Context: an optimization exercise on an open-source flow, tuned for small area. The choices shown serve that exercise and are no tape-out recipe. RTL that was checked went through simulation tests only; none was proved equivalent to the original. Some runs may be left out. An edit can pass the tests and still lose a function that they never use. No functional check of the RTL was part of runs 2 and 3.

$ cat flow/design.v
module frameCounter (
    input  logic Clk, Reset,
    input  logic fre,
    output logic changeFrame,
    output logic tick
);
    logic [3:0] a;
    logic       b;
    logic [2:0] c;
    always_ff @(posedge Clk) begin
        if (Reset) begin
            a <= 4'd0;
            b <= 1'b0;
            c <= 3'd0;
            changeFrame <= 1'b0;
        end else if (fre) begin
            changeFrame <= b;
            if (a == 4'd9) begin
                a <= 4'd0;
                b <= ~b;
                if (b) c <= (c == 3'd5) ? 3'd0 : c + 3'd1;
            end else
                a <= a + 4'd1;
        end
    end
    assign tick = (a == 4'd9) & b & (c == 3'd5);
endmodule
module health (
    input  logic       Clk, Reset,
    input  logic       fre, tick, hit_en,
    output logic [2:0] health_out,
    output logic       game_over
);
    always_ff @(posedge Clk) begin
        if (Reset)
            health_out <= 3'd5;
        else if (fre & tick & hit_en & ~game_over)
            health_out <= health_out - 3'd1;
    end
    assign game_over = (health_out == 3'd0);
endmodule
module enemy_health4 (
    input  logic       Clk, Reset,
    input  logic       fre, tick,
    input  logic [3:0] enemy_hit_en, is_enemy_shield,
    output logic [3:0] dead,
    output logic       all_dead
);
    logic [3:0][2:0] h;
    always_ff @(posedge Clk) begin
        for (int i = 0; i < 4; i++) begin
            if (Reset)
                h[i] <= (i == 3) ? 3'd7 : 3'd5;
            else if (fre & tick & enemy_hit_en[i] & ~is_enemy_shield[i] & ~dead[i])
                h[i] <= h[i] - 3'd1;
        end
    end
    always_comb
        for (int i = 0; i < 4; i++) dead[i] = (h[i] == 3'd0);
    assign all_dead = &dead;
endmodule
module platform (
    input  logic [9:0]  DrawX, DrawY,
    input  logic [13:0] left_bound,
    output logic        is_platform
);
    function automatic logic [8:0] top_of(input logic [3:0] k);
        case (k)
            4'd0:  top_of = 9'd300;  4'd1:  top_of = 9'd400;
            4'd2:  top_of = 9'd300;  4'd3:  top_of = 9'd225;
            4'd4:  top_of = 9'd150;  4'd5:  top_of = 9'd180;
            4'd6:  top_of = 9'd280;  4'd7:  top_of = 9'd380;
            4'd8:  top_of = 9'd440;  4'd9:  top_of = 9'd340;
            4'd10: top_of = 9'd380;  4'd11: top_of = 9'd280;
            4'd12: top_of = 9'd220;  4'd13: top_of = 9'd340;
            default: top_of = 9'd440;
        endcase
    endfunction
    function automatic logic [3:0] step_of(input logic [13:0] v);
        step_of = 4'd0;
        if (v >= 14'd400)  step_of = 4'd1;
        if (v >= 14'd500)  step_of = 4'd2;
        if (v >= 14'd750)  step_of = 4'd3;
        if (v >= 14'd870)  step_of = 4'd4;
        if (v >= 14'd910)  step_of = 4'd5;
        if (v >= 14'd1000) step_of = 4'd6;
        if (v >= 14'd1200) step_of = 4'd7;
        if (v >= 14'd1330) step_of = 4'd8;
        if (v >= 14'd1650) step_of = 4'd9;
        if (v >= 14'd2000) step_of = 4'd10;
        if (v >= 14'd2050) step_of = 4'd11;
        if (v >= 14'd2200) step_of = 4'd12;
        if (v >= 14'd2600) step_of = 4'd13;
        if (v >= 14'd3100) step_of = 4'd14;
    endfunction
    logic [13:0] sx;
    assign sx = {4'd0, DrawX} + left_bound;
    assign is_platform = (sx < 14'd4479) && ({1'b0, DrawY} >= {2'b0, top_of(step_of(sx))});
endmodule
module ball4 (
    input  logic        Clk, Reset,
    input  logic        fre,             
    input  logic        game_over,
    input  logic [7:0]  keycode,
    input  logic [9:0]  DrawX, DrawY,
    input  logic [3:0]  near,            
    input  logic [3:0]  enemy_shield,
    output logic        is_ball,
    output logic        is_shield, is_punch,
    output logic [3:0]  is_attack,
    output logic [13:0] player_location, Ball_X, Ball_Y, left_bound,
    output logic        ball_direction,
    output logic        can_move
);
    function automatic logic [13:0] C(input int k);
        case (k)
            0: C = 14'd0;     1: C = 14'd400;   2: C = 14'd500;   3: C = 14'd750;
            4: C = 14'd870;   5: C = 14'd910;   6: C = 14'd1000;  7: C = 14'd1200;
            8: C = 14'd1330;  9: C = 14'd1650;  10: C = 14'd2000; 11: C = 14'd2050;
            12: C = 14'd2200; 13: C = 14'd2600; 14: C = 14'd3100; default: C = 14'd4479;
        endcase
    endfunction
    function automatic logic [8:0] TOPK(input int k);
        case (k)
            0: TOPK = 9'd300;  1: TOPK = 9'd400;  2: TOPK = 9'd300;  3: TOPK = 9'd225;
            4: TOPK = 9'd150;  5: TOPK = 9'd180;  6: TOPK = 9'd280;  7: TOPK = 9'd380;
            8: TOPK = 9'd440;  9: TOPK = 9'd340;  10: TOPK = 9'd380; 11: TOPK = 9'd280;
            12: TOPK = 9'd220; 13: TOPK = 9'd340; default: TOPK = 9'd440;
        endcase
    endfunction
    function automatic logic [8:0] BOTK(input int k);
        case (k)
            0: BOTK = 9'd350;  1: BOTK = 9'd450;  2: BOTK = 9'd350;  3: BOTK = 9'd275;
            4: BOTK = 9'd200;  5: BOTK = 9'd230;  6: BOTK = 9'd330;  7: BOTK = 9'd430;
            8: BOTK = 9'd479;  9: BOTK = 9'd390;  10: BOTK = 9'd430; 11: BOTK = 9'd330;
            12: BOTK = 9'd370; 13: BOTK = 9'd390; default: BOTK = 9'd479;
        endcase
    endfunction
    function automatic logic [8:0] top_of(input logic [3:0] k);
        top_of = TOPK(int'(k));
    endfunction
    function automatic logic [3:0] step_of(input logic [13:0] v);
        step_of = 4'd0;
        for (int k = 1; k < 15; k++)
            if (v >= C(k)) step_of = 4'(k);
    endfunction
    logic [13:0] X, P, LB;
    logic [8:0]  Y;
    logic        f;                      
    logic [3:0]  top_i, tl_i, tr_i;      
    logic        dir, shield, attack;
    logic [3:0]  hit;
    logic [13:0] X_n, P_n, LB_n;
    logic [8:0]  Y_n;
    logic        f_n;
    logic [3:0]  top_n, tl_n, tr_n;
    logic        dir_n, shield_n, attack_n;
    logic [3:0]  hit_n;
    always_ff @(posedge Clk) begin
        if (Reset) begin
            X <= 14'd320; P <= 14'd320; LB <= 14'd0; Y <= 9'd270; f <= 1'b0;
            top_i <= 4'd0; tl_i <= 4'd0; tr_i <= 4'd0;
            dir <= 1'b1; shield <= 1'b0; attack <= 1'b0; hit <= 4'b0;
        end else begin
            X <= X_n; P <= P_n; LB <= LB_n; Y <= Y_n; f <= f_n;
            top_i <= top_n; tl_i <= tl_n; tr_i <= tr_n;
            dir <= dir_n; shield <= shield_n; attack <= attack_n; hit <= hit_n;
        end
    end
    logic fe, kl, kr, kj, ks, ka;
    assign fe = fre & ~game_over;
    assign kl = (keycode == 8'd4);
    assign kr = (keycode == 8'd7);
    assign kj = (keycode == 8'd26);
    assign ks = (keycode == 8'd22);
    assign ka = (keycode == 8'd44);
    logic [8:0] tv, tlv, trv;
    assign tv  = top_of(top_i);
    assign tlv = top_of(tl_i);
    assign trv = top_of(tr_i);
    logic [14:0] yb;
    always_comb
        for (int k = 0; k < 15; k++)
            yb[k] = ({1'b0, Y} + 10'd30 > {1'b0, TOPK(k)}) && ({1'b0, Y} < {1'b0, BOTK(k)} + 10'd30);
    logic [13:0] Q, R;
    logic        collL, collR;
    logic [2:0]  cl_lo, cr_lo;
    logic [13:0] pl_wall, pr_wall;
    assign Q = P - 14'd20;
    assign R = P + 14'd20;
    always_comb begin
        collL = 1'b0; cl_lo = 3'd0; pl_wall = 14'd0;
        collR = 1'b0; cr_lo = 3'd0; pr_wall = 14'd0;
        for (int k = 1; k < 15; k++) begin
            if (Q >= C(k) && Q <= C(k) + 14'd6 && yb[k-1]) begin
                collL = 1'b1; cl_lo = C(k) % 8; pl_wall = C(k) + 14'd21;
            end
            if (R >= C(k) - 14'd6 && R <= C(k) - 14'd1 && yb[k]) begin
                collR = 1'b1; cr_lo = (C(k) - 14'd1) % 8; pr_wall = C(k) - 14'd21;
            end
        end
    end
    logic [2:0] dl, er;                  
    assign dl = Q[2:0] - cl_lo;
    assign er = cr_lo - R[2:0];
    logic lb0, lbnear, rbend, c3, d2, d3;
    assign lb0    = (LB == 14'd0);
    assign lbnear = (LB <= 14'd6) || (LB >= 14'd8198);
    assign rbend  = f ? (LB == 14'd3839) : (LB == 14'd3840);
    assign c3     = rbend && (P > 14'd4160);
    assign d2     = ({1'b0, LB} + f >= 15'd3834) && ({1'b0, LB} + f <= 15'd15738);
    assign d3     = lb0 && (P < 14'd320);
    logic coll;
    assign coll = (kl & collL) | (kr & collR);
    always_comb begin
        can_move = 1'b0;
        if (fe) begin
            if (kl) begin
                if (lb0) can_move = 1'b1;
                else if (lbnear) can_move = 1'b0;
                else if (c3) can_move = ~(~collL && P < 14'd4166);
            end
            if (kr) begin
                if (rbend) can_move = 1'b1;
                else if (d2) can_move = 1'b0;
                else if (d3) can_move = ~(~collR && P >= 14'd315);
            end
        end
    end
    logic [3:0] w;
    logic       lb_add, lb_set0, lb_setR;
    always_comb begin
        w = 4'd0; lb_add = 1'b0; lb_set0 = 1'b0; lb_setR = 1'b0;
        if (kl) begin
            if (lb0) ;
            else if (lbnear) lb_set0 = ~collL;
            else if (c3) begin
                lb_add = ~collL && P < 14'd4166;
                w = {1'b0, P[2:0]} - 4'd6;
            end else begin
                lb_add = 1'b1;
                w = collL ? 4'd1 - {1'b0, dl} : -4'sd6;
            end
        end
        if (kr) begin
            if (rbend) ;
            else if (d2) lb_setR = ~collR;
            else if (d3) begin
                lb_add = ~collR && P >= 14'd315;
                w = P[3:0] - 4'd10;
            end else begin
                lb_add = 1'b1;
                w = collR ? {1'b0, er} : 4'd6;
            end
        end
    end
    always_comb begin
        X_n = X; P_n = P; LB_n = LB; Y_n = Y; f_n = f;
        top_n = top_i; tl_n = tl_i; tr_n = tr_i;
        dir_n = dir; shield_n = shield; attack_n = attack; hit_n = hit;
        if (fe) begin
            shield_n = ks;
            attack_n = ka;
            hit_n = near & ~enemy_shield & {4{attack}};
            if (kj) begin
                if (Y + 9'd31 >= tv)
                    Y_n = (Y <= 9'd200) ? 9'd30 : Y - 9'd200;
                else
                    Y_n = Y + 9'd6;
            end else if (Y + 9'd37 > tv)
                Y_n = tv - 9'd31;
            else if (Y + 9'd31 < tv && Y + 9'd31 < tlv && Y + 9'd31 < trv)
                Y_n = Y + 9'd6;
            if (kl) begin
                dir_n = 1'b0;
                if (can_move) begin
                    if (collL) X_n = X - 14'd21 - dl;
                    else if (X <= 14'd21) X_n = 14'd20;
                    else X_n = X - 14'd6;
                end else
                    X_n = (lbnear && !lb0 && !collL) ? P - 14'd6 : 14'd320;
                if (collL) P_n = pl_wall;
                else if (can_move && X <= 14'd21) P_n = 14'd20;
                else P_n = P - 14'd6;
            end
            if (kr) begin
                dir_n = 1'b1;
                if (can_move) begin
                    if (collR) X_n = X + 14'd20 + er;
                    else if (X >= 14'd618 && X <= 14'd16363) X_n = 14'd619;
                    else X_n = X + 14'd6;
                end else
                    X_n = (d2 && !rbend && !collR) ? P - 14'd3834 : 14'd320;
                if (collR) P_n = pr_wall;
                else if (can_move && X >= 14'd618 && X <= 14'd16363) P_n = 14'd4453;
                else P_n = P + 14'd6;
            end
            if (kl | kr) begin
                if (lb_set0) begin LB_n = 14'd0; f_n = 1'b0; end
                if (lb_setR) begin LB_n = 14'd3839; f_n = 1'b1; end
                if (lb_add) LB_n = LB + {{10{w[3]}}, w};
                if (P < 14'd4479) top_n = step_of(P);
                if (P - 14'd15 < 14'd4479) tl_n = step_of(P - 14'd15);
                if (P + 14'd15 < 14'd4479) tr_n = step_of(P + 14'd15);
            end
        end
    end
    logic [14:0] sx;
    logic [10:0] sy;
    assign sx = {5'd0, DrawX} + 15'd20 - {1'b0, X};
    assign sy = {1'b0, DrawY} + 11'd30 - {2'b0, Y};
    assign is_ball = (sx <= 15'd40) && (sy <= 11'd60);
    assign player_location = P;
    assign Ball_X          = X;
    assign Ball_Y          = {5'd0, Y};
    assign left_bound      = LB;
    assign ball_direction  = dir;
    assign is_shield       = shield;
    assign is_punch        = attack;
    assign is_attack       = {4{attack & ~game_over}} & (fe ? (near & ~enemy_shield) : hit);
endmodule
module enemy4 (
    input  logic        Clk, Reset,
    input  logic        fre,
    input  logic [9:0]  DrawX, DrawY,
    input  logic [7:0]  keycode,
    input  logic [13:0] Ball_X,
    input  logic        can_move,
    input  logic [13:0] player_location,
    input  logic        hit_en,
    input  logic [3:0]  dead,
    output logic [3:0]  is_enemy, is_enemy_shield, is_enemy_attack, direction, near,
    output logic [55:0] enemy_location, Enemy_X, Enemy_Y
);
    logic [8:0] y0;
    assign y0 = Enemy_Y[8:0];
    logic kany, k4, k7;
    assign kany = (keycode == 8'd0) || (keycode == 8'd22) || (keycode == 8'd44) || (keycode == 8'd26);
    assign k4 = (keycode == 8'd4);
    assign k7 = (keycode == 8'd7);
    logic plo20, phi20;
    assign plo20 = (player_location < 14'd20);
    assign phi20 = (player_location >= 14'd16364);
    for (genvar i = 0; i < 4; i++) begin : g
        enemy_unit #(.IDX(i)) u (
            .Clk(Clk), .Reset(Reset), .fre(fre), .DrawX(DrawX), .DrawY(DrawY),
            .P(player_location), .BX(Ball_X), .y0(y0),
            .cmL(can_move | k7 | kany), .cmR(can_move | k4 | kany),
            .plo20(plo20), .phi20(phi20), .hit_en(hit_en), .dead(dead[i]),
            .is_enemy(is_enemy[i]), .shield(is_enemy_shield[i]), .attack_hit(is_enemy_attack[i]),
            .dir(direction[i]), .near(near[i]),
            .L(enemy_location[14*i +: 14]), .X(Enemy_X[14*i +: 14]), .Y(Enemy_Y[14*i +: 14])
        );
    end
endmodule
module enemy_unit #(parameter int IDX = 0) (
    input  logic        Clk, Reset, fre,
    input  logic [9:0]  DrawX, DrawY,
    input  logic [13:0] P, BX,
    input  logic [8:0]  y0,
    input  logic        cmL, cmR,
    input  logic        plo20, phi20,
    input  logic        hit_en, dead,
    output logic        is_enemy, shield, attack_hit, dir, near,
    output logic [13:0] L, X, Y
);
    localparam int B0 = (IDX == 0) ? 20  : (IDX == 1) ? 1023 : (IDX == 2) ? 2220 : 3121;
    localparam int B1 = (IDX == 0) ? 375 : (IDX == 1) ? 1627 : (IDX == 2) ? 2800 : 4453;
    localparam int LS = (IDX == 0) ? 120 : (IDX == 1) ? 1500 : (IDX == 2) ? 2400 : 3800;
    localparam int LW = (IDX == 0) ? 9 : (IDX == 1) ? 11 : (IDX == 2) ? 12 : 13;
    logic [LW-1:0] l, l_n;
    logic [13:0]   x, x_n;
    logic [8:0]    y, y_n;
    logic          m, m_n;               
    logic [1:0]    t, t_n;               
    logic          s1, s2, s1_n, s2_n;   
    logic          sh, at, ht, dr, sh_n, at_n, ht_n, dr_n;
    always_ff @(posedge Clk) begin
        if (Reset) begin
            l <= LW'(LS); x <= 14'(LS); y <= 9'd449; m <= 1'b0; t <= 2'd0;
            s1 <= 1'b0; s2 <= 1'b0; sh <= 1'b0; at <= 1'b0; ht <= 1'b0; dr <= (IDX == 0);
        end else if (fre) begin
            l <= l_n; x <= x_n; y <= y_n; m <= m_n; t <= t_n;
            s1 <= s1_n; s2 <= s2_n; sh <= sh_n; at <= at_n; ht <= ht_n; dr <= dr_n;
        end
    end
    logic [8:0] tv;
    always_comb begin
        tv = 9'd300;
        if (IDX == 1) tv = (t == 2'd1) ? 9'd280 : (t == 2'd2) ? 9'd380 : (t == 2'd3) ? 9'd440 : 9'd300;
        if (IDX == 2) tv = (t == 2'd1) ? 9'd220 : (t == 2'd2) ? 9'd340 : 9'd300;
        if (IDX == 3) tv = t[0] ? 9'd440 : 9'd300;
    end
    always_comb begin
        t_n = t;
        if (IDX == 1) t_n = (l < 11'd1200) ? 2'd1 : (l < 11'd1330) ? 2'd2 : 2'd3;
        if (IDX == 2) begin
            if (l >= 12'd2201 && l <= 12'd2598) t_n = 2'd1;
            if (l >= 12'd2601 && l <= 12'd3098) t_n = 2'd2;
        end
        if (IDX == 3) t_n = 2'd1;
    end
    logic signed [15:0] D;
    assign D = $signed({2'b0, l}) - $signed({2'b0, P});
    logic ml, mr, az;
    if (IDX == 0) begin : g0
        logic ln20, ln30, plo30, phi30;
        assign ln20  = (l < 9'd20);
        assign ln30  = (l < 9'd30);
        assign plo30 = (P < 14'd30);
        assign phi30 = (P >= 14'd16354);
        function automatic logic ge(input logic signed [15:0] d, input int c, input int n);
            if (n >= 1) ge = 1'b0;
            else if (n <= -2) ge = 1'b1;
            else if (n == 0) ge = (d >= $signed(16'(c)));
            else ge = (d >= $signed(16'(c - 16384)));
        endfunction
        int wp20p, wp20m, wp30p, wp30m, wl20, wl30;
        always_comb begin
            wp20p = phi20 ? 1 : 0;  wp20m = plo20 ? -1 : 0;
            wp30p = phi30 ? 1 : 0;  wp30m = plo30 ? -1 : 0;
            wl20  = ln20 ? -1 : 0;  wl30  = ln30 ? -1 : 0;
        end
        logic le_p20_l20, ge_p20_lm20, le_m20_l20, ge_m20_lm20;
        logic le_p30_l30, ge_p30_lm30, le_m30_l30, ge_m30_lm30;
        always_comb begin
            le_p20_l20  = ge(D, 0, -wp20p);                   
            ge_p20_lm20 = ~ge(D, 41, wl20 - wp20p);           
            le_m20_l20  = ge(D, -40, -wp20m);                 
            ge_m20_lm20 = ~ge(D, 1, wl20 - wp20m);            
            le_p30_l30  = ge(D, 0, -wp30p);
            ge_p30_lm30 = ~ge(D, 61, wl30 - wp30p);
            le_m30_l30  = ge(D, -60, -wp30m);
            ge_m30_lm30 = ~ge(D, 1, wl30 - wp30m);
            ml = ~ge_p20_lm20;                                
            mr = ~ge(D, -40, -wp20m);                         
            az = ge_p20_lm20 | le_m20_l20;
            near = ((le_p20_l20 & ge_p20_lm20) | (le_m20_l20 & ge_m20_lm20)) &
                   ((le_p30_l30 & ge_p30_lm30) | (le_m30_l30 & ge_m30_lm30));
        end
    end else begin : g1
        assign ml   = phi20 | (D > 16'sd40);
        assign mr   = plo20 | (D < -16'sd40);
        assign az   = ~(plo20 | phi20);
        assign near = (D >= -16'sd40) && (D <= 16'sd40);
    end
    logic [13:0] q;
    logic        jw, cw;
    assign q = 14'(l) - 14'd20;
    always_comb begin
        jw = 1'b0; cw = 1'b0;
        if (IDX == 1) begin
            jw = (q >= 1000 && q <= 1006) || (q >= 1200 && q <= 1206) || (q >= 1330 && q <= 1336);
            cw = (q >= 1000 && q <= 1004 && y > 150 && y < 260) ||
                 (q >= 1200 && q <= 1204 && y > 250 && y < 360) ||
                 (q >= 1330 && q <= 1334 && y > 350 && y < 460);
        end
        if (IDX == 2) begin
            jw = (q >= 2200 && q <= 2206) || (q >= 2600 && q <= 2606);
            cw = (q >= 2200 && q <= 2204 && y > 250 && y < 360) ||
                 (q >= 2600 && q <= 2604 && y > 190 && y < 400);
        end
        if (IDX == 3) begin
            jw = (q >= 3100 && q <= 3106);
            cw = (q >= 3100 && q <= 3104 && y > 310 && y < 420);
        end
    end
    function automatic logic [1:0] mod3(input logic [13:0] v);
        logic [1:0] r;
        r = 2'd0;
        for (int b = 13; b >= 0; b--) begin
            case ({r, v[b]})
                3'b000: r = 2'd0; 3'b001: r = 2'd1;
                3'b010: r = 2'd2; 3'b011: r = 2'd0;
                3'b100: r = 2'd1; 3'b101: r = 2'd2;
                default: r = 2'd0;
            endcase
        end
        mod3 = r;
    endfunction
    logic [1:0] r3;
    assign r3 = mod3(14'(l) + 14'(y0));
    logic [13:0] xs;                     
    logic [8:0]  m6;
    assign m6 = m ? 9'd6 : 9'd0;
    always_comb begin
        l_n = l; x_n = x; dr_n = dr;
        s1_n = (r3 == 2'd1); s2_n = (r3 == 2'd2);
        y_n = y + m6;
        m_n = (IDX == 0) ? (y < tv - 9'd1) : (y < tv - 9'd2);
        if (y + m6 + 9'd31 > tv) begin
            m_n = 1'b0;
            y_n = tv - 9'd31;
        end
        if (y <= 9'd31 + m6) m_n = 1'b1;
        if (ml) begin
            dr_n = 1'b0;
            s1_n = 1'b0; s2_n = 1'b0;
            if (l >= LW'(B0)) begin
                if (IDX == 0 && cmL && P <= 14'd319 && l <= LW'(21)) begin
                    x_n = 14'd20; l_n = LW'(20);
                end else begin
                    l_n = l - LW'(4);
                    if (cmL && !cw) x_n = BX + D[13:0];
                    else x_n = (D[13:0] <= 14'd320) ? 14'd320 + D[13:0] : 14'd662;
                end
                if (jw) begin
                    if (y + 9'd31 >= tv)
                        y_n = (y <= 9'd200) ? 9'd30 : y - 9'd200;
                    else
                        y_n = y + 9'd6;
                end
            end else
                x_n = BX + D[13:0];
        end
        if (mr) begin
            dr_n = 1'b1;
            s1_n = 1'b0; s2_n = 1'b0;
            if (l <= LW'(B1)) begin
                l_n = l + LW'(4);
                if (cmR) x_n = BX + D[13:0];
                else x_n = (D[13:0] + 14'd340 <= 14'd320) ? 14'd320 + D[13:0] : 14'd15745;
            end else begin
                l_n = l;
                x_n = BX + D[13:0];
            end
        end
    end
    assign sh_n = az & s1;
    assign at_n = az & s2;
    assign ht_n = near & hit_en & at & ~dead & (l >= LW'(B0)) & (l <= LW'(B1));
    logic [14:0] sx;
    logic [10:0] sy;
    assign sx = {5'd0, DrawX} + 15'd20 - {1'b0, x};
    assign sy = {1'b0, DrawY} + 11'd30 - {2'b0, y};
    assign is_enemy = (sx <= 15'd40) && (sy <= 11'd60) && ~dead;
    assign shield     = sh;
    assign attack_hit = at & ht;
    assign dir        = dr;
    assign L          = 14'(l);
    assign X          = x;
    assign Y          = {5'd0, y};
endmodule
module game_core (
    input  logic        Clk,
    input  logic        Reset,           
    input  logic        frame_clk,       
    input  logic [7:0]  keycode,
    input  logic [9:0]  DrawX,
    input  logic [9:0]  DrawY,
    output logic        is_ball,
    output logic [3:0]  is_enemy,
    output logic        is_platform,
    output logic        is_shield,
    output logic        is_punch,
    output logic [3:0]  is_attack,
    output logic [13:0] player_location,
    output logic [13:0] Ball_X,
    output logic [13:0] Ball_Y,
    output logic        ball_direction,
    output logic [55:0] enemy_loc,
    output logic [55:0] Enemy_X,
    output logic [55:0] Enemy_Y,
    output logic [3:0]  enemy_direction,
    output logic [3:0]  is_enemy_shield,
    output logic [3:0]  is_enemy_attack,
    output logic [2:0]  health_out,
    output logic        game_over,
    output logic [3:0]  dead,
    output logic        all_dead,
    output logic        changeFrame,
    output logic [13:0] left_bound
);
    logic frame_clk_delayed, fre;
    always_ff @(posedge Clk) begin
        frame_clk_delayed <= frame_clk;
        fre <= frame_clk & ~frame_clk_delayed;
    end
    logic       tick, can_move;
    logic [3:0] near;
    frameCounter frame_count (
        .Clk(Clk), .Reset(Reset), .fre(fre), .changeFrame(changeFrame), .tick(tick)
    );
    ball4 ball_instance (
        .Clk(Clk), .Reset(Reset), .fre(fre), .game_over(game_over), .keycode(keycode),
        .DrawX(DrawX), .DrawY(DrawY), .near(near), .enemy_shield(is_enemy_shield),
        .is_ball(is_ball), .is_shield(is_shield), .is_punch(is_punch), .is_attack(is_attack),
        .player_location(player_location), .Ball_X(Ball_X), .Ball_Y(Ball_Y),
        .left_bound(left_bound), .ball_direction(ball_direction), .can_move(can_move)
    );
    enemy4 enemy (
        .Clk(Clk), .Reset(Reset), .fre(fre), .DrawX(DrawX), .DrawY(DrawY), .keycode(keycode),
        .Ball_X(Ball_X), .can_move(can_move), .player_location(player_location),
        .hit_en(~is_shield), .dead(dead), .is_enemy(is_enemy), .is_enemy_shield(is_enemy_shield),
        .is_enemy_attack(is_enemy_attack), .direction(enemy_direction), .near(near),
        .enemy_location(enemy_loc), .Enemy_X(Enemy_X), .Enemy_Y(Enemy_Y)
    );
    platform plat (
        .DrawX(DrawX), .DrawY(DrawY), .left_bound(left_bound), .is_platform(is_platform)
    );
    health player_health (
        .Clk(Clk), .Reset(Reset), .fre(fre), .tick(tick), .hit_en(|is_enemy_attack),
        .health_out(health_out), .game_over(game_over)
    );
    enemy_health4 enemy_health (
        .Clk(Clk), .Reset(Reset), .fre(fre), .tick(tick), .enemy_hit_en(is_attack),
        .is_enemy_shield(is_enemy_shield), .dead(dead), .all_dead(all_dead)
    );
endmodule
$ cat flow/run.sh
#!/bin/bash
# synth_recipe.tcl (not shown) runs the flow's synth.tcl, then flattens the netlist and writes it again
# the make line also repeats each setting of config.mk as NAME=value (left out here)
make -C /OpenROAD-flow-scripts/flow DESIGN_CONFIG=/design/flow/config.mk WORK_HOME=/design/flow/orfs CLKGATE_MAP_FILE= SYNTH_SCRIPT=/design/flow/synth_recipe.tcl finish
$ cat flow/config.mk
export PLATFORM = sky130hd
export DESIGN_NAME = game_core
export DESIGN_NICKNAME = game_core
export VERILOG_FILES = /design/flow/design.v
export SDC_FILE = /design/flow/constraint.sdc
export NUM_CORES = 8
export LEC_CHECK = 0
export CAP_MARGIN = 20
export CORE_MARGIN = 2
export CORE_UTILIZATION = 40
export PLACE_DENSITY = 0.6
export SLEW_MARGIN = 20
$ cat flow/constraint.sdc
create_clock -name core_clock -period 25.0 [get_ports {Clk}]
set_input_delay 5.0000 -clock core_clock [delete_from_list [all_inputs] [get_ports {Clk}]]
set_output_delay 5.0000 -clock core_clock [all_outputs]
set_load 0.01 [all_outputs]
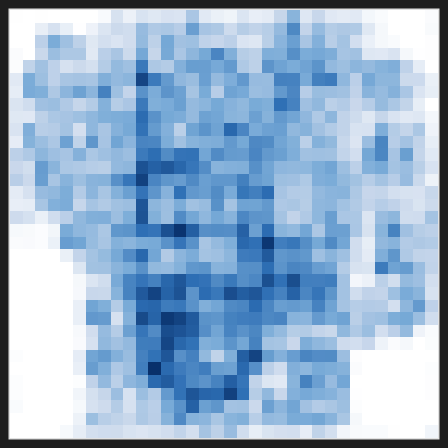
(run_1/metal_density.png)
The die is cut into 34 by 34 equal tiles; white is low, dark blue is high, scaled to the fullest tile. Values are wire area over tile area, all layers added.
mean over tiles	0.28
emptiest ninth of the die	south-west
fullest tile	0.77
nearly empty tiles	13%
total wire length after detailed routing: 193000 µm
Global Route Usage Sum: 0.316
total number of vias: 51037
average routed wire per standard cell: 24.1 µm

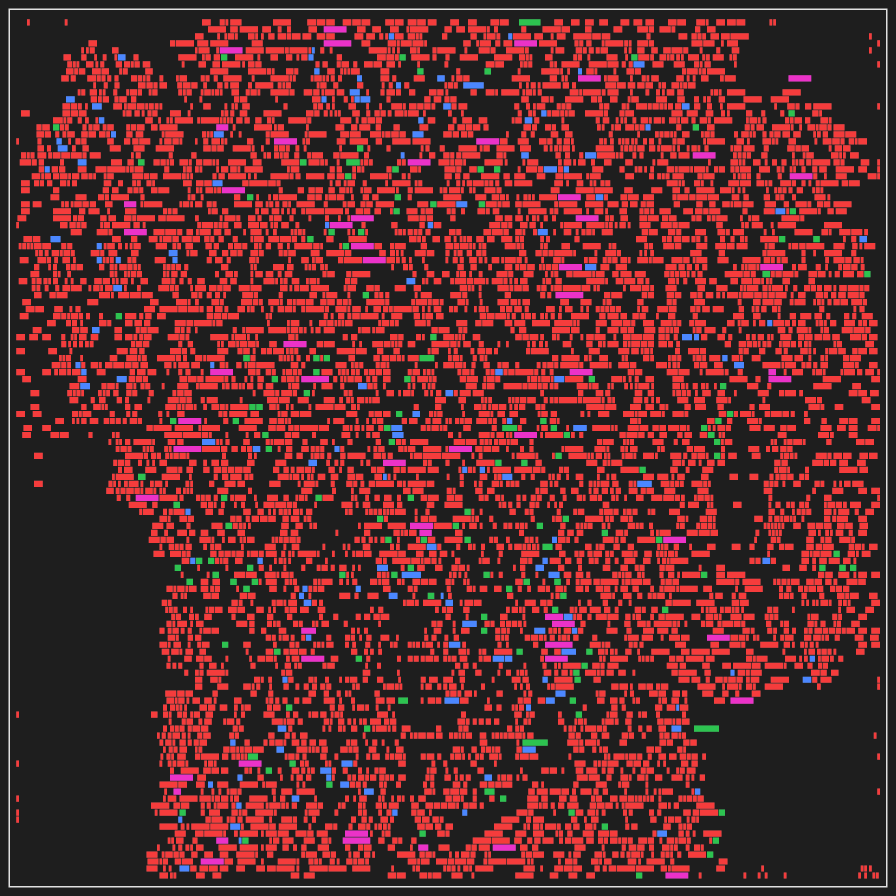
(run_1/sizes.png)
color	size	cells	share	most used
magenta	_6 and larger	57	0.87%	clkbuf_16
blue	_2 cells	143	2.2%	or2_2
green	_3 and _4 cells	141	2.2%	buf_4
red	_0 and _1 cells	6179	95%	nand2_1
post-synthesis to final-layout area growth: 11.4%
post-route cell area: 50500 µm²

==> PnR_summary.wiki, run 1 <==
{| class="wikitable"
! Metric !! Value
|-
| Outcome || timing/DRC/antenna clean
|-
| Effective utilization at floorplan || 0.403
|-
| Slew Viols, Final || 0
|-
| Most common cell in the synthesized netlist || sky130_fd_sc_hd__nand2_1
|-
| Largest cells by area after synthesis || sky130_fd_sc_hd__ha_1 (14%), sky130_fd_sc_hd__dfxtp_1 (13%), sky130_fd_sc_hd__xnor2_1 (6.8%)
|-
| Storage cell area || 5730 µm²
|-
| Worst-Margin Slew || 1.29 ns
|-
| Peak clock frequency supported by timing || between 50 and 60 MHz
|-
| Final critical-path share of the clock period || 0.698
|-
| Post-route DRC violation count || 0
|-
| Cell type with the highest aggregate area in the netlist || sky130_fd_sc_hd__ha_1
|-
| CTS buffer count || 41
|-
| Number of buffers inserted by post-CTS setup repair || 0
|-
| Met3 Resource Use GR || 0.0547
|-
| Pin count of the biggest net entering global routing || just over 60
|-
| IO Count || 290
|-
| Total count of hold-check failures in the final report || 0
|-
| Most frequent cells after synthesis || sky130_fd_sc_hd__nand2_1 (586), sky130_fd_sc_hd__nor2_1 (552), sky130_fd_sc_hd__ha_1 (516)
|-
| Worst min path class || flip-flop to flip-flop
|-
| Vias in the first global route || 45967
|-
| Unique cell type count in the Yosys netlist || about 120
|-
| Total congestion overflow after global routing || 0
|-
| Peak per-stage delay on the critical path || roughly 0.83 ns
|-
| Critical Path Source Type || input port
|-
| Number of antenna violations at the first check in global routing || 3
|-
| Vias per cell || 6.36
|-
| Number of hold buffers added after CTS || 0
|-
| Share of cells above drive strength 1 || 0.0523
|-
| Die X || between 300 and 400 µm
|-
| Path depth of the worst reg2reg path || 30
|-
| Worst setup EP type || output pin
|-
| Clock tree root buffer cell || sky130_fd_sc_hd__clkbuf_16
|-
| Flip-flop and latch count after synthesis || approximately 290
|-
| DRT iter0 DRCs || between 6000 and 7000
|-
| Path type of the worst setup path || input port to output pin
|-
| Final core utilization || 0.449
|-
| First-pass GRT wire length || 288000 µm
|-
| Final setup margin || 7.55 ns
|-
| Average cell area after synthesis || 7.07 µm²
|-
| Total of max-cap violations || 0
|-
| Met1 usage || 0.457
|-
| RSZ-0062 raised after global routing || no
|-
| Clock latency at the later pin of the worst-skew pair || 0.63 ns
|-
| Warning count from the yosys run || 10
|-
| Post-synth design cell area || about 45000 µm²
|-
| Data arrival time of the worst path || 12.45 ns
|-
| H-Tree Level Count || 2
|-
| Routing usage on met2 || 0.454
|-
| Die Height || approximately 340 µm
|-
| Relative slew slack || 0.131
|-
| CTS tree || built
|-
| Number of enable-type register cells in the synthesized netlist || 0
|-
| Hold path endpoint || fre
|-
| Antenna-violating nets left || 0
|-
| Worst hold path stage count || 1
|-
| # clock sinks || 286
|-
| Clock slew at the register clock pins of the worst setup and hold paths || 0.06 ns
|-
| Area of the multi-input gates || 36700 µm²
|-
| Main flop type after synthesis || sky130_fd_sc_hd__dfxtp_1
|-
| Final antenna diode count || 0
|-
| Number of nets in the layout || about 7100
|-
| Die ar. || roughly 120000 µm²
|-
| Number of endpoints failing setup at the final stage || 0
|-
| Worst reg2reg path startpoint || ball_instance.Y[4]
|-
| Number of fill cells || approximately 11000
|-
| Buffers added on ports || 245
|-
| Final clock skew || 0.0229 ns
|-
| Post-Synthesis Cells || 6420
|-
| Worst Path Required || approximately 20 ns
|-
| Routability congestion estimate || 1.01
|-
| Fraction of synthesized cell area taken by the top area cell type || 0.142
|-
| Hold Crit Start || frame_clk_delayed
|-
| Top cell by count, worst path || sky130_fd_sc_hd__a21oi_1
|-
| Most heavily used metal layer in global routing || met1
|-
| First-pass detailed-route iteration total || 6
|-
| R2r endpoint || ball_instance.X[13]
|-
| Cell with the largest stage delay on the worst path || sky130_fd_sc_hd__clkdlybuf4s50_1
|-
| Number of buffers on the longest clock path || 3
|}
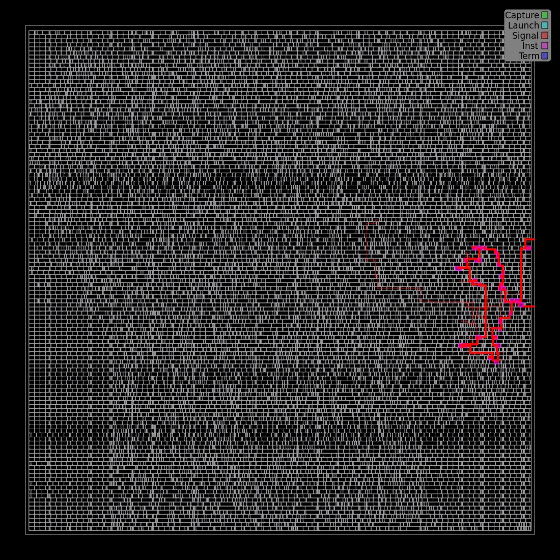
(run_1/worst_path.png)
setup tns final: 0 ns
crit path time final: 17.45 ns

## run 1: state kept, by name, indices dropped and copies added (netlist names), 5 cells and up
register / flops
enemy.g.u.x: 56
enemy.g.u.l: 37
enemy.g.u.y: 36
ball_instance.LB: 14
ball_instance.P: 14
ball_instance.X: 14
enemy_health.h: 12
ball_instance.Y: 9
ball_instance.tlv: 9
ball_instance.trv: 9
ball_instance.tv: 9
enemy.g.u.t: 5
## run 1: worst max-delay path: cells and delay by family
kind	cells	cell delay, ns
simple gates	8	0.95
fa+ha+maj	3	0.80
mux	1	0.25
xor+xnor	1	0.82
compound gates	17	3.30
buf+inv	2	1.31
## run 1: worst max path at each step
stage                        to  slack (ns)  startpoint
global placement    is_platform        7.57    DrawX[1]
CTS                 is_platform        7.62    DrawX[1]
finish              is_platform        7.55    DrawX[1]
floorplan           is_platform        9.35    DrawX[1]
detailed placement  is_platform        7.65    DrawX[1]
global route        is_platform        6.89    DrawX[1]
## run 1: final cells by class
| type | count | share of cell area |
|---|---|---|
| Timing Repair Buffer | 369 | 0.0670 |
| Inverter | 366 | 0.0272 |
| Multi-Input combinational cell | 5427 | 0.727 |
| Sequential cell | 286 | 0.113 |
| Clock buffer | 48 | 0.0220 |
| Clock inverter | 24 | 0.00641 |
| Tap cell | 1500 | 0.0371 |
## run 1: layer usage
layer | vias to the layer above | part of all wire
met5 | - | 0.00012
met2 | 2686 | 0.40
met3 | 440 | 0.10
met4 | 4 | 0.050
li1 | 23787 | -
met1 | 24120 | 0.45
## run 1: metrics by stage
stage / instances / hold WS, ns
2_1_floorplan: 6463 / 0.367
3_3_place_gp: 7948 / 0.364
3_5_place_dp: 7948 / 0.371
4_1_cts: 8020 / 0.380
5_1_grt: 8020 / 0.414
6_report: 8020 / 0.380
## run 1: cells by family after synthesis
kind of cell / synth area share
buffers and inverters: 0.0695
other: 0.0000827
adders and majority gates: 0.150
and+or+nand+nor: 0.247
DFF: 0.126
AOI/OAI and AO/OA: 0.302
muxes: 0.0188
xor gates and xnor gates: 0.0855
## run 1: cells in the final DEF (no fill, tap or decap), drive strengths merged, types with 66 or more instances in the layout
cell / Yosys / final
dfxtp: 286 / 286
a31oi: 126 / 126
nor3: 217 / 217
a21oi: 506 / 506
a211oi: 112 / 112
mux2i: 66 / 66
o21a: 80 / 80
o211ai: 73 / 73
nand3: 182 / 182
nor2: 554 / 554
nor4: 93 / 93
nand2: 588 / 588
o21ai: 403 / 403
nand4: 72 / 72
a21o: 117 / 117
ha: 516 / 516
nor2b: 100 / 100
buf: 133 / 125
xor2: 92 / 92
nand2b: 91 / 91
xnor2: 351 / 351
inv: 351 / 353
clkdlybuf4s50: 0 / 244
==> run_1/detail.png <==
Bar = 20 µm. Window x 231 to 281, y 60 to 110 µm. Cells in gray, sequential cells in the stronger gray; small squares are vias.
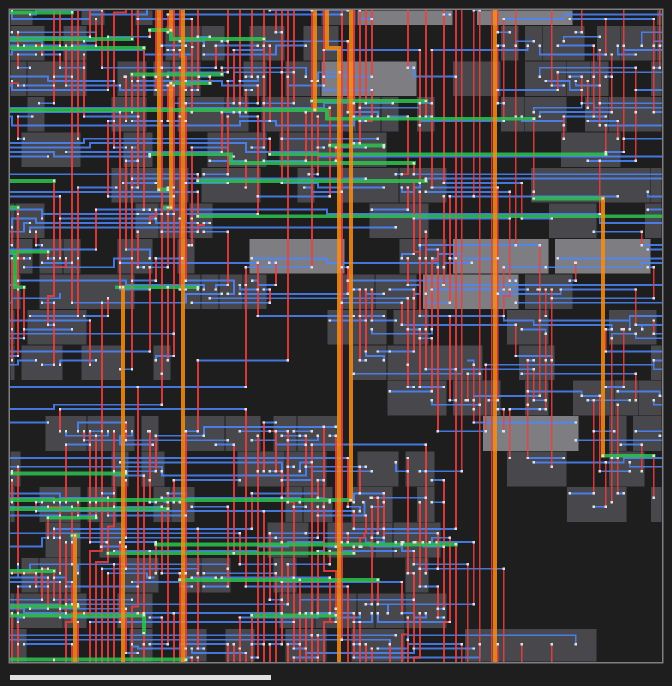

--- run 2 (changed files replaced; the others as in run 1) ---
==> flow/design.v <==
module frameCounter (
    input  logic Clk, Reset,
    input  logic fre,
    output logic changeFrame,
    output logic tick
);
    logic [3:0] a;
    logic       b;
    logic [2:0] c;
    always_ff @(posedge Clk) begin
        if (Reset) begin
            a <= 4'd0;
            b <= 1'b0;
            c <= 3'd0;
            changeFrame <= 1'b0;
        end else if (fre) begin
            changeFrame <= b;
            if (a == 4'd9) begin
                a <= 4'd0;
                b <= ~b;
                if (b) c <= (c == 3'd5) ? 3'd0 : c + 3'd1;
            end else
                a <= a + 4'd1;
        end
    end
    assign tick = (a == 4'd9) & b & (c == 3'd5);
endmodule
module health (
    input  logic       Clk, Reset,
    input  logic       fre, tick, hit_en,
    output logic [2:0] health_out,
    output logic       game_over
);
    always_ff @(posedge Clk) begin
        if (Reset)
            health_out <= 3'd5;
        else if (fre & tick & hit_en & ~game_over)
            health_out <= health_out - 3'd1;
    end
    assign game_over = (health_out == 3'd0);
endmodule
module enemy_health4 (
    input  logic       Clk, Reset,
    input  logic       fre, tick,
    input  logic [3:0] enemy_hit_en, is_enemy_shield,
    output logic [3:0] dead,
    output logic       all_dead
);
    logic [3:0][2:0] h;
    always_ff @(posedge Clk) begin
        for (int i = 0; i < 4; i++) begin
            if (Reset)
                h[i] <= (i == 3) ? 3'd7 : 3'd5;
            else if (fre & tick & enemy_hit_en[i] & ~is_enemy_shield[i] & ~dead[i])
                h[i] <= h[i] - 3'd1;
        end
    end
    always_comb
        for (int i = 0; i < 4; i++) dead[i] = (h[i] == 3'd0);
    assign all_dead = &dead;
endmodule
module platform (
    input  logic [9:0]  DrawX, DrawY,
    input  logic [13:0] left_bound,
    output logic        is_platform
);
    function automatic logic [8:0] top_of(input logic [3:0] k);
        case (k)
            4'd0:  top_of = 9'd300;  4'd1:  top_of = 9'd400;
            4'd2:  top_of = 9'd300;  4'd3:  top_of = 9'd225;
            4'd4:  top_of = 9'd150;  4'd5:  top_of = 9'd180;
            4'd6:  top_of = 9'd280;  4'd7:  top_of = 9'd380;
            4'd8:  top_of = 9'd440;  4'd9:  top_of = 9'd340;
            4'd10: top_of = 9'd380;  4'd11: top_of = 9'd280;
            4'd12: top_of = 9'd220;  4'd13: top_of = 9'd340;
            default: top_of = 9'd440;
        endcase
    endfunction
    function automatic logic [3:0] step_of(input logic [13:0] v);
        step_of = 4'd0;
        if (v >= 14'd400)  step_of = 4'd1;
        if (v >= 14'd500)  step_of = 4'd2;
        if (v >= 14'd750)  step_of = 4'd3;
        if (v >= 14'd870)  step_of = 4'd4;
        if (v >= 14'd910)  step_of = 4'd5;
        if (v >= 14'd1000) step_of = 4'd6;
        if (v >= 14'd1200) step_of = 4'd7;
        if (v >= 14'd1330) step_of = 4'd8;
        if (v >= 14'd1650) step_of = 4'd9;
        if (v >= 14'd2000) step_of = 4'd10;
        if (v >= 14'd2050) step_of = 4'd11;
        if (v >= 14'd2200) step_of = 4'd12;
        if (v >= 14'd2600) step_of = 4'd13;
        if (v >= 14'd3100) step_of = 4'd14;
    endfunction
    logic [13:0] sx;
    assign sx = {4'd0, DrawX} + left_bound;
    assign is_platform = (sx < 14'd4479) && ({1'b0, DrawY} >= {2'b0, top_of(step_of(sx))});
endmodule
module ball4 (
    input  logic        Clk, Reset,
    input  logic        fre,             
    input  logic        game_over,
    input  logic [7:0]  keycode,
    input  logic [10:0] dxp, dxm,        
    input  logic        dxlo,            
    input  logic [10:0] dyp, dym,        
    input  logic        dylo,            
    input  logic [3:0]  near,            
    input  logic [3:0]  enemy_shield,
    output logic        is_ball,
    output logic        is_shield, is_punch,
    output logic [3:0]  is_attack,
    output logic [13:0] player_location, Ball_X, Ball_Y, left_bound,
    output logic        ball_direction,
    output logic        can_move
);
    function automatic logic le14(input logic [13:0] a, input logic [13:0] b);
        logic c;
        c = 1'b1;
        for (int i = 0; i < 14; i++) c = (~a[i] & b[i]) | (~a[i] & c) | (b[i] & c);
        le14 = c;
    endfunction
    function automatic logic [13:0] add14(input logic [13:0] a, input logic [13:0] b, input logic ci);
        logic c;
        c = ci;
        for (int i = 0; i < 14; i++) begin
            add14[i] = a[i] ^ b[i] ^ c;
            c = (a[i] & b[i]) | (c & (a[i] ^ b[i]));
        end
    endfunction
    function automatic logic [13:0] C(input int k);
        case (k)
            0: C = 14'd0;     1: C = 14'd400;   2: C = 14'd500;   3: C = 14'd750;
            4: C = 14'd870;   5: C = 14'd910;   6: C = 14'd1000;  7: C = 14'd1200;
            8: C = 14'd1330;  9: C = 14'd1650;  10: C = 14'd2000; 11: C = 14'd2050;
            12: C = 14'd2200; 13: C = 14'd2600; 14: C = 14'd3100; default: C = 14'd4479;
        endcase
    endfunction
    function automatic logic [8:0] TOPK(input int k);
        case (k)
            0: TOPK = 9'd300;  1: TOPK = 9'd400;  2: TOPK = 9'd300;  3: TOPK = 9'd225;
            4: TOPK = 9'd150;  5: TOPK = 9'd180;  6: TOPK = 9'd280;  7: TOPK = 9'd380;
            8: TOPK = 9'd440;  9: TOPK = 9'd340;  10: TOPK = 9'd380; 11: TOPK = 9'd280;
            12: TOPK = 9'd220; 13: TOPK = 9'd340; default: TOPK = 9'd440;
        endcase
    endfunction
    function automatic logic [8:0] BOTK(input int k);
        case (k)
            0: BOTK = 9'd350;  1: BOTK = 9'd450;  2: BOTK = 9'd350;  3: BOTK = 9'd275;
            4: BOTK = 9'd200;  5: BOTK = 9'd230;  6: BOTK = 9'd330;  7: BOTK = 9'd430;
            8: BOTK = 9'd479;  9: BOTK = 9'd390;  10: BOTK = 9'd430; 11: BOTK = 9'd330;
            12: BOTK = 9'd370; 13: BOTK = 9'd390; default: BOTK = 9'd479;
        endcase
    endfunction
    logic [13:0] X, P, LB;
    logic [8:0]  Y;
    logic        f;                      
    logic [3:0]  top_i, tl_i, tr_i;      
    logic        dir, shield, attack;
    logic [3:0]  hit;
    logic [13:0] X_n, P_n, LB_n;
    logic [8:0]  Y_n;
    logic        f_n;
    logic [3:0]  top_n, tl_n, tr_n;
    logic        dir_n, shield_n, attack_n;
    logic [3:0]  hit_n;
    always_ff @(posedge Clk) begin
        if (Reset) begin
            X <= 14'd320; P <= 14'd320; LB <= 14'd0; Y <= 9'd270; f <= 1'b0;
            top_i <= 4'd0; tl_i <= 4'd0; tr_i <= 4'd0;
            dir <= 1'b1; shield <= 1'b0; attack <= 1'b0; hit <= 4'b0;
        end else begin
            X <= X_n; P <= P_n; LB <= LB_n; Y <= Y_n; f <= f_n;
            top_i <= top_n; tl_i <= tl_n; tr_i <= tr_n;
            dir <= dir_n; shield <= shield_n; attack <= attack_n; hit <= hit_n;
        end
    end
    logic fe, kl, kr, kj, ks, ka;
    assign fe = fre & ~game_over;
    assign kl = (keycode == 8'd4);
    assign kr = (keycode == 8'd7);
    assign kj = (keycode == 8'd26);
    assign ks = (keycode == 8'd22);
    assign ka = (keycode == 8'd44);
    logic [14:0] below, landing;     
    logic [14:0] yb;                 
    always_comb
        for (int k = 0; k < 15; k++) begin
            below[k]   = ~le14(14'(TOPK(k) - 9'd31), 14'(Y));
            landing[k] = ~le14(14'(Y), 14'(TOPK(k) - 9'd37));
            yb[k]      = ~le14(14'(Y), 14'(TOPK(k) - 9'd30)) & ~le14(14'(BOTK(k) + 9'd30), 14'(Y));
        end
    logic [8:0] tv;
    assign tv = TOPK(int'(top_i));
    logic [3:0]  sP;
    always_comb begin
        sP = 4'd0;
        for (int k = 1; k < 16; k++)
            if (le14(C(k), P)) sP = 4'(k);
    end
    logic [13:0] cs, cn, gap;
    logic [10:0] d, e;                   
    always_comb begin
        cs = 14'd0; cn = 14'd0;
        for (int k = 0; k < 16; k++)
            if (sP == 4'(k)) begin cs = C(k); cn = C(k + 1); end
        gap = cn - cs;
    end
    assign d = 11'(add14(P, ~cs, 1'b1));
    assign e = 11'(add14(gap, ~{3'd0, d}, 1'b1));
    logic collL, collR;
    logic [2:0] dl, er;
    always_comb begin
        collL = (sP >= 4'd1) && (sP <= 4'd14) && le14(14'd20, 14'(d)) && le14(14'(d), 14'd26) && yb[sP - 4'd1];
        collR = (sP <= 4'd13) && le14(14'd21, 14'(e)) && le14(14'(e), 14'd26) && yb[sP + 4'd1];
        dl = d[2:0] - 3'd4;              
        er = e[2:0] - 3'd5;              
    end
    logic lb0, lbnear, rbend, c3, d2, d3;
    assign lb0    = (LB == 14'd0);
    assign lbnear = le14(LB, 14'd6) || le14(14'd8198, LB);
    assign rbend  = f ? (LB == 14'd3839) : (LB == 14'd3840);
    assign c3     = rbend && ~le14(P, 14'd4160);
    assign d2     = f ? (le14(14'd3833, LB) && le14(LB, 14'd15737)) : (le14(14'd3834, LB) && le14(LB, 14'd15738));
    assign d3     = lb0 && ~le14(14'd320, P);
    logic p4166, p315;
    assign p4166 = ~le14(14'd4166, P);   
    assign p315  = le14(14'd315, P);     
    always_comb begin
        can_move = 1'b0;
        if (fe) begin
            if (kl) begin
                if (lb0) can_move = 1'b1;
                else if (lbnear) can_move = 1'b0;
                else if (c3) can_move = ~(~collL && p4166);
            end
            if (kr) begin
                if (rbend) can_move = 1'b1;
                else if (d2) can_move = 1'b0;
                else if (d3) can_move = ~(~collR && p315);
            end
        end
    end
    logic [3:0] w;
    logic       lb_add, lb_set0, lb_setR;
    always_comb begin
        w = 4'd0; lb_add = 1'b0; lb_set0 = 1'b0; lb_setR = 1'b0;
        if (kl) begin
            if (lb0) ;
            else if (lbnear) lb_set0 = ~collL;
            else if (c3) begin
                lb_add = ~collL && p4166;
                w = {1'b0, P[2:0]} - 4'd6;
            end else begin
                lb_add = 1'b1;
                w = collL ? 4'd1 - {1'b0, dl} : -4'sd6;
            end
        end
        if (kr) begin
            if (rbend) ;
            else if (d2) lb_setR = ~collR;
            else if (d3) begin
                lb_add = ~collR && p315;
                w = P[3:0] - 4'd10;
            end else begin
                lb_add = 1'b1;
                w = collR ? {1'b0, er} : 4'd6;
            end
        end
    end
    logic xle21, xre;
    assign xle21 = le14(X, 14'd21);
    assign xre   = le14(14'd618, X) && le14(X, 14'd16363);
    logic [5:0]  xa;                     
    logic [13:0] xs, ps, pm;             
    always_comb begin
        if (kl) xa = collL ? -6'sd21 - {3'd0, dl} : -6'sd6;
        else    xa = collR ? 6'd20 + {3'd0, er} : 6'd6;
    end
    assign xs = add14(X, {{8{xa[5]}}, xa}, 1'b0);
    assign ps = add14(P, kl ? -14'sd6 : 14'd6, 1'b0);
    assign pm = {ps[13:8] - 6'd15, ps[7:0]};
    always_comb begin
        X_n = X; P_n = P; LB_n = LB; Y_n = Y; f_n = f;
        top_n = top_i; tl_n = tl_i; tr_n = tr_i;
        dir_n = dir; shield_n = shield; attack_n = attack; hit_n = hit;
        if (fe) begin
            shield_n = ks;
            attack_n = ka;
            hit_n = near & ~enemy_shield & {4{attack}};
            if (kj) begin
                if (~below[top_i])
                    Y_n = (Y <= 9'd200) ? 9'd30 : Y - 9'd200;
                else
                    Y_n = Y + 9'd6;
            end else if (landing[top_i])
                Y_n = tv - 9'd31;
            else if (below[top_i] && below[tl_i] && below[tr_i])
                Y_n = Y + 9'd6;
            if (kl | kr) begin
                dir_n = kr;
                if (can_move) begin
                    if (kl ? (~collL && xle21) : (~collR && xre))
                        X_n = kl ? 14'd20 : 14'd619;
                    else
                        X_n = xs;
                end else if (kl ? (lbnear && !lb0 && !collL) : (d2 && !rbend && !collR))
                    X_n = kl ? ps : pm;
                else
                    X_n = 14'd320;
                if (kl ? collL : collR)
                    P_n = kl ? cs + 14'd21 : cn - 14'd21;
                else if (can_move && (kl ? xle21 : xre))
                    P_n = kl ? 14'd20 : 14'd4453;
                else
                    P_n = ps;
                if (lb_set0) begin LB_n = 14'd0; f_n = 1'b0; end
                if (lb_setR) begin LB_n = 14'd3839; f_n = 1'b1; end
                if (lb_add) LB_n = add14(LB, {{10{w[3]}}, w}, 1'b0);
                if (sP != 4'd15) top_n = sP;
                if (le14(14'd15, P) && ~le14(14'd4494, P))
                    tl_n = (sP == 4'd15) ? 4'd14 : (sP != 4'd0 && d < 11'd15) ? sP - 4'd1 : sP;
                if (~le14(14'd4464, P))
                    tr_n = (e <= 11'd15) ? sP + 4'd1 : sP;
                else if (le14(14'd16369, P))
                    tr_n = 4'd0;
            end
        end
    end
    assign is_ball = le14(X, 14'(dxp)) && (dxlo || le14(14'(dxm), X)) &&
                     le14(14'(Y), 14'(dyp)) && (dylo || le14(14'(dym), 14'(Y)));
    assign player_location = P;
    assign Ball_X          = X;
    assign Ball_Y          = {5'd0, Y};
    assign left_bound      = LB;
    assign ball_direction  = dir;
    assign is_shield       = shield;
    assign is_punch        = attack;
    assign is_attack       = {4{attack & ~game_over}} & (fe ? (near & ~enemy_shield) : hit);
endmodule
module enemy4 (
    input  logic        Clk, Reset,
    input  logic        fre,
    input  logic [10:0] dxp, dxm,        
    input  logic        dxlo,            
    input  logic [10:0] dyp, dym,        
    input  logic        dylo,            
    input  logic [7:0]  keycode,
    input  logic [13:0] Ball_X,
    input  logic        can_move,
    input  logic [13:0] player_location,
    input  logic        hit_en,
    input  logic [3:0]  dead,
    output logic [3:0]  is_enemy, is_enemy_shield, is_enemy_attack, direction, near,
    output logic [55:0] enemy_location, Enemy_X, Enemy_Y
);
    function automatic logic [14:0] add15(input logic [14:0] a, input logic [14:0] b, input logic ci);
        logic c;
        c = ci;
        for (int i = 0; i < 15; i++) begin
            add15[i] = a[i] ^ b[i] ^ c;
            c = (a[i] & b[i]) | (c & (a[i] ^ b[i]));
        end
    endfunction
    function automatic logic [1:0] mod3(input logic [8:0] v);
        logic [1:0] r;
        r = 2'd0;
        for (int b = 8; b >= 0; b--)
            case ({r, v[b]})
                3'b000: r = 2'd0; 3'b001: r = 2'd1;
                3'b010: r = 2'd2; 3'b011: r = 2'd0;
                3'b100: r = 2'd1; 3'b101: r = 2'd2;
                default: r = 2'd0;
            endcase
        mod3 = r;
    endfunction
    logic [13:0] P;
    assign P = player_location;
    logic [1:0] y0m3;
    assign y0m3 = mod3(Enemy_Y[8:0]);
    logic kany, k4, k7;
    assign kany = (keycode == 8'd0) || (keycode == 8'd22) || (keycode == 8'd44) || (keycode == 8'd26);
    assign k4 = (keycode == 8'd4);
    assign k7 = (keycode == 8'd7);
    logic plo20, phi20;
    assign plo20 = (player_location < 14'd20);
    assign phi20 = (player_location >= 14'd16364);
    logic [14:0] pp40, pm40, pp320, pm340;
    logic        plt40, plt340;
    logic [13:0] k1, k2;                 
    assign pp40   = add15({1'b0, P}, 15'd40, 1'b0);
    assign pm40   = add15({1'b0, P}, ~15'd40, 1'b1);
    assign pp320  = add15({1'b0, P}, 15'd320, 1'b0);
    assign pm340  = add15({1'b0, P}, ~15'd340, 1'b1);
    assign plt40  = pm40[14];
    assign plt340 = pm340[14];
    assign k1     = 14'(add15({1'b0, Ball_X}, ~{1'b0, P}, 1'b1));
    assign k2     = 14'(add15(15'd320, ~{1'b0, P}, 1'b1));
    for (genvar i = 0; i < 4; i++) begin : g
        enemy_unit #(.IDX(i)) u (
            .Clk(Clk), .Reset(Reset), .fre(fre),
            .dxp(dxp), .dxm(dxm), .dxlo(dxlo), .dyp(dyp), .dym(dym), .dylo(dylo),
            .P(P), .k1(k1), .k2(k2), .pp40(pp40), .pm40(pm40), .pp320(pp320), .pm340(pm340),
            .plt40(plt40), .plt340(plt340), .y0m3(y0m3),
            .cmL(can_move | k7 | kany), .cmR(can_move | k4 | kany),
            .plo20(plo20), .phi20(phi20), .hit_en(hit_en), .dead(dead[i]),
            .is_enemy(is_enemy[i]), .shield(is_enemy_shield[i]), .attack_hit(is_enemy_attack[i]),
            .dir(direction[i]), .near(near[i]),
            .L(enemy_location[14*i +: 14]), .X(Enemy_X[14*i +: 14]), .Y(Enemy_Y[14*i +: 14])
        );
    end
endmodule
module enemy_unit #(parameter int IDX = 0) (
    input  logic        Clk, Reset, fre,
    input  logic [10:0] dxp, dxm,
    input  logic        dxlo,
    input  logic [10:0] dyp, dym,
    input  logic        dylo,
    input  logic [13:0] P, k1, k2,
    input  logic [14:0] pp40, pm40, pp320, pm340,
    input  logic        plt40, plt340,
    input  logic [1:0]  y0m3,
    input  logic        cmL, cmR,
    input  logic        plo20, phi20,
    input  logic        hit_en, dead,
    output logic        is_enemy, shield, attack_hit, dir, near,
    output logic [13:0] L, X, Y
);
    localparam int B0 = (IDX == 0) ? 20  : (IDX == 1) ? 1023 : (IDX == 2) ? 2220 : 3121;
    localparam int B1 = (IDX == 0) ? 375 : (IDX == 1) ? 1627 : (IDX == 2) ? 2800 : 4453;
    localparam int LS = (IDX == 0) ? 120 : (IDX == 1) ? 1500 : (IDX == 2) ? 2400 : 3800;
    localparam int LW = (IDX == 0) ? 9 : (IDX == 1) ? 11 : (IDX == 2) ? 12 : 13;
    function automatic logic le15(input logic [14:0] a, input logic [14:0] b);
        logic c;
        c = 1'b1;
        for (int i = 0; i < 15; i++) c = (~a[i] & b[i]) | (~a[i] & c) | (b[i] & c);
        le15 = c;
    endfunction
    function automatic logic [13:0] add14(input logic [13:0] a, input logic [13:0] b, input logic ci);
        logic c;
        c = ci;
        for (int i = 0; i < 14; i++) begin
            add14[i] = a[i] ^ b[i] ^ c;
            c = (a[i] & b[i]) | (c & (a[i] ^ b[i]));
        end
    endfunction
    function automatic logic [1:0] mod3(input logic [12:0] v);
        logic [1:0] r;
        r = 2'd0;
        for (int b = 12; b >= 0; b--)
            case ({r, v[b]})
                3'b000: r = 2'd0; 3'b001: r = 2'd1;
                3'b010: r = 2'd2; 3'b011: r = 2'd0;
                3'b100: r = 2'd1; 3'b101: r = 2'd2;
                default: r = 2'd0;
            endcase
        mod3 = r;
    endfunction
    function automatic logic [4:0] ytest(input logic [8:0] y, input int tv);
        ytest[4] = ~le15(15'(tv - 1), 15'(y));
        ytest[3] = ~le15(15'(tv - 2), 15'(y));
        ytest[2] = ~le15(15'(y), 15'(tv - 31));
        ytest[1] = ~le15(15'(y), 15'(tv - 37));
        ytest[0] = le15(15'(tv - 31), 15'(y));
    endfunction
    logic [LW-1:0] l, l_n;
    logic [13:0]   x, x_n;
    logic [8:0]    y, y_n;
    logic          m, m_n;               
    logic [1:0]    t, t_n;               
    logic          s1, s2, s1_n, s2_n;   
    logic          sh, at, ht, dr, sh_n, at_n, ht_n, dr_n;
    always_ff @(posedge Clk) begin
        if (Reset) begin
            l <= LW'(LS); x <= 14'(LS); y <= 9'd449; m <= 1'b0; t <= 2'd0;
            s1 <= 1'b0; s2 <= 1'b0; sh <= 1'b0; at <= 1'b0; ht <= 1'b0; dr <= (IDX == 0);
        end else if (fre) begin
            l <= l_n; x <= x_n; y <= y_n; m <= m_n; t <= t_n;
            s1 <= s1_n; s2 <= s2_n; sh <= sh_n; at <= at_n; ht <= ht_n; dr <= dr_n;
        end
    end
    logic [8:0] tv;
    logic [4:0] yt;
    always_comb begin
        tv = 9'd300; yt = ytest(y, 300);
        if (IDX == 1) begin
            tv = (t == 2'd1) ? 9'd280 : (t == 2'd2) ? 9'd380 : (t == 2'd3) ? 9'd440 : 9'd300;
            yt = (t == 2'd1) ? ytest(y, 280) : (t == 2'd2) ? ytest(y, 380) : (t == 2'd3) ? ytest(y, 440) : ytest(y, 300);
        end
        if (IDX == 2) begin
            tv = (t == 2'd1) ? 9'd220 : (t == 2'd2) ? 9'd340 : 9'd300;
            yt = (t == 2'd1) ? ytest(y, 220) : (t == 2'd2) ? ytest(y, 340) : ytest(y, 300);
        end
        if (IDX == 3) begin
            tv = t[0] ? 9'd440 : 9'd300;
            yt = t[0] ? ytest(y, 440) : ytest(y, 300);
        end
    end
    always_comb begin
        t_n = t;
        if (IDX == 1) t_n = (l < 11'd1200) ? 2'd1 : (l < 11'd1330) ? 2'd2 : 2'd3;
        if (IDX == 2) begin
            if (l >= 12'd2201 && l <= 12'd2598) t_n = 2'd1;
            if (l >= 12'd2601 && l <= 12'd3098) t_n = 2'd2;
        end
        if (IDX == 3) t_n = 2'd1;
    end
    logic ml, mr, az, in320, in340;
    if (IDX == 0) begin : g0
        logic signed [15:0] D;
        assign D = $signed({7'b0, l}) - $signed({2'b0, P});
        logic ln20, ln30, plo30, phi30;
        assign ln20  = (l < 9'd20);
        assign ln30  = (l < 9'd30);
        assign plo30 = (P < 14'd30);
        assign phi30 = (P >= 14'd16354);
        function automatic logic ge(input logic signed [15:0] d, input int c, input int n);
            if (n >= 1) ge = 1'b0;
            else if (n <= -2) ge = 1'b1;
            else if (n == 0) ge = (d >= $signed(16'(c)));
            else ge = (d >= $signed(16'(c - 16384)));
        endfunction
        int wp20p, wp20m, wp30p, wp30m, wl20, wl30;
        always_comb begin
            wp20p = phi20 ? 1 : 0;  wp20m = plo20 ? -1 : 0;
            wp30p = phi30 ? 1 : 0;  wp30m = plo30 ? -1 : 0;
            wl20  = ln20 ? -1 : 0;  wl30  = ln30 ? -1 : 0;
        end
        logic le_p20_l20, ge_p20_lm20, le_m20_l20, ge_m20_lm20;
        logic le_p30_l30, ge_p30_lm30, le_m30_l30, ge_m30_lm30;
        always_comb begin
            le_p20_l20  = ge(D, 0, -wp20p);                   
            ge_p20_lm20 = ~ge(D, 41, wl20 - wp20p);           
            le_m20_l20  = ge(D, -40, -wp20m);                 
            ge_m20_lm20 = ~ge(D, 1, wl20 - wp20m);            
            le_p30_l30  = ge(D, 0, -wp30p);
            ge_p30_lm30 = ~ge(D, 61, wl30 - wp30p);
            le_m30_l30  = ge(D, -60, -wp30m);
            ge_m30_lm30 = ~ge(D, 1, wl30 - wp30m);
            ml = ~ge_p20_lm20;                                
            mr = ~le_m20_l20;                                 
            az = ge_p20_lm20 | le_m20_l20;
            near = ((le_p20_l20 & ge_p20_lm20) | (le_m20_l20 & ge_m20_lm20)) &
                   ((le_p30_l30 & ge_p30_lm30) | (le_m30_l30 & ge_m30_lm30));
            in320 = (D[13:0] <= 14'd320);
            in340 = (D[13:0] >= 14'd16044) && (D[13:0] <= 14'd16364);
        end
    end else begin : g1
        logic c_gt, c_lt;
        assign c_gt  = ~le15(15'(l), pp40);                  
        assign c_lt  = ~plt40 & ~le15(pm40, 15'(l));         
        assign ml    = phi20 | c_gt;
        assign mr    = plo20 | c_lt;
        assign az    = ~(plo20 | phi20);
        assign near  = ~c_gt & ~c_lt;
        assign in320 = ~phi20 & le15(15'(l), pp320);         
        assign in340 = ~plo20 & (plt340 | le15(pm340, 15'(l)));    
    end
    logic [13:0] q;
    logic        jw, cw;
    assign q = 14'(l) - 14'd20;
    always_comb begin
        jw = 1'b0; cw = 1'b0;
        if (IDX == 1) begin
            jw = (q >= 1000 && q <= 1006) || (q >= 1200 && q <= 1206) || (q >= 1330 && q <= 1336);
            cw = (q >= 1000 && q <= 1004 && y > 150 && y < 260) ||
                 (q >= 1200 && q <= 1204 && y > 250 && y < 360) ||
                 (q >= 1330 && q <= 1334 && y > 350 && y < 460);
        end
        if (IDX == 2) begin
            jw = (q >= 2200 && q <= 2206) || (q >= 2600 && q <= 2606);
            cw = (q >= 2200 && q <= 2204 && y > 250 && y < 360) ||
                 (q >= 2600 && q <= 2604 && y > 190 && y < 400);
        end
        if (IDX == 3) begin
            jw = (q >= 3100 && q <= 3106);
            cw = (q >= 3100 && q <= 3104 && y > 310 && y < 420);
        end
    end
    logic [1:0] r3;
    always_comb begin
        logic [2:0] s;
        s = {1'b0, mod3(13'(l))} + {1'b0, y0m3};
        r3 = (s >= 3'd3) ? s[1:0] - 2'd3 : s[1:0];
    end
    logic [1:0]  la;                     
    logic        selk2;                  
    logic        xc;                     
    logic [13:0] xcv;
    logic [8:0]  ya;                     
    logic        yc;                     
    logic [8:0]  ycv;
    always_comb begin
        la = 2'd0; selk2 = 1'b0; xc = 1'b0; xcv = 14'd0;
        dr_n = dr;
        s1_n = (r3 == 2'd1); s2_n = (r3 == 2'd2);
        m_n = (IDX == 0) ? yt[4] : yt[3];
        ya = m ? 9'd6 : 9'd0; yc = 1'b0; ycv = tv - 9'd31;
        if (m ? yt[1] : yt[2]) begin     
            m_n = 1'b0;
            yc = 1'b1;
        end
        if (y <= (m ? 9'd37 : 9'd31)) m_n = 1'b1;
        if (ml) begin
            dr_n = 1'b0;
            s1_n = 1'b0; s2_n = 1'b0;
            if (l >= LW'(B0)) begin
                if (IDX == 0 && cmL && P <= 14'd319 && l <= LW'(21)) begin
                    xc = 1'b1; xcv = 14'd20; la = 2'd3;
                end else begin
                    la = 2'd1;
                    if (!(cmL && !cw)) begin
                        if (in320) selk2 = 1'b1;
                        else begin xc = 1'b1; xcv = 14'd662; end
                    end
                end
                if (jw) begin
                    if (yt[0]) begin
                        if (y <= 9'd200) begin yc = 1'b1; ycv = 9'd30; end
                        else begin yc = 1'b0; ya = -9'sd200; end
                    end else begin
                        yc = 1'b0; ya = 9'd6;
                    end
                end
            end
        end
        if (mr) begin
            dr_n = 1'b1;
            s1_n = 1'b0; s2_n = 1'b0;
            xc = 1'b0; selk2 = 1'b0;
            if (l <= LW'(B1)) begin
                la = 2'd2;
                if (!cmR) begin
                    if (in340) selk2 = 1'b1;
                    else begin xc = 1'b1; xcv = 14'd15745; end
                end
            end else
                la = 2'd0;
        end
    end
    logic [13:0] xsum;
    assign xsum = add14(selk2 ? k2 : k1, 14'(l), 1'b0);
    always_comb begin
        case (la)
            2'd1:    l_n = l - LW'(4);
            2'd2:    l_n = l + LW'(4);
            2'd3:    l_n = LW'(20);
            default: l_n = l;
        endcase
        x_n = x;
        if (ml | mr) x_n = xc ? xcv : xsum;
        y_n = yc ? ycv : y + ya;
    end
    assign sh_n = az & s1;
    assign at_n = az & s2;
    assign ht_n = near & hit_en & at & ~dead & (l >= LW'(B0)) & (l <= LW'(B1));
    assign is_enemy = le15({1'b0, x}, 15'(dxp)) && (dxlo || le15(15'(dxm), {1'b0, x})) &&
                      le15(15'(y), 15'(dyp)) && (dylo || le15(15'(dym), 15'(y))) && ~dead;
    assign shield     = sh;
    assign attack_hit = at & ht;
    assign dir        = dr;
    assign L          = 14'(l);
    assign X          = x;
    assign Y          = {5'd0, y};
endmodule
module game_core (
    input  logic        Clk,
    input  logic        Reset,           
    input  logic        frame_clk,       
    input  logic [7:0]  keycode,
    input  logic [9:0]  DrawX,
    input  logic [9:0]  DrawY,
    output logic        is_ball,
    output logic [3:0]  is_enemy,
    output logic        is_platform,
    output logic        is_shield,
    output logic        is_punch,
    output logic [3:0]  is_attack,
    output logic [13:0] player_location,
    output logic [13:0] Ball_X,
    output logic [13:0] Ball_Y,
    output logic        ball_direction,
    output logic [55:0] enemy_loc,
    output logic [55:0] Enemy_X,
    output logic [55:0] Enemy_Y,
    output logic [3:0]  enemy_direction,
    output logic [3:0]  is_enemy_shield,
    output logic [3:0]  is_enemy_attack,
    output logic [2:0]  health_out,
    output logic        game_over,
    output logic [3:0]  dead,
    output logic        all_dead,
    output logic        changeFrame,
    output logic [13:0] left_bound
);
    logic frame_clk_delayed, fre;
    always_ff @(posedge Clk) begin
        frame_clk_delayed <= frame_clk;
        fre <= frame_clk & ~frame_clk_delayed;
    end
    logic       tick, can_move;
    logic [3:0] near;
    logic [10:0] dxp, dxm, dyp, dym;
    logic        dxlo, dylo;
    assign dxp  = {1'b0, DrawX} + 11'd20;
    assign dxm  = {1'b0, DrawX} - 11'd20;
    assign dxlo = (DrawX < 10'd20);
    assign dyp  = {1'b0, DrawY} + 11'd30;
    assign dym  = {1'b0, DrawY} - 11'd30;
    assign dylo = (DrawY < 10'd30);
    frameCounter frame_count (
        .Clk(Clk), .Reset(Reset), .fre(fre), .changeFrame(changeFrame), .tick(tick)
    );
    ball4 ball_instance (
        .Clk(Clk), .Reset(Reset), .fre(fre), .game_over(game_over), .keycode(keycode),
        .dxp(dxp), .dxm(dxm), .dxlo(dxlo), .dyp(dyp), .dym(dym), .dylo(dylo), .near(near), .enemy_shield(is_enemy_shield),
        .is_ball(is_ball), .is_shield(is_shield), .is_punch(is_punch), .is_attack(is_attack),
        .player_location(player_location), .Ball_X(Ball_X), .Ball_Y(Ball_Y),
        .left_bound(left_bound), .ball_direction(ball_direction), .can_move(can_move)
    );
    enemy4 enemy (
        .Clk(Clk), .Reset(Reset), .fre(fre), .dxp(dxp), .dxm(dxm), .dxlo(dxlo), .dyp(dyp), .dym(dym), .dylo(dylo),
        .keycode(keycode), .Ball_X(Ball_X), .can_move(can_move), .player_location(player_location),
        .hit_en(~is_shield), .dead(dead), .is_enemy(is_enemy), .is_enemy_shield(is_enemy_shield),
        .is_enemy_attack(is_enemy_attack), .direction(enemy_direction), .near(near),
        .enemy_location(enemy_loc), .Enemy_X(Enemy_X), .Enemy_Y(Enemy_Y)
    );
    platform plat (
        .DrawX(DrawX), .DrawY(DrawY), .left_bound(left_bound), .is_platform(is_platform)
    );
    health player_health (
        .Clk(Clk), .Reset(Reset), .fre(fre), .tick(tick), .hit_en(|is_enemy_attack),
        .health_out(health_out), .game_over(game_over)
    );
    enemy_health4 enemy_health (
        .Clk(Clk), .Reset(Reset), .fre(fre), .tick(tick), .enemy_hit_en(is_attack),
        .is_enemy_shield(is_enemy_shield), .dead(dead), .all_dead(all_dead)
    );
endmodule
==> flow/config.mk <==
export PLATFORM = sky130hd
export DESIGN_NAME = game_core
export DESIGN_NICKNAME = game_core
export VERILOG_FILES = /design/flow/design.v
export SDC_FILE = /design/flow/constraint.sdc
export NUM_CORES = 8
export LEC_CHECK = 0
export ABC_AREA = 1
export CAP_MARGIN = 0
export CORE_MARGIN = 2
export CORE_UTILIZATION = 65
export PLACE_DENSITY = 0.75
export SLEW_MARGIN = 0
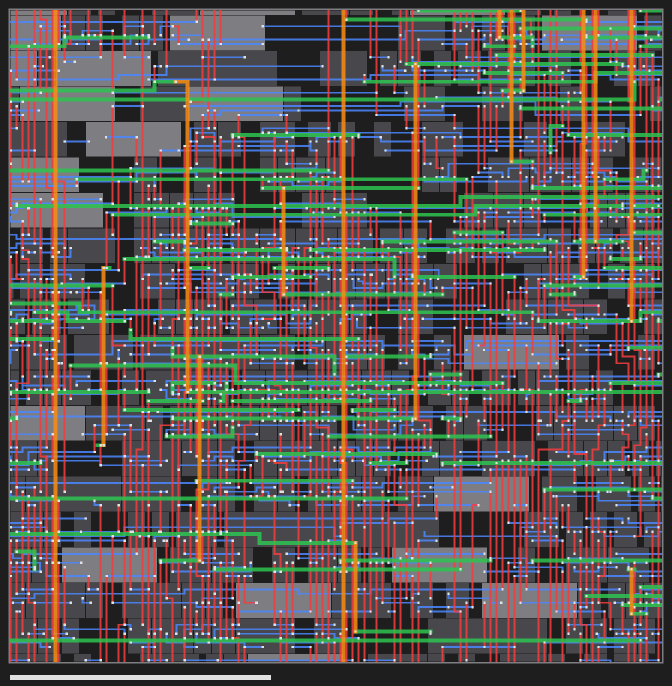
(run_2/detail.png)
Bar = 20 µm. Window x 146 to 196, y 32 to 82 µm. Cells in gray, sequential cells in the stronger gray; small squares are vias.
color	layer
blue	metal 1
red	metal 2
green	metal 3
orange	metal 4
most frequent	nand2_1 (43), inv_1 (37), nor2_1 (29)
netlist names of flops here include	`enemy.g.u.x` (6), `enemy.g.u.y` (6), `enemy.g.u.t` (2)
sequential cells in the window	16
cells with their middle in the window	272

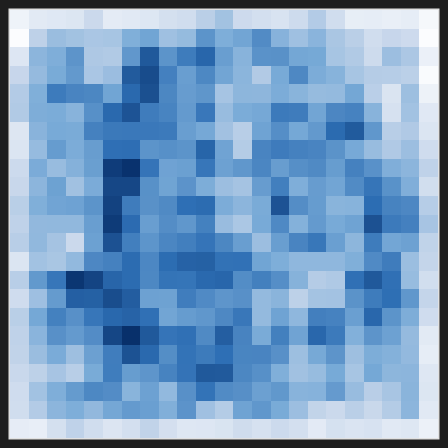
(run_2/metal_density.png)
The die is cut into 23 by 23 equal tiles; white is low, dark blue is high, scaled to the fullest tile. Values are wire area over tile area, all layers added.
tiles over half the peak	51%
fullest tile	0.90
emptiest ninth of the die	north-east
nearly empty tiles	0.40%
total wire length after detailed routing: 127000 µm
Global Route Usage Sum: 0.465
average routed wire per standard cell: 21.6 µm

==> run 2 against run 1 <==
Compared with the run above: register-to-register slack worse by 6.0 ns; largest cell class unchanged; worst hold slack improved by 0.0043 ns; synthesized area down 28%; final cell count is 27% lower; still clean; sequential cell count fell by 18; die area is 55% lower.
==> PnR_summary.wiki, run 2 <==
{| class="wikitable"
! Metric !! Value
|-
| Final antenna diode count || 0
|-
| Dominant combinational cell family by area after synthesis || compound AO/OA/AOI/OAI gates
|-
| Number of buffers on the longest clock path || 3
|-
| Most frequent cells in the layout || sky130_fd_sc_hd__nand2_1 (878), sky130_fd_sc_hd__inv_1 (806), sky130_fd_sc_hd__o21ai_0 (437)
|-
| Post-synthesis to final-layout area growth || 11.7%
|-
| Outcome || timing/DRC/antenna clean
|-
| Pin count of the biggest net entering global routing || 90
|-
| Clock slew at the register clock pins of the worst setup and hold paths || 0.06 ns
|-
| Met1 usage || 0.607
|-
| Xor/xnor cell area share of the yosys netlist || 0.0321
|-
| Final clock skew || about 0.034 ns
|-
| Average cell area after synthesis || 6.51 µm²
|-
| Die X || 228 µm
|-
| Most frequent standard cell in the layout excluding fill and tap cells || sky130_fd_sc_hd__nand2_1
|-
| Synth Area in Compound Gates || 0.262
|-
| CTS tree || built
|-
| Buffers added on ports || around 250
|-
| Total count of hold-check failures in the final report || 0
|-
| Effective utilization at floorplan || 0.656
|-
| Cell with the largest stage delay on the worst path || sky130_fd_sc_hd__clkdlybuf4s50_1
|-
| IO Count || 290
|-
| Data arrival time of the worst path || 11.86 ns
|-
| Cell type with the highest aggregate area in the netlist || sky130_fd_sc_hd__dfxtp_1
|-
| Worst-Margin Slew || 1.08 ns
|-
| Die Height || about 230 µm
|-
| Top Registers || enemy.g.u.x x56, enemy.g.u.l x37, enemy.g.u.y x36
|-
| Number of endpoints failing setup at the final stage || 0
|-
| Final core utilization || 0.732
|-
| Number of enable-type register cells in the synthesized netlist || 0
|-
| Number of buffers inserted by post-CTS setup repair || 0
|-
| Total of max-cap violations || 0
|-
| Most heavily used metal layer in global routing || met2
|-
| H-Tree Level Count || 2
|-
| Fraction of registers with async set/reset || 0
|-
| CTS buffer count || 34
|-
| Total congestion overflow after global routing || 0
|-
| Critical Path Source Type || input port
|-
| Met3 Resource Use GR || 0.122
|-
| Post-synth design cell area || 32700 µm²
|-
| Flip-flop count of the largest register, all copies and words added || 56
|-
| Critical-path maximum fanout || 16
|-
| Basic-gate share of the synthesized area counting and, or, nand and nor cells || 0.234
|-
| Number of nets in the layout || 5584
|-
| Vias per cell || 6.45
|-
| Vias in the first global route || approximately 34000
|-
| First-pass detailed-route iteration total || 9
|-
| Placed Area || 35400 µm²
|-
| Largest cells by area after synthesis || sky130_fd_sc_hd__dfxtp_1 (16%), sky130_fd_sc_hd__ha_1 (10%), sky130_fd_sc_hd__nand2_1 (10%)
|-
| Share of cells above drive strength 1 || 0.0394
|-
| Unique cell type count in the Yosys netlist || just over 80
|-
| Worst Path Required || 20.00 ns
|-
| Total of cells resized after clock tree synthesis || 0
|-
| Fraction of synthesized cell area taken by the top area cell type || 0.164
|-
| Cell Count, Final, Fillers Out || 5869
|-
| Most frequent cells after synthesis || sky130_fd_sc_hd__nand2_1 (878), sky130_fd_sc_hd__inv_1 (807), sky130_fd_sc_hd__o21ai_0 (437)
|-
| Most common cell in the synthesized netlist || sky130_fd_sc_hd__nand2_1
|-
| Total number of vias || 37884
|-
| DRT iter0 DRCs || around 5700
|-
| Post-route DRC violation count || 0
|-
| Worst setup EP type || output pin
|-
| # clock sinks || 268
|-
| Die ar. || 52100 µm²
|-
| Setup tns final || 0 ns
|-
| Clock latency at the later pin of the worst-skew pair || 0.59 ns
|-
| Post-route cell area || 36500 µm²
|-
| Post-Synthesis Cells || 5021
|-
| Clock tree root buffer cell || sky130_fd_sc_hd__clkbuf_16
|-
| Register with the highest flop count || enemy.g.u.x
|-
| Top cell by count, worst path || sky130_fd_sc_hd__nand2_1
|-
| Crit path time final || approximately 17 ns
|-
| Routing usage on met2 || 0.691
|-
| RSZ-0062 raised after global routing || no
|-
| Peak per-stage delay on the critical path || 0.92 ns
|-
| Final critical-path share of the clock period || 0.674
|-
| Warning count from the yosys run || 11
|-
| Main flop type after synthesis || sky130_fd_sc_hd__dfxtp_1
|-
| Worst min path class || flip-flop to flip-flop
|-
| HPWL after detailed placement || 97100 µm
|-
| Peak clock frequency supported by timing || 59.3 MHz
|-
| Routability congestion estimate || 1.07
|-
| Fraction of synthesized area in multiplexers || 0
|-
| Share of synthesized area occupied by flip-flops and latches || 0.164
|-
| Antenna-violating nets left || 0
|-
| Number of antenna violations at the first check in global routing || 1
|-
| Placed Cells incl. Taps || 5808
|-
| Fraction of the mapped netlist area in adder cells || 0.175
|-
| First-pass GRT wire length || 193000 µm
|-
| Path type of the worst setup path || input port to output pin
|-
| Slew Viols, Final || 0
|-
| Relative slew slack || 0.279
|-
| Number of hold buffers added after CTS || 0
|-
| Flip-flop and latch count after synthesis || 268
|}
## run 2: cell type report
| type | instances | area [µm²] |
|---|---|---|
| timing repair buffer | 282 | 2730 |
| tap | 672 | 841 |
| sequential | 268 | 5370 |
| clock buffer | 47 | 960 |
| fill | 4251 | 13300 |
| multi-input combinational | 3725 | 23200 |
| clock inverter | 14 | 195 |
| inverter | 861 | 3240 |
## run 2: cell families after synthesis
logic type,Yosys count
other,2
buffers and inverters,1075
and+or+nand+nor,1779
AOI/OAI and AO/OA,1388
adders and majority gates,389
DFF,268
xor gates and xnor gates,120
## run 2: path summary, 6_finish.rpt
kind | from | to | slack [ns] | cells after the start
min | frame_clk_delayed | fre | 0.38 | 1
max | DrawX[2] | is_platform | 8.14 | 37
max reg2reg | ball_instance.P[2] | ball_instance.LB[13] | 9.57 | 71
min reg2reg | frame_clk_delayed | fre | 0.38 | 1
## run 2: critical path, delay by kind of cell
| kind | cells | cell delay (ns) |
|---|---|---|
| fa+ha+maj | 3 | 0.92 |
| simple gates | 13 | 1.59 |
| xor+xnor | 1 | 0.32 |
| buf+inv | 3 | 1.53 |
| compound gates | 17 | 2.45 |
## run 2: routing by layer
layer	share of wire	vias up
li1	-	17262
met1	0.37	17107
met2	0.41	2873
met3	0.15	642
met4	0.074	0
met5	0	-
## run 2: metrics by stage
stage / setup WS, ns / hold WS [ns]
2_1_floorplan: 10.19 / 0.366
3_3_place_gp: 8.34 / 0.363
3_5_place_dp: 8.27 / 0.371
4_1_cts: 8.20 / 0.379
5_1_grt: 7.43 / 0.392
6_report: 8.14 / 0.384
==> run_2/clk_routes.png <==
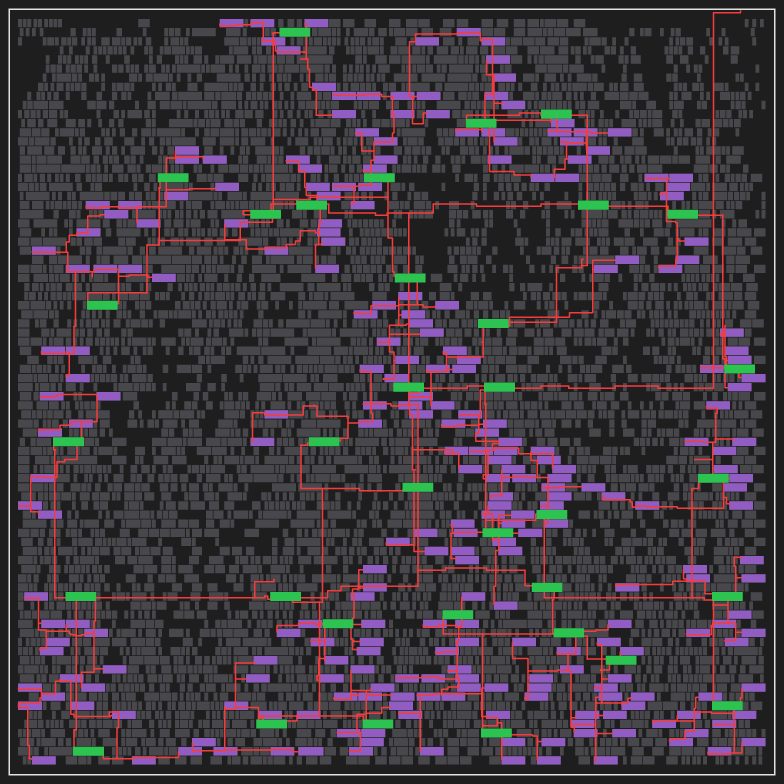

==> run 2 -> run 3 <==
==> flow/flow/run.sh (new file) <==
#!/bin/bash
# Own layout flow: the standard synthesis, then the combinational logic of
# the synthesized netlist is re-mapped for area with ABC (flip-flops are kept
# as they are: same instances, names and cells), then the standard layout
# from floorplan to the final layout.  Each tool's output goes to its own log.
set -euo pipefail
here=$(pwd)
flowdir=$here/flow
results=$here/orfs/results/${FLOW_PLATFORM}/game_core/base
lib=$FLOW_HOME/platforms/${FLOW_PLATFORM}/lib/sky130_fd_sc_hd__tt_025C_1v80.lib
yosys_bin=$FLOW_HOME/../tools/install/yosys/bin/yosys
[ -x "$yosys_bin" ] || yosys_bin=yosys

# 1. standard synthesis
bash standard.sh synth > $here/log_1_synth.txt 2>&1

# 2. area re-mapping of the combinational logic
cp $results/1_2_yosys.v $here/remap_in.v
du=""
for c in $(cat $flowdir/dontuse.txt); do du="$du -dont_use $c"; done
printf 'set_driving_cell sky130_fd_sc_hd__buf_1\nset_load 5\n' > $here/remap_abc.constr
cat > $here/remap.ys <<EOY
read_liberty -ignore_miss_func $lib
blackbox $(tr '\n' ' ' < $flowdir/seqcells.txt) sky130_fd_sc_hd__conb_1
read_verilog $here/remap_in.v
hierarchy -top $FLOW_TOP
rename -hide c:_*
flatten
opt_clean -purge
tee -o $here/remap_stat_in.txt stat -liberty $lib
abc -liberty $lib $du -script $flowdir/remap.abc -constr $here/remap_abc.constr
opt_clean -purge
hilomap -singleton -hicell sky130_fd_sc_hd__conb_1 HI -locell sky130_fd_sc_hd__conb_1 LO
splitnets
opt_clean -purge
insbuf -buf sky130_fd_sc_hd__buf_4 A X

opt_clean -purge
check
tee -o $here/remap_stat_out.txt stat -liberty $lib
write_verilog -noattr -noexpr -nohex -nodec $here/remap_out.v
EOY
$yosys_bin -s $here/remap.ys > $here/log_2_remap.txt 2>&1
cp $here/remap_out.v $results/1_2_yosys.v
touch $results/1_2_yosys.v

# 3. standard layout from the re-mapped netlist
bash standard.sh > $here/log_3_layout.txt 2>&1
==> flow/flow/dontuse.txt (new file) <==
sky130_fd_sc_hd__probe_p_8 sky130_fd_sc_hd__probec_p_8 sky130_fd_sc_hd__lpflow_bleeder_1 sky130_fd_sc_hd__lpflow_clkbufkapwr_1 sky130_fd_sc_hd__lpflow_clkbufkapwr_16 sky130_fd_sc_hd__lpflow_clkbufkapwr_2 sky130_fd_sc_hd__lpflow_clkbufkapwr_4 sky130_fd_sc_hd__lpflow_clkbufkapwr_8 sky130_fd_sc_hd__lpflow_clkinvkapwr_1 sky130_fd_sc_hd__lpflow_clkinvkapwr_16 sky130_fd_sc_hd__lpflow_clkinvkapwr_2 sky130_fd_sc_hd__lpflow_clkinvkapwr_4 sky130_fd_sc_hd__lpflow_clkinvkapwr_8 sky130_fd_sc_hd__lpflow_decapkapwr_12 sky130_fd_sc_hd__lpflow_decapkapwr_3 sky130_fd_sc_hd__lpflow_decapkapwr_4 sky130_fd_sc_hd__lpflow_decapkapwr_6 sky130_fd_sc_hd__lpflow_decapkapwr_8 sky130_fd_sc_hd__lpflow_inputiso0n_1 sky130_fd_sc_hd__lpflow_inputiso0p_1 sky130_fd_sc_hd__lpflow_inputiso1n_1 sky130_fd_sc_hd__lpflow_inputiso1p_1 sky130_fd_sc_hd__lpflow_inputisolatch_1 sky130_fd_sc_hd__lpflow_isobufsrc_1 sky130_fd_sc_hd__lpflow_isobufsrc_16 sky130_fd_sc_hd__lpflow_isobufsrc_2 sky130_fd_sc_hd__lpflow_isobufsrc_4 sky130_fd_sc_hd__lpflow_isobufsrc_8 sky130_fd_sc_hd__lpflow_isobufsrckapwr_16 sky130_fd_sc_hd__lpflow_lsbuf_lh_hl_isowell_tap_1 sky130_fd_sc_hd__lpflow_lsbuf_lh_hl_isowell_tap_2 sky130_fd_sc_hd__lpflow_lsbuf_lh_hl_isowell_tap_4 sky130_fd_sc_hd__lpflow_lsbuf_lh_isowell_4 sky130_fd_sc_hd__lpflow_lsbuf_lh_isowell_tap_1 sky130_fd_sc_hd__lpflow_lsbuf_lh_isowell_tap_2 sky130_fd_sc_hd__lpflow_lsbuf_lh_isowell_tap_4
==> flow/flow/remap.abc (new file) <==
strash
dc2
&get -n
&deepsyn -T 200
&put
dch -f
amap
topo
stime -c
==> flow/flow/seqcells.txt (new file) <==
sky130_fd_sc_hd__dfbbn_1
sky130_fd_sc_hd__dfbbn_2
sky130_fd_sc_hd__dfbbp_1
sky130_fd_sc_hd__dfrbp_1
sky130_fd_sc_hd__dfrbp_2
sky130_fd_sc_hd__dfrtn_1
sky130_fd_sc_hd__dfrtp_1
sky130_fd_sc_hd__dfrtp_2
sky130_fd_sc_hd__dfrtp_4
sky130_fd_sc_hd__dfsbp_1
sky130_fd_sc_hd__dfsbp_2
sky130_fd_sc_hd__dfstp_1
sky130_fd_sc_hd__dfstp_2
sky130_fd_sc_hd__dfstp_4
sky130_fd_sc_hd__dfxbp_1
sky130_fd_sc_hd__dfxbp_2
sky130_fd_sc_hd__dfxtp_1
sky130_fd_sc_hd__dfxtp_2
sky130_fd_sc_hd__dfxtp_4
sky130_fd_sc_hd__dlclkp_1
sky130_fd_sc_hd__dlclkp_2
sky130_fd_sc_hd__dlclkp_4
sky130_fd_sc_hd__dlrbn_1
sky130_fd_sc_hd__dlrbn_2
sky130_fd_sc_hd__dlrbp_1
sky130_fd_sc_hd__dlrbp_2
sky130_fd_sc_hd__dlrtn_1
sky130_fd_sc_hd__dlrtn_2
sky130_fd_sc_hd__dlrtn_4
sky130_fd_sc_hd__dlrtp_1
sky130_fd_sc_hd__dlrtp_2
sky130_fd_sc_hd__dlrtp_4
sky130_fd_sc_hd__dlxbn_1
sky130_fd_sc_hd__dlxbn_2
sky130_fd_sc_hd__dlxbp_1
sky130_fd_sc_hd__dlxtn_1
sky130_fd_sc_hd__dlxtn_2
sky130_fd_sc_hd__dlxtn_4
sky130_fd_sc_hd__dlxtp_1
sky130_fd_sc_hd__edfxbp_1
sky130_fd_sc_hd__edfxtp_1
sky130_fd_sc_hd__lpflow_inputisolatch_1
sky130_fd_sc_hd__sdfbbn_1
sky130_fd_sc_hd__sdfbbn_2
sky130_fd_sc_hd__sdfbbp_1
sky130_fd_sc_hd__sdfrbp_1
sky130_fd_sc_hd__sdfrbp_2
sky130_fd_sc_hd__sdfrtn_1
sky130_fd_sc_hd__sdfrtp_1
sky130_fd_sc_hd__sdfrtp_2
sky130_fd_sc_hd__sdfrtp_4
sky130_fd_sc_hd__sdfsbp_1
sky130_fd_sc_hd__sdfsbp_2
sky130_fd_sc_hd__sdfstp_1
sky130_fd_sc_hd__sdfstp_2
sky130_fd_sc_hd__sdfstp_4
sky130_fd_sc_hd__sdfxbp_1
sky130_fd_sc_hd__sdfxbp_2
sky130_fd_sc_hd__sdfxtp_1
sky130_fd_sc_hd__sdfxtp_2
sky130_fd_sc_hd__sdfxtp_4
sky130_fd_sc_hd__sdlclkp_1
sky130_fd_sc_hd__sdlclkp_2
sky130_fd_sc_hd__sdlclkp_4
sky130_fd_sc_hd__sedfxbp_1
sky130_fd_sc_hd__sedfxbp_2
sky130_fd_sc_hd__sedfxtp_1
sky130_fd_sc_hd__sedfxtp_2
sky130_fd_sc_hd__sedfxtp_4
==> flow/standard.sh (new file) <==
#!/bin/bash
# synth_recipe.tcl (not shown) runs the flow's synth.tcl, then flattens the netlist and writes it again
# the make line also repeats each setting of config.mk as NAME=value (left out here)
make -C /OpenROAD-flow-scripts/flow DESIGN_CONFIG=/design/flow/config.mk WORK_HOME=/design/flow/orfs CLKGATE_MAP_FILE= SYNTH_SCRIPT=/design/flow/synth_recipe.tcl "${@:-finish}"
removed: flow/run.sh
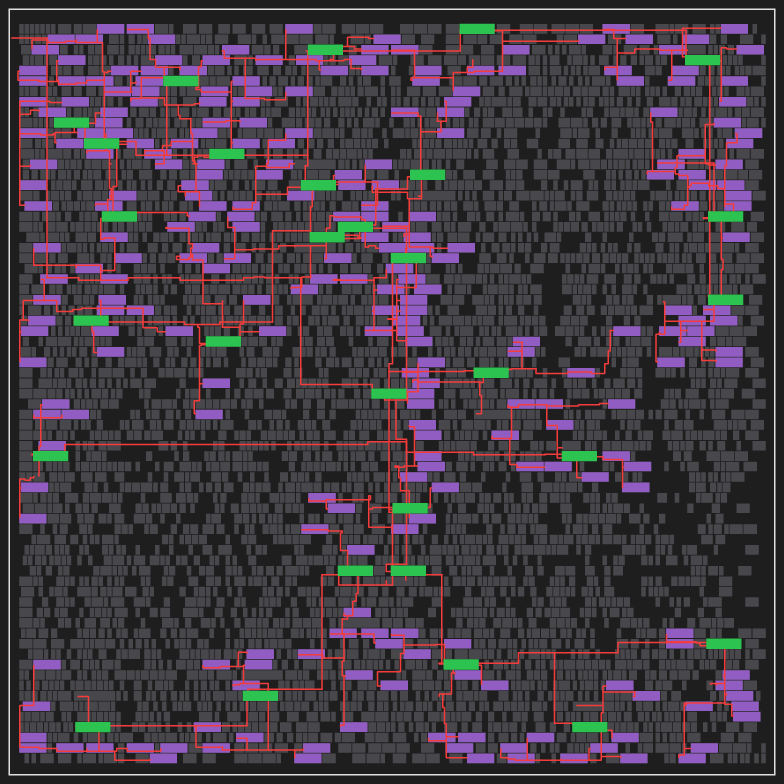
(run_3/clk_routes.png)
[green] clock drivers | count: 29
[purple] flip-flops | count: 268
[red] clock wires | length: 3820 µm
routed clock nets	30
flops lie	spread over the die
final clock skew: 0.0293 ns
clock latency at the later pin of the worst-skew pair: 0.63 ns

==> run 3 against run 2 <==
Compared with the run above: now fails the layout checks on max-capacitance violations, max-slew violations; synthesized area decreased by 24%; first-iteration DRC count is 19% higher.
==> PnR_summary.wiki, run 3 <==
{| class="wikitable"
! Metric !! Value
|-
| Outcome || finished with violations
|-
| Checks failing in the layout checks || max-capacitance violations, max-slew violations
|-
| Total wire length after detailed routing || 118000 µm
|-
| CTS tree || built
|-
| Peak clock frequency supported by timing || between 50 and 60 MHz
|-
| H-Tree Level Count || 1
|-
| Clock tree root buffer cell || sky130_fd_sc_hd__clkbuf_16
|-
| Number of antenna violations at the first check in global routing || 7
|-
| Vias per cell || 7.23
|-
| Worst-Margin Slew || 1.62 ns
|-
| Total count of hold-check failures in the final report || 0
|-
| Post-route DRC violation count || 0
|-
| CTS buffer count || 29
|-
| Buffers added on ports || 245
|-
| Final critical-path share of the clock period || 0.705
|-
| Antenna-violating nets left || 0
|-
| Critical-path maximum fanout || 7
|-
| Slew Viols, Final || 10
|-
| Warning count from the yosys run || 11
|-
| Total of cells resized after clock tree synthesis || 0
|-
| Post-synthesis to final-layout area growth || 15.9%
|-
| Setup tns final || 0 ns
|-
| Path type of the worst setup path || input port to output pin
|-
| HPWL after detailed placement || a little under 90000 µm
|-
| Worst min path class || flip-flop to flip-flop
|-
| Peak per-stage delay on the critical path || 0.63 ns
|-
| Vias in the first global route || about 31000
|-
| Register with the highest flop count || enemy.g.u.x
|-
| Die X || between 150 and 200 µm
|-
| Pin count of the biggest net entering global routing || 53
|-
| Most frequent standard cell in the layout excluding fill and tap cells || sky130_fd_sc_hd__nor2_1
|-
| Relative slew slack || -0.0917
|-
| # rows || 71
|-
| First-pass GRT wire length || 175000 µm
|-
| IO Count || 290
|-
| Average routed wire per standard cell || 24.4 µm
|-
| Data arrival time of the worst path || 12.63 ns
|-
| Die Height || 199 µm
|-
| Most frequent cells in the layout || sky130_fd_sc_hd__nor2_1 (833), sky130_fd_sc_hd__clkinv_1 (554), sky130_fd_sc_hd__o21ai_0 (424)
|-
| Number of buffers inserted by post-CTS setup repair || 0
|-
| DRT iter0 DRCs || 6781
|-
| Cell type group with the largest total delay on the critical path || compound AO/OA/AOI/OAI gates
|-
| Post-synth design cell area || between 20000 and 25000 µm²
|-
| Routability congestion estimate || roughly 1.2
|-
| Effective utilization at floorplan || 0.659
|-
| Top cell by count, worst path || sky130_fd_sc_hd__nand2_1
|-
| Number of buffers on the longest clock path || 3
|-
| Number of hold buffers added after CTS || 0
|-
| Crit path time final || between 15 and 20 ns
|-
| Core area || about 38000 µm²
|-
| Clock slew at the register clock pins of the worst setup and hold paths || roughly 0.06 ns
|-
| Worst hold slack after final layout || 0.419 ns
|-
| Total congestion overflow after global routing || 0
|-
| Share of cells above drive strength 1 || 0.0251
|-
| Global Route Usage Sum || 0.568
|-
| # clock sinks || 268
|-
| Top Registers || enemy.g.u.x x56, enemy.g.u.l x37, enemy.g.u.y x36
|-
| Worst path bufs/invs || 7
|-
| Number of nets in the layout || 4347
|-
| Total of max-cap violations || 3
|-
| Post-Synthesis Cells || around 4100
|-
| Number of endpoints failing setup at the final stage || 0
|-
| Cell with the largest stage delay on the worst path || sky130_fd_sc_hd__clkdlybuf4s50_1
|-
| Worst setup EP type || output pin
|-
| Worst Path Required || 20.00 ns
|-
| Critical Path Source Type || input port
|-
| First-pass detailed-route iteration total || 14
|-
| Average cell area after synthesis || 6.13 µm²
|-
| Flip-flop count of the largest register, all copies and words added || 56
|-
| RSZ-0062 raised after global routing || no
|-
| Die ar. || 39800 µm²
|-
| Total number of vias || 35081
|}
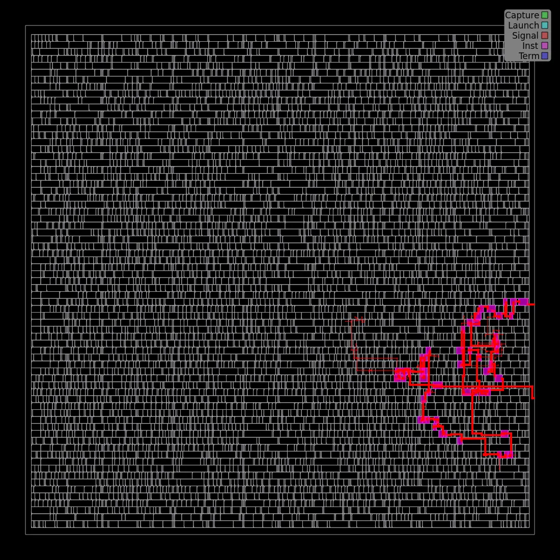
(run_3/worst_path.png)
final setup margin: 7.37 ns
final core utilization: 0.764

## run 3: worst paths after layout
check                startpoint                  to  slack [ns]  cells past startpoint
min reg2reg   frame_clk_delayed                 fre        0.42                      1
min           frame_clk_delayed                 fre        0.42                      1
max reg2reg  ball_instance.P[4]  ball_instance.X[9]       10.67                     50
max                    DrawX[1]         is_platform        7.37                     51
## run 3: final cells by class
cell class	count	area (µm²)
multi-input cells	3164	16700
fillers	3124	8890
flip-flops and latches	268	5370
repair buffers	298	2850
inverters	555	2080
clock buffers	33	771
well taps	511	639
clock inverters	21	332
diodes	4	10.0
## run 3: through the flow
stage	util	instance area, µm²	cells	setup WS, ns
floorplan	-	25000	4097	9.55
global placement	0.734	27700	4796	7.56
detailed placement	0.734	27700	4796	7.53
CTS	0.764	28800	4850	7.48
finish	0.764	28800	4854	7.37
global route	0.764	28800	4851	6.37
## run 3: per-layer routing
layer	global-route usage	up-vias	routed length, µm
li1	-	15270	-
met2	0.787	3555	44400
met1	0.672	15053	38200
met4	0.478	8	13500
met5	0.00511	-	55
met3	0.244	1195	22200
==> run_3/metal_density.png <==
The die is cut into 40 by 40 equal tiles; white is low, dark blue is high, scaled to the fullest tile. Values are wire area over tile area, all layers added.
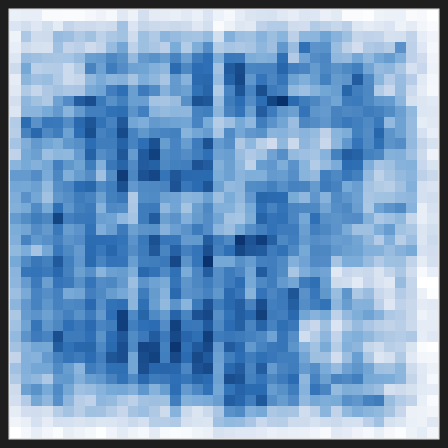

==> run 3 -> run 4 <==
--- a/flow/design.v
+++ b/flow/design.v
@@ -364,20 +364,6 @@
         end
     endfunction
-    function automatic logic [1:0] mod3(input logic [8:0] v);
-        logic [1:0] r;
-        r = 2'd0;
-        for (int b = 8; b >= 0; b--)
-            case ({r, v[b]})
-                3'b000: r = 2'd0; 3'b001: r = 2'd1;
-                3'b010: r = 2'd2; 3'b011: r = 2'd0;
-                3'b100: r = 2'd1; 3'b101: r = 2'd2;
-                default: r = 2'd0;
-            endcase
-        mod3 = r;
-    endfunction
     logic [13:0] P;
     assign P = player_location;
-    logic [1:0] y0m3;
-    assign y0m3 = mod3(Enemy_Y[8:0]);
     logic kany, k4, k7;
     assign kany = (keycode == 8'd0) || (keycode == 8'd22) || (keycode == 8'd44) || (keycode == 8'd26);
@@ -387,21 +373,9 @@
     assign plo20 = (player_location < 14'd20);
     assign phi20 = (player_location >= 14'd16364);
-    logic [14:0] pp40, pm40, pp320, pm340;
-    logic        plt40, plt340;
-    logic [13:0] k1, k2;                 
-    assign pp40   = add15({1'b0, P}, 15'd40, 1'b0);
-    assign pm40   = add15({1'b0, P}, ~15'd40, 1'b1);
-    assign pp320  = add15({1'b0, P}, 15'd320, 1'b0);
-    assign pm340  = add15({1'b0, P}, ~15'd340, 1'b1);
-    assign plt40  = pm40[14];
-    assign plt340 = pm340[14];
-    assign k1     = 14'(add15({1'b0, Ball_X}, ~{1'b0, P}, 1'b1));
-    assign k2     = 14'(add15(15'd320, ~{1'b0, P}, 1'b1));
     for (genvar i = 0; i < 4; i++) begin : g
         enemy_unit #(.IDX(i)) u (
             .Clk(Clk), .Reset(Reset), .fre(fre),
             .dxp(dxp), .dxm(dxm), .dxlo(dxlo), .dyp(dyp), .dym(dym), .dylo(dylo),
-            .P(P), .k1(k1), .k2(k2), .pp40(pp40), .pm40(pm40), .pp320(pp320), .pm340(pm340),
-            .plt40(plt40), .plt340(plt340), .y0m3(y0m3),
+            .P(P), .BX(Ball_X),
             .cmL(can_move | k7 | kany), .cmR(can_move | k4 | kany),
             .plo20(plo20), .phi20(phi20), .hit_en(hit_en), .dead(dead[i]),
@@ -418,8 +392,5 @@
     input  logic [10:0] dyp, dym,
     input  logic        dylo,
-    input  logic [13:0] P, k1, k2,
-    input  logic [14:0] pp40, pm40, pp320, pm340,
-    input  logic        plt40, plt340,
-    input  logic [1:0]  y0m3,
+    input  logic [13:0] P, BX,
     input  logic        cmL, cmR,
     input  logic        plo20, phi20,
@@ -438,4 +409,12 @@
         le15 = c;
     endfunction
+    function automatic logic [14:0] add15(input logic [14:0] a, input logic [14:0] b, input logic ci);
+        logic c;
+        c = ci;
+        for (int i = 0; i < 15; i++) begin
+            add15[i] = a[i] ^ b[i] ^ c;
+            c = (a[i] & b[i]) | (c & (a[i] ^ b[i]));
+        end
+    endfunction
     function automatic logic [13:0] add14(input logic [13:0] a, input logic [13:0] b, input logic ci);
         logic c;
@@ -446,16 +425,4 @@
         end
     endfunction
-    function automatic logic [1:0] mod3(input logic [12:0] v);
-        logic [1:0] r;
-        r = 2'd0;
-        for (int b = 12; b >= 0; b--)
-            case ({r, v[b]})
-                3'b000: r = 2'd0; 3'b001: r = 2'd1;
-                3'b010: r = 2'd2; 3'b011: r = 2'd0;
-                3'b100: r = 2'd1; 3'b101: r = 2'd2;
-                default: r = 2'd0;
-            endcase
-        mod3 = r;
-    endfunction
     function automatic logic [4:0] ytest(input logic [8:0] y, input int tv);
         ytest[4] = ~le15(15'(tv - 1), 15'(y));
@@ -470,13 +437,16 @@
     logic          m, m_n;               
     logic [1:0]    t, t_n;               
-    logic          s1, s2, s1_n, s2_n;   
+    logic          nm, nm_n;             
     logic          sh, at, ht, dr, sh_n, at_n, ht_n, dr_n;
+    logic [1:0]    lm3, lm3_n;           
     always_ff @(posedge Clk) begin
         if (Reset) begin
             l <= LW'(LS); x <= 14'(LS); y <= 9'd449; m <= 1'b0; t <= 2'd0;
-            s1 <= 1'b0; s2 <= 1'b0; sh <= 1'b0; at <= 1'b0; ht <= 1'b0; dr <= (IDX == 0);
+            nm <= 1'b0; sh <= 1'b0; at <= 1'b0; ht <= 1'b0; dr <= (IDX == 0);
+            lm3 <= 2'(LS % 3);
         end else if (fre) begin
+            lm3 <= lm3_n;
             l <= l_n; x <= x_n; y <= y_n; m <= m_n; t <= t_n;
-            s1 <= s1_n; s2 <= s2_n; sh <= sh_n; at <= at_n; ht <= ht_n; dr <= dr_n;
+            nm <= nm_n; sh <= sh_n; at <= at_n; ht <= ht_n; dr <= dr_n;
         end
     end
@@ -508,7 +478,7 @@
     end
     logic ml, mr, az, in320, in340;
+    logic [14:0] D;                      
+    assign D = add15(15'(l), ~{1'b0, P}, 1'b1);
     if (IDX == 0) begin : g0
-        logic signed [15:0] D;
-        assign D = $signed({7'b0, l}) - $signed({2'b0, P});
         logic ln20, ln30, plo30, phi30;
         assign ln20  = (l < 9'd20);
@@ -516,9 +486,9 @@
         assign plo30 = (P < 14'd30);
         assign phi30 = (P >= 14'd16354);
-        function automatic logic ge(input logic signed [15:0] d, input int c, input int n);
+        function automatic logic ge(input logic signed [14:0] d, input int c, input int n);
             if (n >= 1) ge = 1'b0;
             else if (n <= -2) ge = 1'b1;
-            else if (n == 0) ge = (d >= $signed(16'(c)));
-            else ge = (d >= $signed(16'(c - 16384)));
+            else if (n == 0) ge = (d >= $signed(15'(c)));
+            else ge = (d >= $signed(15'(c - 16384)));
         endfunction
         int wp20p, wp20m, wp30p, wp30m, wl20, wl30;
@@ -549,12 +519,12 @@
     end else begin : g1
         logic c_gt, c_lt;
-        assign c_gt  = ~le15(15'(l), pp40);                  
-        assign c_lt  = ~plt40 & ~le15(pm40, 15'(l));         
+        assign c_gt  = ~D[14] & ~le15(D, 15'd40);             
+        assign c_lt  = D[14] & ~le15(15'h7FD8, D);            
         assign ml    = phi20 | c_gt;
         assign mr    = plo20 | c_lt;
         assign az    = ~(plo20 | phi20);
         assign near  = ~c_gt & ~c_lt;
-        assign in320 = ~phi20 & le15(15'(l), pp320);         
-        assign in340 = ~plo20 & (plt340 | le15(pm340, 15'(l)));    
+        assign in320 = ~phi20 & ~D[14] & le15(D, 15'd320);           
+        assign in340 = ~plo20 & D[14] & le15(15'h7EAC, D);           
     end
     logic [13:0] q;
@@ -579,10 +549,7 @@
         end
     end
-    logic [1:0] r3;
-    always_comb begin
-        logic [2:0] s;
-        s = {1'b0, mod3(13'(l))} + {1'b0, y0m3};
-        r3 = (s >= 3'd3) ? s[1:0] - 2'd3 : s[1:0];
-    end
+    logic s1, s2;                        
+    assign s1 = nm & (lm3 == 2'd2);
+    assign s2 = nm & (lm3 == 2'd0);
     logic [1:0]  la;                     
     logic        selk2;                  
@@ -595,5 +562,5 @@
         la = 2'd0; selk2 = 1'b0; xc = 1'b0; xcv = 14'd0;
         dr_n = dr;
-        s1_n = (r3 == 2'd1); s2_n = (r3 == 2'd2);
+        nm_n = 1'b1;
         m_n = (IDX == 0) ? yt[4] : yt[3];
         ya = m ? 9'd6 : 9'd0; yc = 1'b0; ycv = tv - 9'd31;
@@ -605,5 +572,5 @@
         if (ml) begin
             dr_n = 1'b0;
-            s1_n = 1'b0; s2_n = 1'b0;
+            nm_n = 1'b0;
             if (l >= LW'(B0)) begin
                 if (IDX == 0 && cmL && P <= 14'd319 && l <= LW'(21)) begin
@@ -628,5 +595,5 @@
         if (mr) begin
             dr_n = 1'b1;
-            s1_n = 1'b0; s2_n = 1'b0;
+            nm_n = 1'b0;
             xc = 1'b0; selk2 = 1'b0;
             if (l <= LW'(B1)) begin
@@ -641,11 +608,11 @@
     end
     logic [13:0] xsum;
-    assign xsum = add14(selk2 ? k2 : k1, 14'(l), 1'b0);
+    assign xsum = add14(selk2 ? 14'd320 : BX, D[13:0], 1'b0);
     always_comb begin
         case (la)
-            2'd1:    l_n = l - LW'(4);
-            2'd2:    l_n = l + LW'(4);
-            2'd3:    l_n = LW'(20);
-            default: l_n = l;
+            2'd1:    begin l_n = l - LW'(4); lm3_n = (lm3 == 2'd0) ? 2'd2 : lm3 - 2'd1; end
+            2'd2:    begin l_n = l + LW'(4); lm3_n = (lm3 == 2'd2) ? 2'd0 : lm3 + 2'd1; end
+            2'd3:    begin l_n = LW'(20);    lm3_n = 2'd2; end
+            default: begin l_n = l;          lm3_n = lm3; end
         endcase
         x_n = x;
==> flow/flow/run.sh (replaced) <==
#!/bin/bash
# Own layout flow: the standard synthesis; then the combinational logic of
# the synthesized netlist is re-mapped for area with ABC (flip-flops are kept
# as they are: same instances, names and cells; several ABC random seeds are
# tried in parallel and the smallest netlist is kept); then the standard
# layout from floorplan to the final layout, with the smallest buffer on each
# port.  Each tool's output goes to a log file of its own in this folder.
set -euo pipefail
here=$(pwd)
flowdir=$here/flow
results=$here/orfs/results/${FLOW_PLATFORM}/game_core/base
lib=$FLOW_HOME/platforms/${FLOW_PLATFORM}/lib/sky130_fd_sc_hd__tt_025C_1v80.lib
yosys_bin=$FLOW_HOME/../tools/install/yosys/bin/yosys
[ -x "$yosys_bin" ] || yosys_bin=yosys
seeds="1 2 3 4 5 6"
dstime=150

# 1. standard synthesis
bash standard.sh synth > $here/log_1_synth.txt 2>&1

# 2. area re-mapping of the combinational logic
cp $results/1_2_yosys.v $here/remap_in.v
du=""
for c in $(cat $flowdir/dontuse.txt); do du="$du -dont_use $c"; done
printf 'set_driving_cell sky130_fd_sc_hd__buf_1\nset_load 5\n' > $here/remap_abc.constr
for s in $seeds; do
  sed "s/@SEED@/$s/; s/@TIME@/$dstime/" $flowdir/remap.abc > $here/remap_$s.abc
  cat > $here/remap_$s.ys <<EOY
read_liberty -ignore_miss_func $lib
blackbox $(tr '\n' ' ' < $flowdir/seqcells.txt) sky130_fd_sc_hd__conb_1
read_verilog $here/remap_in.v
hierarchy -top $FLOW_TOP
rename -hide c:_*
flatten
opt_clean -purge
abc -liberty $lib $du -script $here/remap_$s.abc -constr $here/remap_abc.constr
opt_clean -purge
hilomap -singleton -hicell sky130_fd_sc_hd__conb_1 HI -locell sky130_fd_sc_hd__conb_1 LO
splitnets
opt_clean -purge
insbuf -buf sky130_fd_sc_hd__buf_4 A X
opt_clean -purge
tee -o $here/remap_stat_$s.txt stat -liberty $lib
write_verilog -noattr -noexpr -nohex -nodec $here/remap_out_$s.v
EOY
  $yosys_bin -s $here/remap_$s.ys > $here/log_2_remap_$s.txt 2>&1 &
done
wait
best=""; bestarea=""
for s in $seeds; do
  a=$(sed -n "s/.*Chip area for module.*: \([0-9.]*\).*/\1/p" $here/remap_stat_$s.txt 2>/dev/null | head -1)
  [ -n "$a" ] || continue
  if [ -z "$best" ] || awk "BEGIN{exit !($a < $bestarea)}"; then best=$s; bestarea=$a; fi
done
echo "remap: seed $best area $bestarea" > $here/log_2_remap_choice.txt
[ -n "$best" ]
cp $here/remap_out_$best.v $results/1_2_yosys.v
touch $results/1_2_yosys.v

# 3. standard layout from the re-mapped netlist
bash standard.sh BUFFER_PORTS_ARGS="-buffer_cell sky130_fd_sc_hd__buf_1" finish > $here/log_3_layout.txt 2>&1
==> flow/flow/remap.abc (replaced) <==
strash
dc2
&get -n
&deepsyn -T @TIME@ -S @SEED@
&put
dch -f
amap -F 10 -A 20
topo
stime -c
--- a/flow/config.mk
+++ b/flow/config.mk
@@ -9,5 +9,5 @@
 export CAP_MARGIN = 0
 export CORE_MARGIN = 2
-export CORE_UTILIZATION = 65
-export PLACE_DENSITY = 0.75
+export CORE_UTILIZATION = 60
+export PLACE_DENSITY = 0.72
 export SLEW_MARGIN = 0
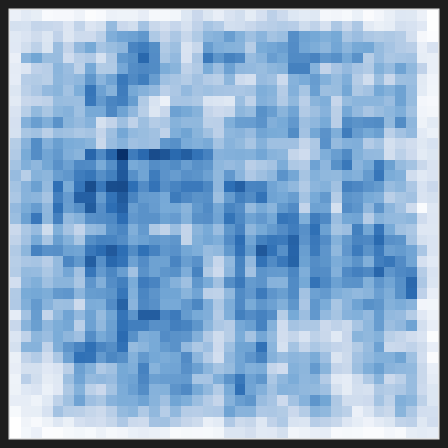
(run_4/metal_density.png)
The die is cut into 40 by 40 equal tiles; white is low, dark blue is high, scaled to the fullest tile. Values are wire area over tile area, all layers added.
emptiest ninth of the die	south-east
tiles over half the peak	35%
fullest tile	1.3
total wire length after detailed routing: 109000 µm
average routed wire per standard cell: 24.6 µm
Global Route Usage Sum: 0.530
total number of vias: 31966

==> run 4 against run 3 <==
Compared with the run above: register-to-register slack hardly changed; sequential share of layout area is 2.8 points higher; maximum frequency is 0.14% higher; first-iteration DRC count is 15% lower; highest routed layer unchanged; largest cell class unchanged; worst hold slack worse by 0.012 ns; the layout still fails its checks (max-capacitance violations, max-slew violations).
==> PnR_summary.wiki, run 4 <==
{| class="wikitable"
! Metric !! Value
|-
| Peak per-stage delay on the critical path || 0.72 ns
|-
| # clock sinks || 272
|-
| Worst-Margin Slew || approximately 1.5 ns
|-
| Setup tns final || 0 ns
|-
| Flip-flop count of the largest register, all copies and words added || 56
|-
| Most frequent standard cell in the layout excluding fill and tap cells || sky130_fd_sc_hd__nor2_1
|-
| Clock slew at the register clock pins of the worst setup and hold paths || 0.06 ns
|-
| Critical Path Source Type || input port
|-
| Routability congestion estimate || 1.20
|-
| Post-synth design cell area || 22800 µm²
|-
| Clock latency at the later pin of the worst-skew pair || 0.63 ns
|-
| Number of buffers on the longest clock path || 3
|-
| Number of hold buffers added after CTS || 0
|-
| Antenna-violating nets left || 0
|-
| Slew Viols, Final || 8
|-
| CTS tree || built
|-
| Vias in the first global route || 28490
|-
| RSZ-0062 raised after global routing || no
|-
| Final clock skew || 0.0352 ns
|-
| Peak clock frequency supported by timing || roughly 57 MHz
|-
| Register with the highest flop count || enemy.g.u.x
|-
| Total of max-cap violations || 1
|-
| Worst setup EP type || output pin
|-
| Path type of the worst setup path || input port to output pin
|-
| CTS buffer count || 31
|-
| Final critical-path share of the clock period || 0.704
|-
| IO Count || 290
|-
| HPWL after detailed placement || 82700 µm
|-
| Number of endpoints failing setup at the final stage || 0
|-
| Top Registers || enemy.g.u.x x56, enemy.g.u.l x37, enemy.g.u.y x36
|-
| Outcome || finished with violations
|-
| Number of fill cells || 3419
|-
| Worst min path class || flip-flop to flip-flop
|-
| DRT iter0 DRCs || roughly 5800
|-
| Cell with the largest stage delay on the worst path || sky130_fd_sc_hd__o31ai_1
|-
| Top cell by count, worst path || sky130_fd_sc_hd__a21oi_1
|-
| # rows || 71
|-
| FF-to-FF setup slack || 10.68 ns
|-
| Warning count from the yosys run || 10
|-
| Worst Path Required || approximately 20 ns
|-
| Checks failing in the layout checks || max-capacitance violations, max-slew violations
|-
| Clock tree root buffer cell || sky130_fd_sc_hd__clkbuf_16
|-
| Effective utilization at floorplan || 0.608
|}
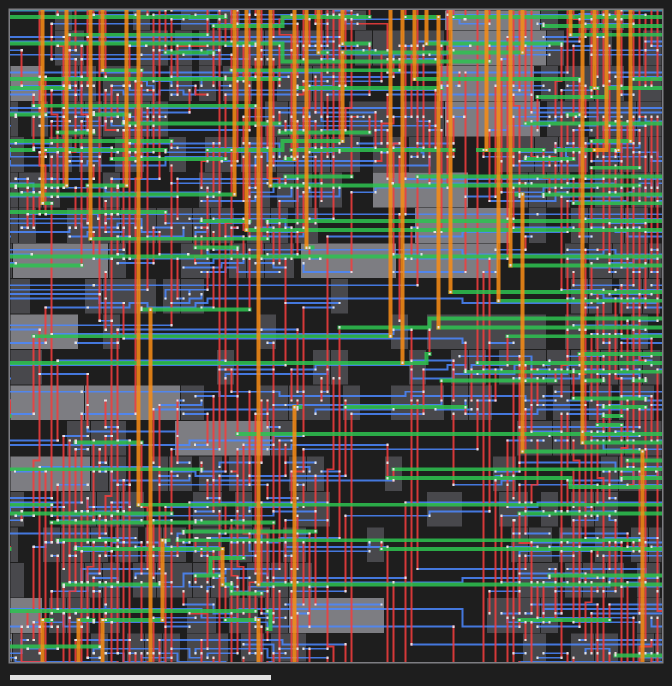
(run_4/detail.png)
Bar = 20 µm. Window x 124 to 174, y 25 to 75 µm. Cells in gray, sequential cells in the stronger gray; small squares are vias.
color	layer
green	metal 3
blue	metal 1
orange	metal 4
red	metal 2
cells with their middle in the window	246
most frequent	o21ai_0 (39), clkinv_1 (37), nor2_1 (35)
netlist names of flops here include	`enemy.g.u.x` (8), `ball_instance.LB` (4), `ball_instance.X` (2)
sequential cells in the window	15

==> run 4: cell count changes in the layout (fill, tap and decap cells not counted), moves of 27 or more <==
cell,previous run,this run
sky130_fd_sc_hd__clkdlybuf4s50_1,244,0
sky130_fd_sc_hd__buf_1,0,244
sky130_fd_sc_hd__clkinv_1,554,527
sky130_fd_sc_hd__nor3_1,160,125
sky130_fd_sc_hd__nand2_1,364,245
sky130_fd_sc_hd__a221oi_1,60,21
sky130_fd_sc_hd__a21oi_1,284,341
sky130_fd_sc_hd__nor2_1,833,683
==> run 4: how the worst max path moves through the flow <==
stage	to	from	slack [ns]
floorplan	is_platform	DrawX[1]	9.91
global placement	is_platform	DrawX[1]	8.35
detailed placement	is_platform	DrawX[1]	8.11
CTS	is_platform	DrawX[1]	8.07
global route	is_platform	DrawX[1]	6.76
finish	is_platform	DrawX[2]	7.40
==> run 4: metrics by stage <==
step	setup WS (ns)	instances	utilization	instance area [µm²]
floorplan	9.91	3668	-	22900
global placement	8.35	4387	0.646	24200
detailed placement	8.11	4387	0.646	24200
CTS	8.07	4444	0.676	25300
global route	6.76	4446	0.676	25300
finish	7.40	4448	0.676	25300
==> run 4: worst max-delay path, delay by kind of cell <==
family	cells	cell delay [ns]
buf+inv	4	1.32
compound gates	21	4.43
simple gates	12	1.83
==> run 4: routing by layer <==
layer | global-route usage | part of all wire | vias to the layer above
li1 | - | - | 13809
met1 | 0.672 | 0.35 | 14256
met2 | 0.747 | 0.39 | 3152
met3 | 0.180 | 0.17 | 747
met4 | 0.372 | 0.090 | 2
met5 | 0.00894 | 0.00042 | -
==> run 4: layout make-up <==
| cell class | count | area, µm² | area share |
|---|---|---|---|
| antenna | 4 | 10.0 | 0.000395 |
| clock buffer | 42 | 857 | 0.0338 |
| clock inverter | 15 | 238 | 0.00938 |
| inverter | 528 | 1980 | 0.0782 |
| multi-input combinational | 2789 | 14900 | 0.589 |
| sequential | 272 | 5450 | 0.215 |
| tap | 511 | 639 | 0.0252 |
| timing repair buffer | 287 | 1240 | 0.0489 |
==> run_4/worst_path.png <==
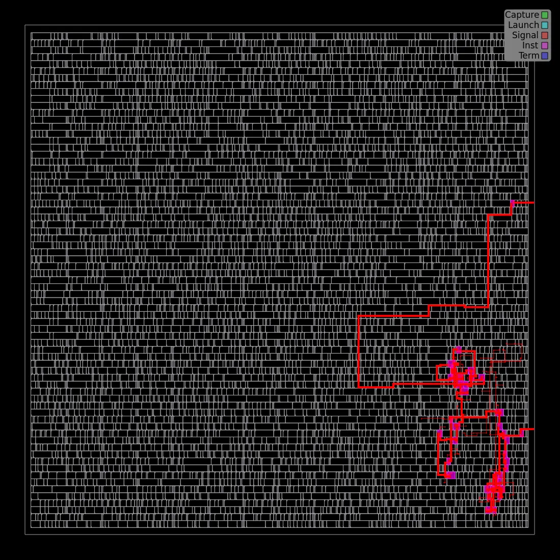

==> run 4 -> run 5 <==
--- a/flow/config.mk
+++ b/flow/config.mk
@@ -7,7 +7,8 @@
 export LEC_CHECK = 0
 export ABC_AREA = 1
-export CAP_MARGIN = 0
+export CAP_MARGIN = 20
 export CORE_MARGIN = 2
 export CORE_UTILIZATION = 60
+export CTS_BUF_LIST = sky130_fd_sc_hd__clkbuf_4 sky130_fd_sc_hd__clkbuf_8
 export PLACE_DENSITY = 0.72
-export SLEW_MARGIN = 0
+export SLEW_MARGIN = 20
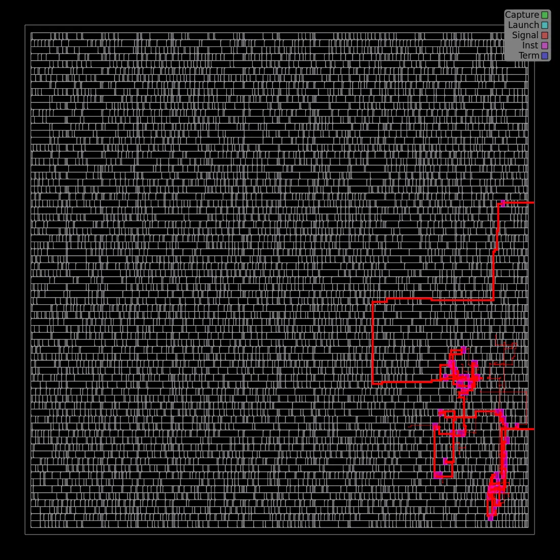
(run_5/worst_path.png)
final core utilization: 0.676
final setup margin: 7.40 ns

==> run 5 against run 4 <==
Compared with the run above: the run now finishes clean; synthesized cell count stayed put; non-clock buffer count is 2 higher; sequential cell count did not move; sequential share of layout area is essentially flat; core utilization is essentially flat; critical path type unchanged; highest routed layer is now met4.
==> PnR_summary.wiki, run 5 <==
{| class="wikitable"
! Metric !! Value
|-
| Outcome || timing/DRC/antenna clean
|-
| Die X || 199 µm
|-
| Number of fill cells || approximately 3500
|-
| Number of buffers inserted by post-CTS setup repair || 0
|-
| Setup tns final || 0 ns
|-
| Hold Crit Start || frame_clk_delayed
|-
| Die Height || 199 µm
|-
| Worst reg2reg path startpoint || ball_instance.P[7]
|-
| Top cell by count, worst path || sky130_fd_sc_hd__a21oi_1
|-
| Critical-path maximum fanout || 10
|-
| Average routed wire per standard cell || 24.6 µm
|-
| H-Tree Level Count || 2
|-
| Worst-Margin Slew || 1.20 ns
|-
| Post-synth design cell area || 22800 µm²
|-
| Buffers added on ports || 245
|-
| DRT iter0 DRCs || 6055
|-
| Pin count of the biggest net entering global routing || 80
|-
| Post-Synthesis Cells || 3624
|-
| Number of endpoints failing setup at the final stage || 0
|-
| Total congestion overflow after global routing || 0
|-
| Number of hold buffers added after CTS || 0
|-
| Total count of hold-check failures in the final report || 0
|-
| Global Route Usage Sum || 0.533
|-
| HPWL after detailed placement || 82700 µm
|-
| Post-route DRC violation count || 0
|-
| IO Count || between 200 and 300
|-
| Storage cell area || ~5400 µm²
|-
| Register with the highest flop count || enemy.g.u.x
|-
| Total number of vias || approximately 32000
|-
| Number of antenna violations at the first check in global routing || 2
|-
| Clock latency at the later pin of the worst-skew pair || a little under 0.7 ns
|-
| # rows || 71
|-
| Data arrival time of the worst path || 12.60 ns
|-
| Clock tree root buffer cell || sky130_fd_sc_hd__clkbuf_8
|-
| Antenna-violating nets left || 0
|-
| Total of max-cap violations || 0
|-
| First-pass GRT wire length || 163000 µm
|-
| Peak per-stage delay on the critical path || 0.72 ns
|-
| Worst min path class || flip-flop to flip-flop
|-
| Slew Viols, Final || 0
|-
| Worst setup EP type || output pin
|-
| Average cell area after synthesis || around 6.3 µm²
|-
| # clock sinks || 272
|-
| Warning count from the yosys run || 10
|-
| Routability congestion estimate || 1.20
|-
| Area of the multi-input gates || 14900 µm²
|-
| First-pass detailed-route iteration total || 21
|-
| Vias per cell || about 7.2
|-
| Share of cells above drive strength 1 || 0.0331
|-
| Worst Setup SP || DrawX[2]
|-
| Placed Area || 24200 µm²
|-
| Relative slew slack || 0.192
|-
| CTS tree || built
|-
| Total wire length after detailed routing || 110000 µm
|-
| Peak clock frequency supported by timing || 56.8 MHz
|-
| Most frequent standard cell in the layout excluding fill and tap cells || sky130_fd_sc_hd__nor2_1
|-
| Final critical-path share of the clock period || 0.704
|-
| Most frequent cells in the layout || sky130_fd_sc_hd__nor2_1 (683), sky130_fd_sc_hd__clkinv_1 (527), sky130_fd_sc_hd__o21ai_0 (406)
|-
| Effective utilization at floorplan || 0.608
|-
| Number of buffers on the longest clock path || 3
|-
| Worst Path Required || 20.00 ns
|-
| Clock slew at the register clock pins of the worst setup and hold paths || 0.06 ns
|-
| Die ar. || 39500 µm²
|-
| Number of nets in the layout || 3960
|-
| RSZ-0062 raised after global routing || no
|-
| Path type of the worst setup path || input port to output pin
|-
| Total of cells resized after clock tree synthesis || 0
|-
| Top Registers || enemy.g.u.x x56, enemy.g.u.l x37, enemy.g.u.y x36
|-
| Flip-flop count of the largest register, all copies and words added || 56
|-
| Crit path time final || 17.60 ns
|-
| Vias in the first global route || 28628
|-
| Critical Path Source Type || input port
|-
| CTS buffer count || 49
|-
| Cell with the largest stage delay on the worst path || sky130_fd_sc_hd__o31ai_1
|-
| Core area || around 37000 µm²
|-
| Final clock skew || between 0.03 and 0.04 ns
|}
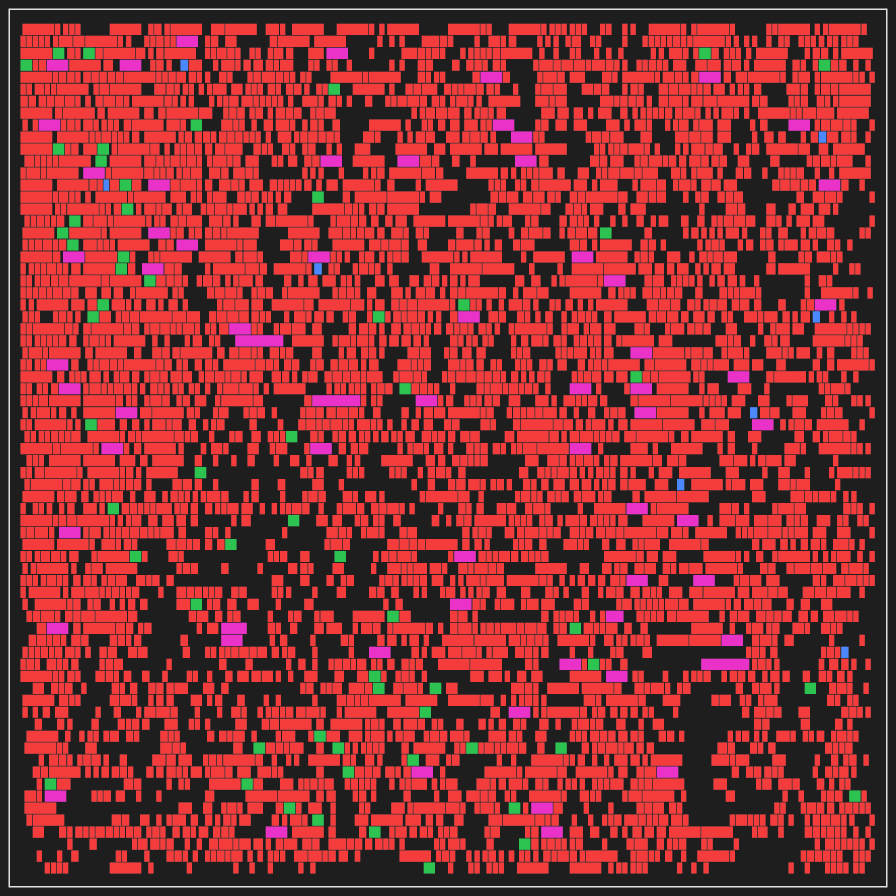
(run_5/sizes.png)
color	size	cells	share	most used
green	_3 and _4 cells	59	1.5%	buf_4
red	_0 and _1 cells	3832	97%	nor2_1
blue	_2 cells	8	0.20%	clkinv_2
magenta	_6 and larger	64	1.6%	clkbuf_8
post-synthesis to final-layout area growth: 11.2%
post-route cell area: 25300 µm²

## run 5: cell type report
class | instances | share of cell area
clock buffers | 74 | 0.0365
multi-input cells | 2789 | 0.589
inverters | 528 | 0.0783
clock inverters | 11 | 0.00593
repair buffers | 289 | 0.0493
well taps | 511 | 0.0252
flip-flops and latches | 272 | 0.215
diodes | 3 | 0.000296
## run 5: stage by stage
stage          instances  setup slack [ns]  hold WS (ns)
4_1_cts             4474              8.03         0.408
5_1_grt             4474              6.76         0.422
3_5_place_dp        4389              8.06         0.400
3_3_place_gp        4387              8.35         0.370
2_1_floorplan       3668              9.91         0.367
6_report            4477              7.40         0.412
## run 5: critical path, delay by kind of cell
| kind | cells | cell delay (ns) |
|---|---|---|
| buffers and inverters | 4 | 1.35 |
| AND/OR/NAND/NOR | 12 | 1.80 |
| AO/OA/AOI/OAI | 21 | 4.46 |
## run 5: path summary, 6_finish.rpt
| kind | endpoint | slack (ns) | cells after the start |
|---|---|---|---|
| hold / removal | fre | 0.41 | 1 |
| setup / recovery | is_platform | 7.40 | 37 |
| setup reg to reg | ball_instance.X[8] | 10.67 | 54 |
| hold reg to reg | fre | 0.41 | 1 |
## run 5: per-layer routing
metal / part of all wire / vias up / GRT usage
met5: 0 / - / 0
met4: 0.091 / 0 / 0.376
met3: 0.18 / 803 / 0.203
met2: 0.39 / 3202 / 0.756
met1: 0.34 / 14212 / 0.660
li1: - / 13876 / -

==> what the ideal ports hide <==
The results above use ideal ports. As a check the final layouts listed here were re-extracted and re-timed, cells and wires unchanged.
Step 1 sets driving cells, clkbuf_16 on the clock port and buf_2 on the other inputs (assumed; they add their load-dependent delay and slew).
Step 2 adds t to the input delays and takes it off the output delays; t is the mean of the earliest and latest rising clock arrival at the registers after step 1. Input paths then give back, and output paths get back, about the clock's delay inside the block.
a / b / c = ideal / step 1 / step 2; a / b = the first two.
run | t, ns | setup slack, ns | hold WS [ns] | worst setup path at the end | latest minus earliest clock arrival (ns)
run 1 | 0.683 | 7.549 / 7.521 / 7.521 | 0.380 / 0.380 / 0.380 | input to output | 0.023 / 0.023
run 2 | 0.642 | 8.143 / 8.121 / 8.121 | 0.384 / 0.384 / 0.384 | input to output | 0.038 / 0.038
run 3 | 0.678 | 7.374 / 7.319 / 7.319 | 0.419 / 0.419 / 0.419 | input to output | 0.032 / 0.032
run 4 | 0.674 | 7.398 / 7.373 / 7.373 | 0.408 / 0.408 / 0.408 | input to output | 0.035 / 0.036
run 5 | 0.718 | 7.401 / 7.373 / 7.373 | 0.412 / 0.412 / 0.412 | input to output | 0.036 / 0.037
For run 3, which loses most, drivers alone change the setup slack by -0.055 ns; drivers and shift together by -0.055 ns.
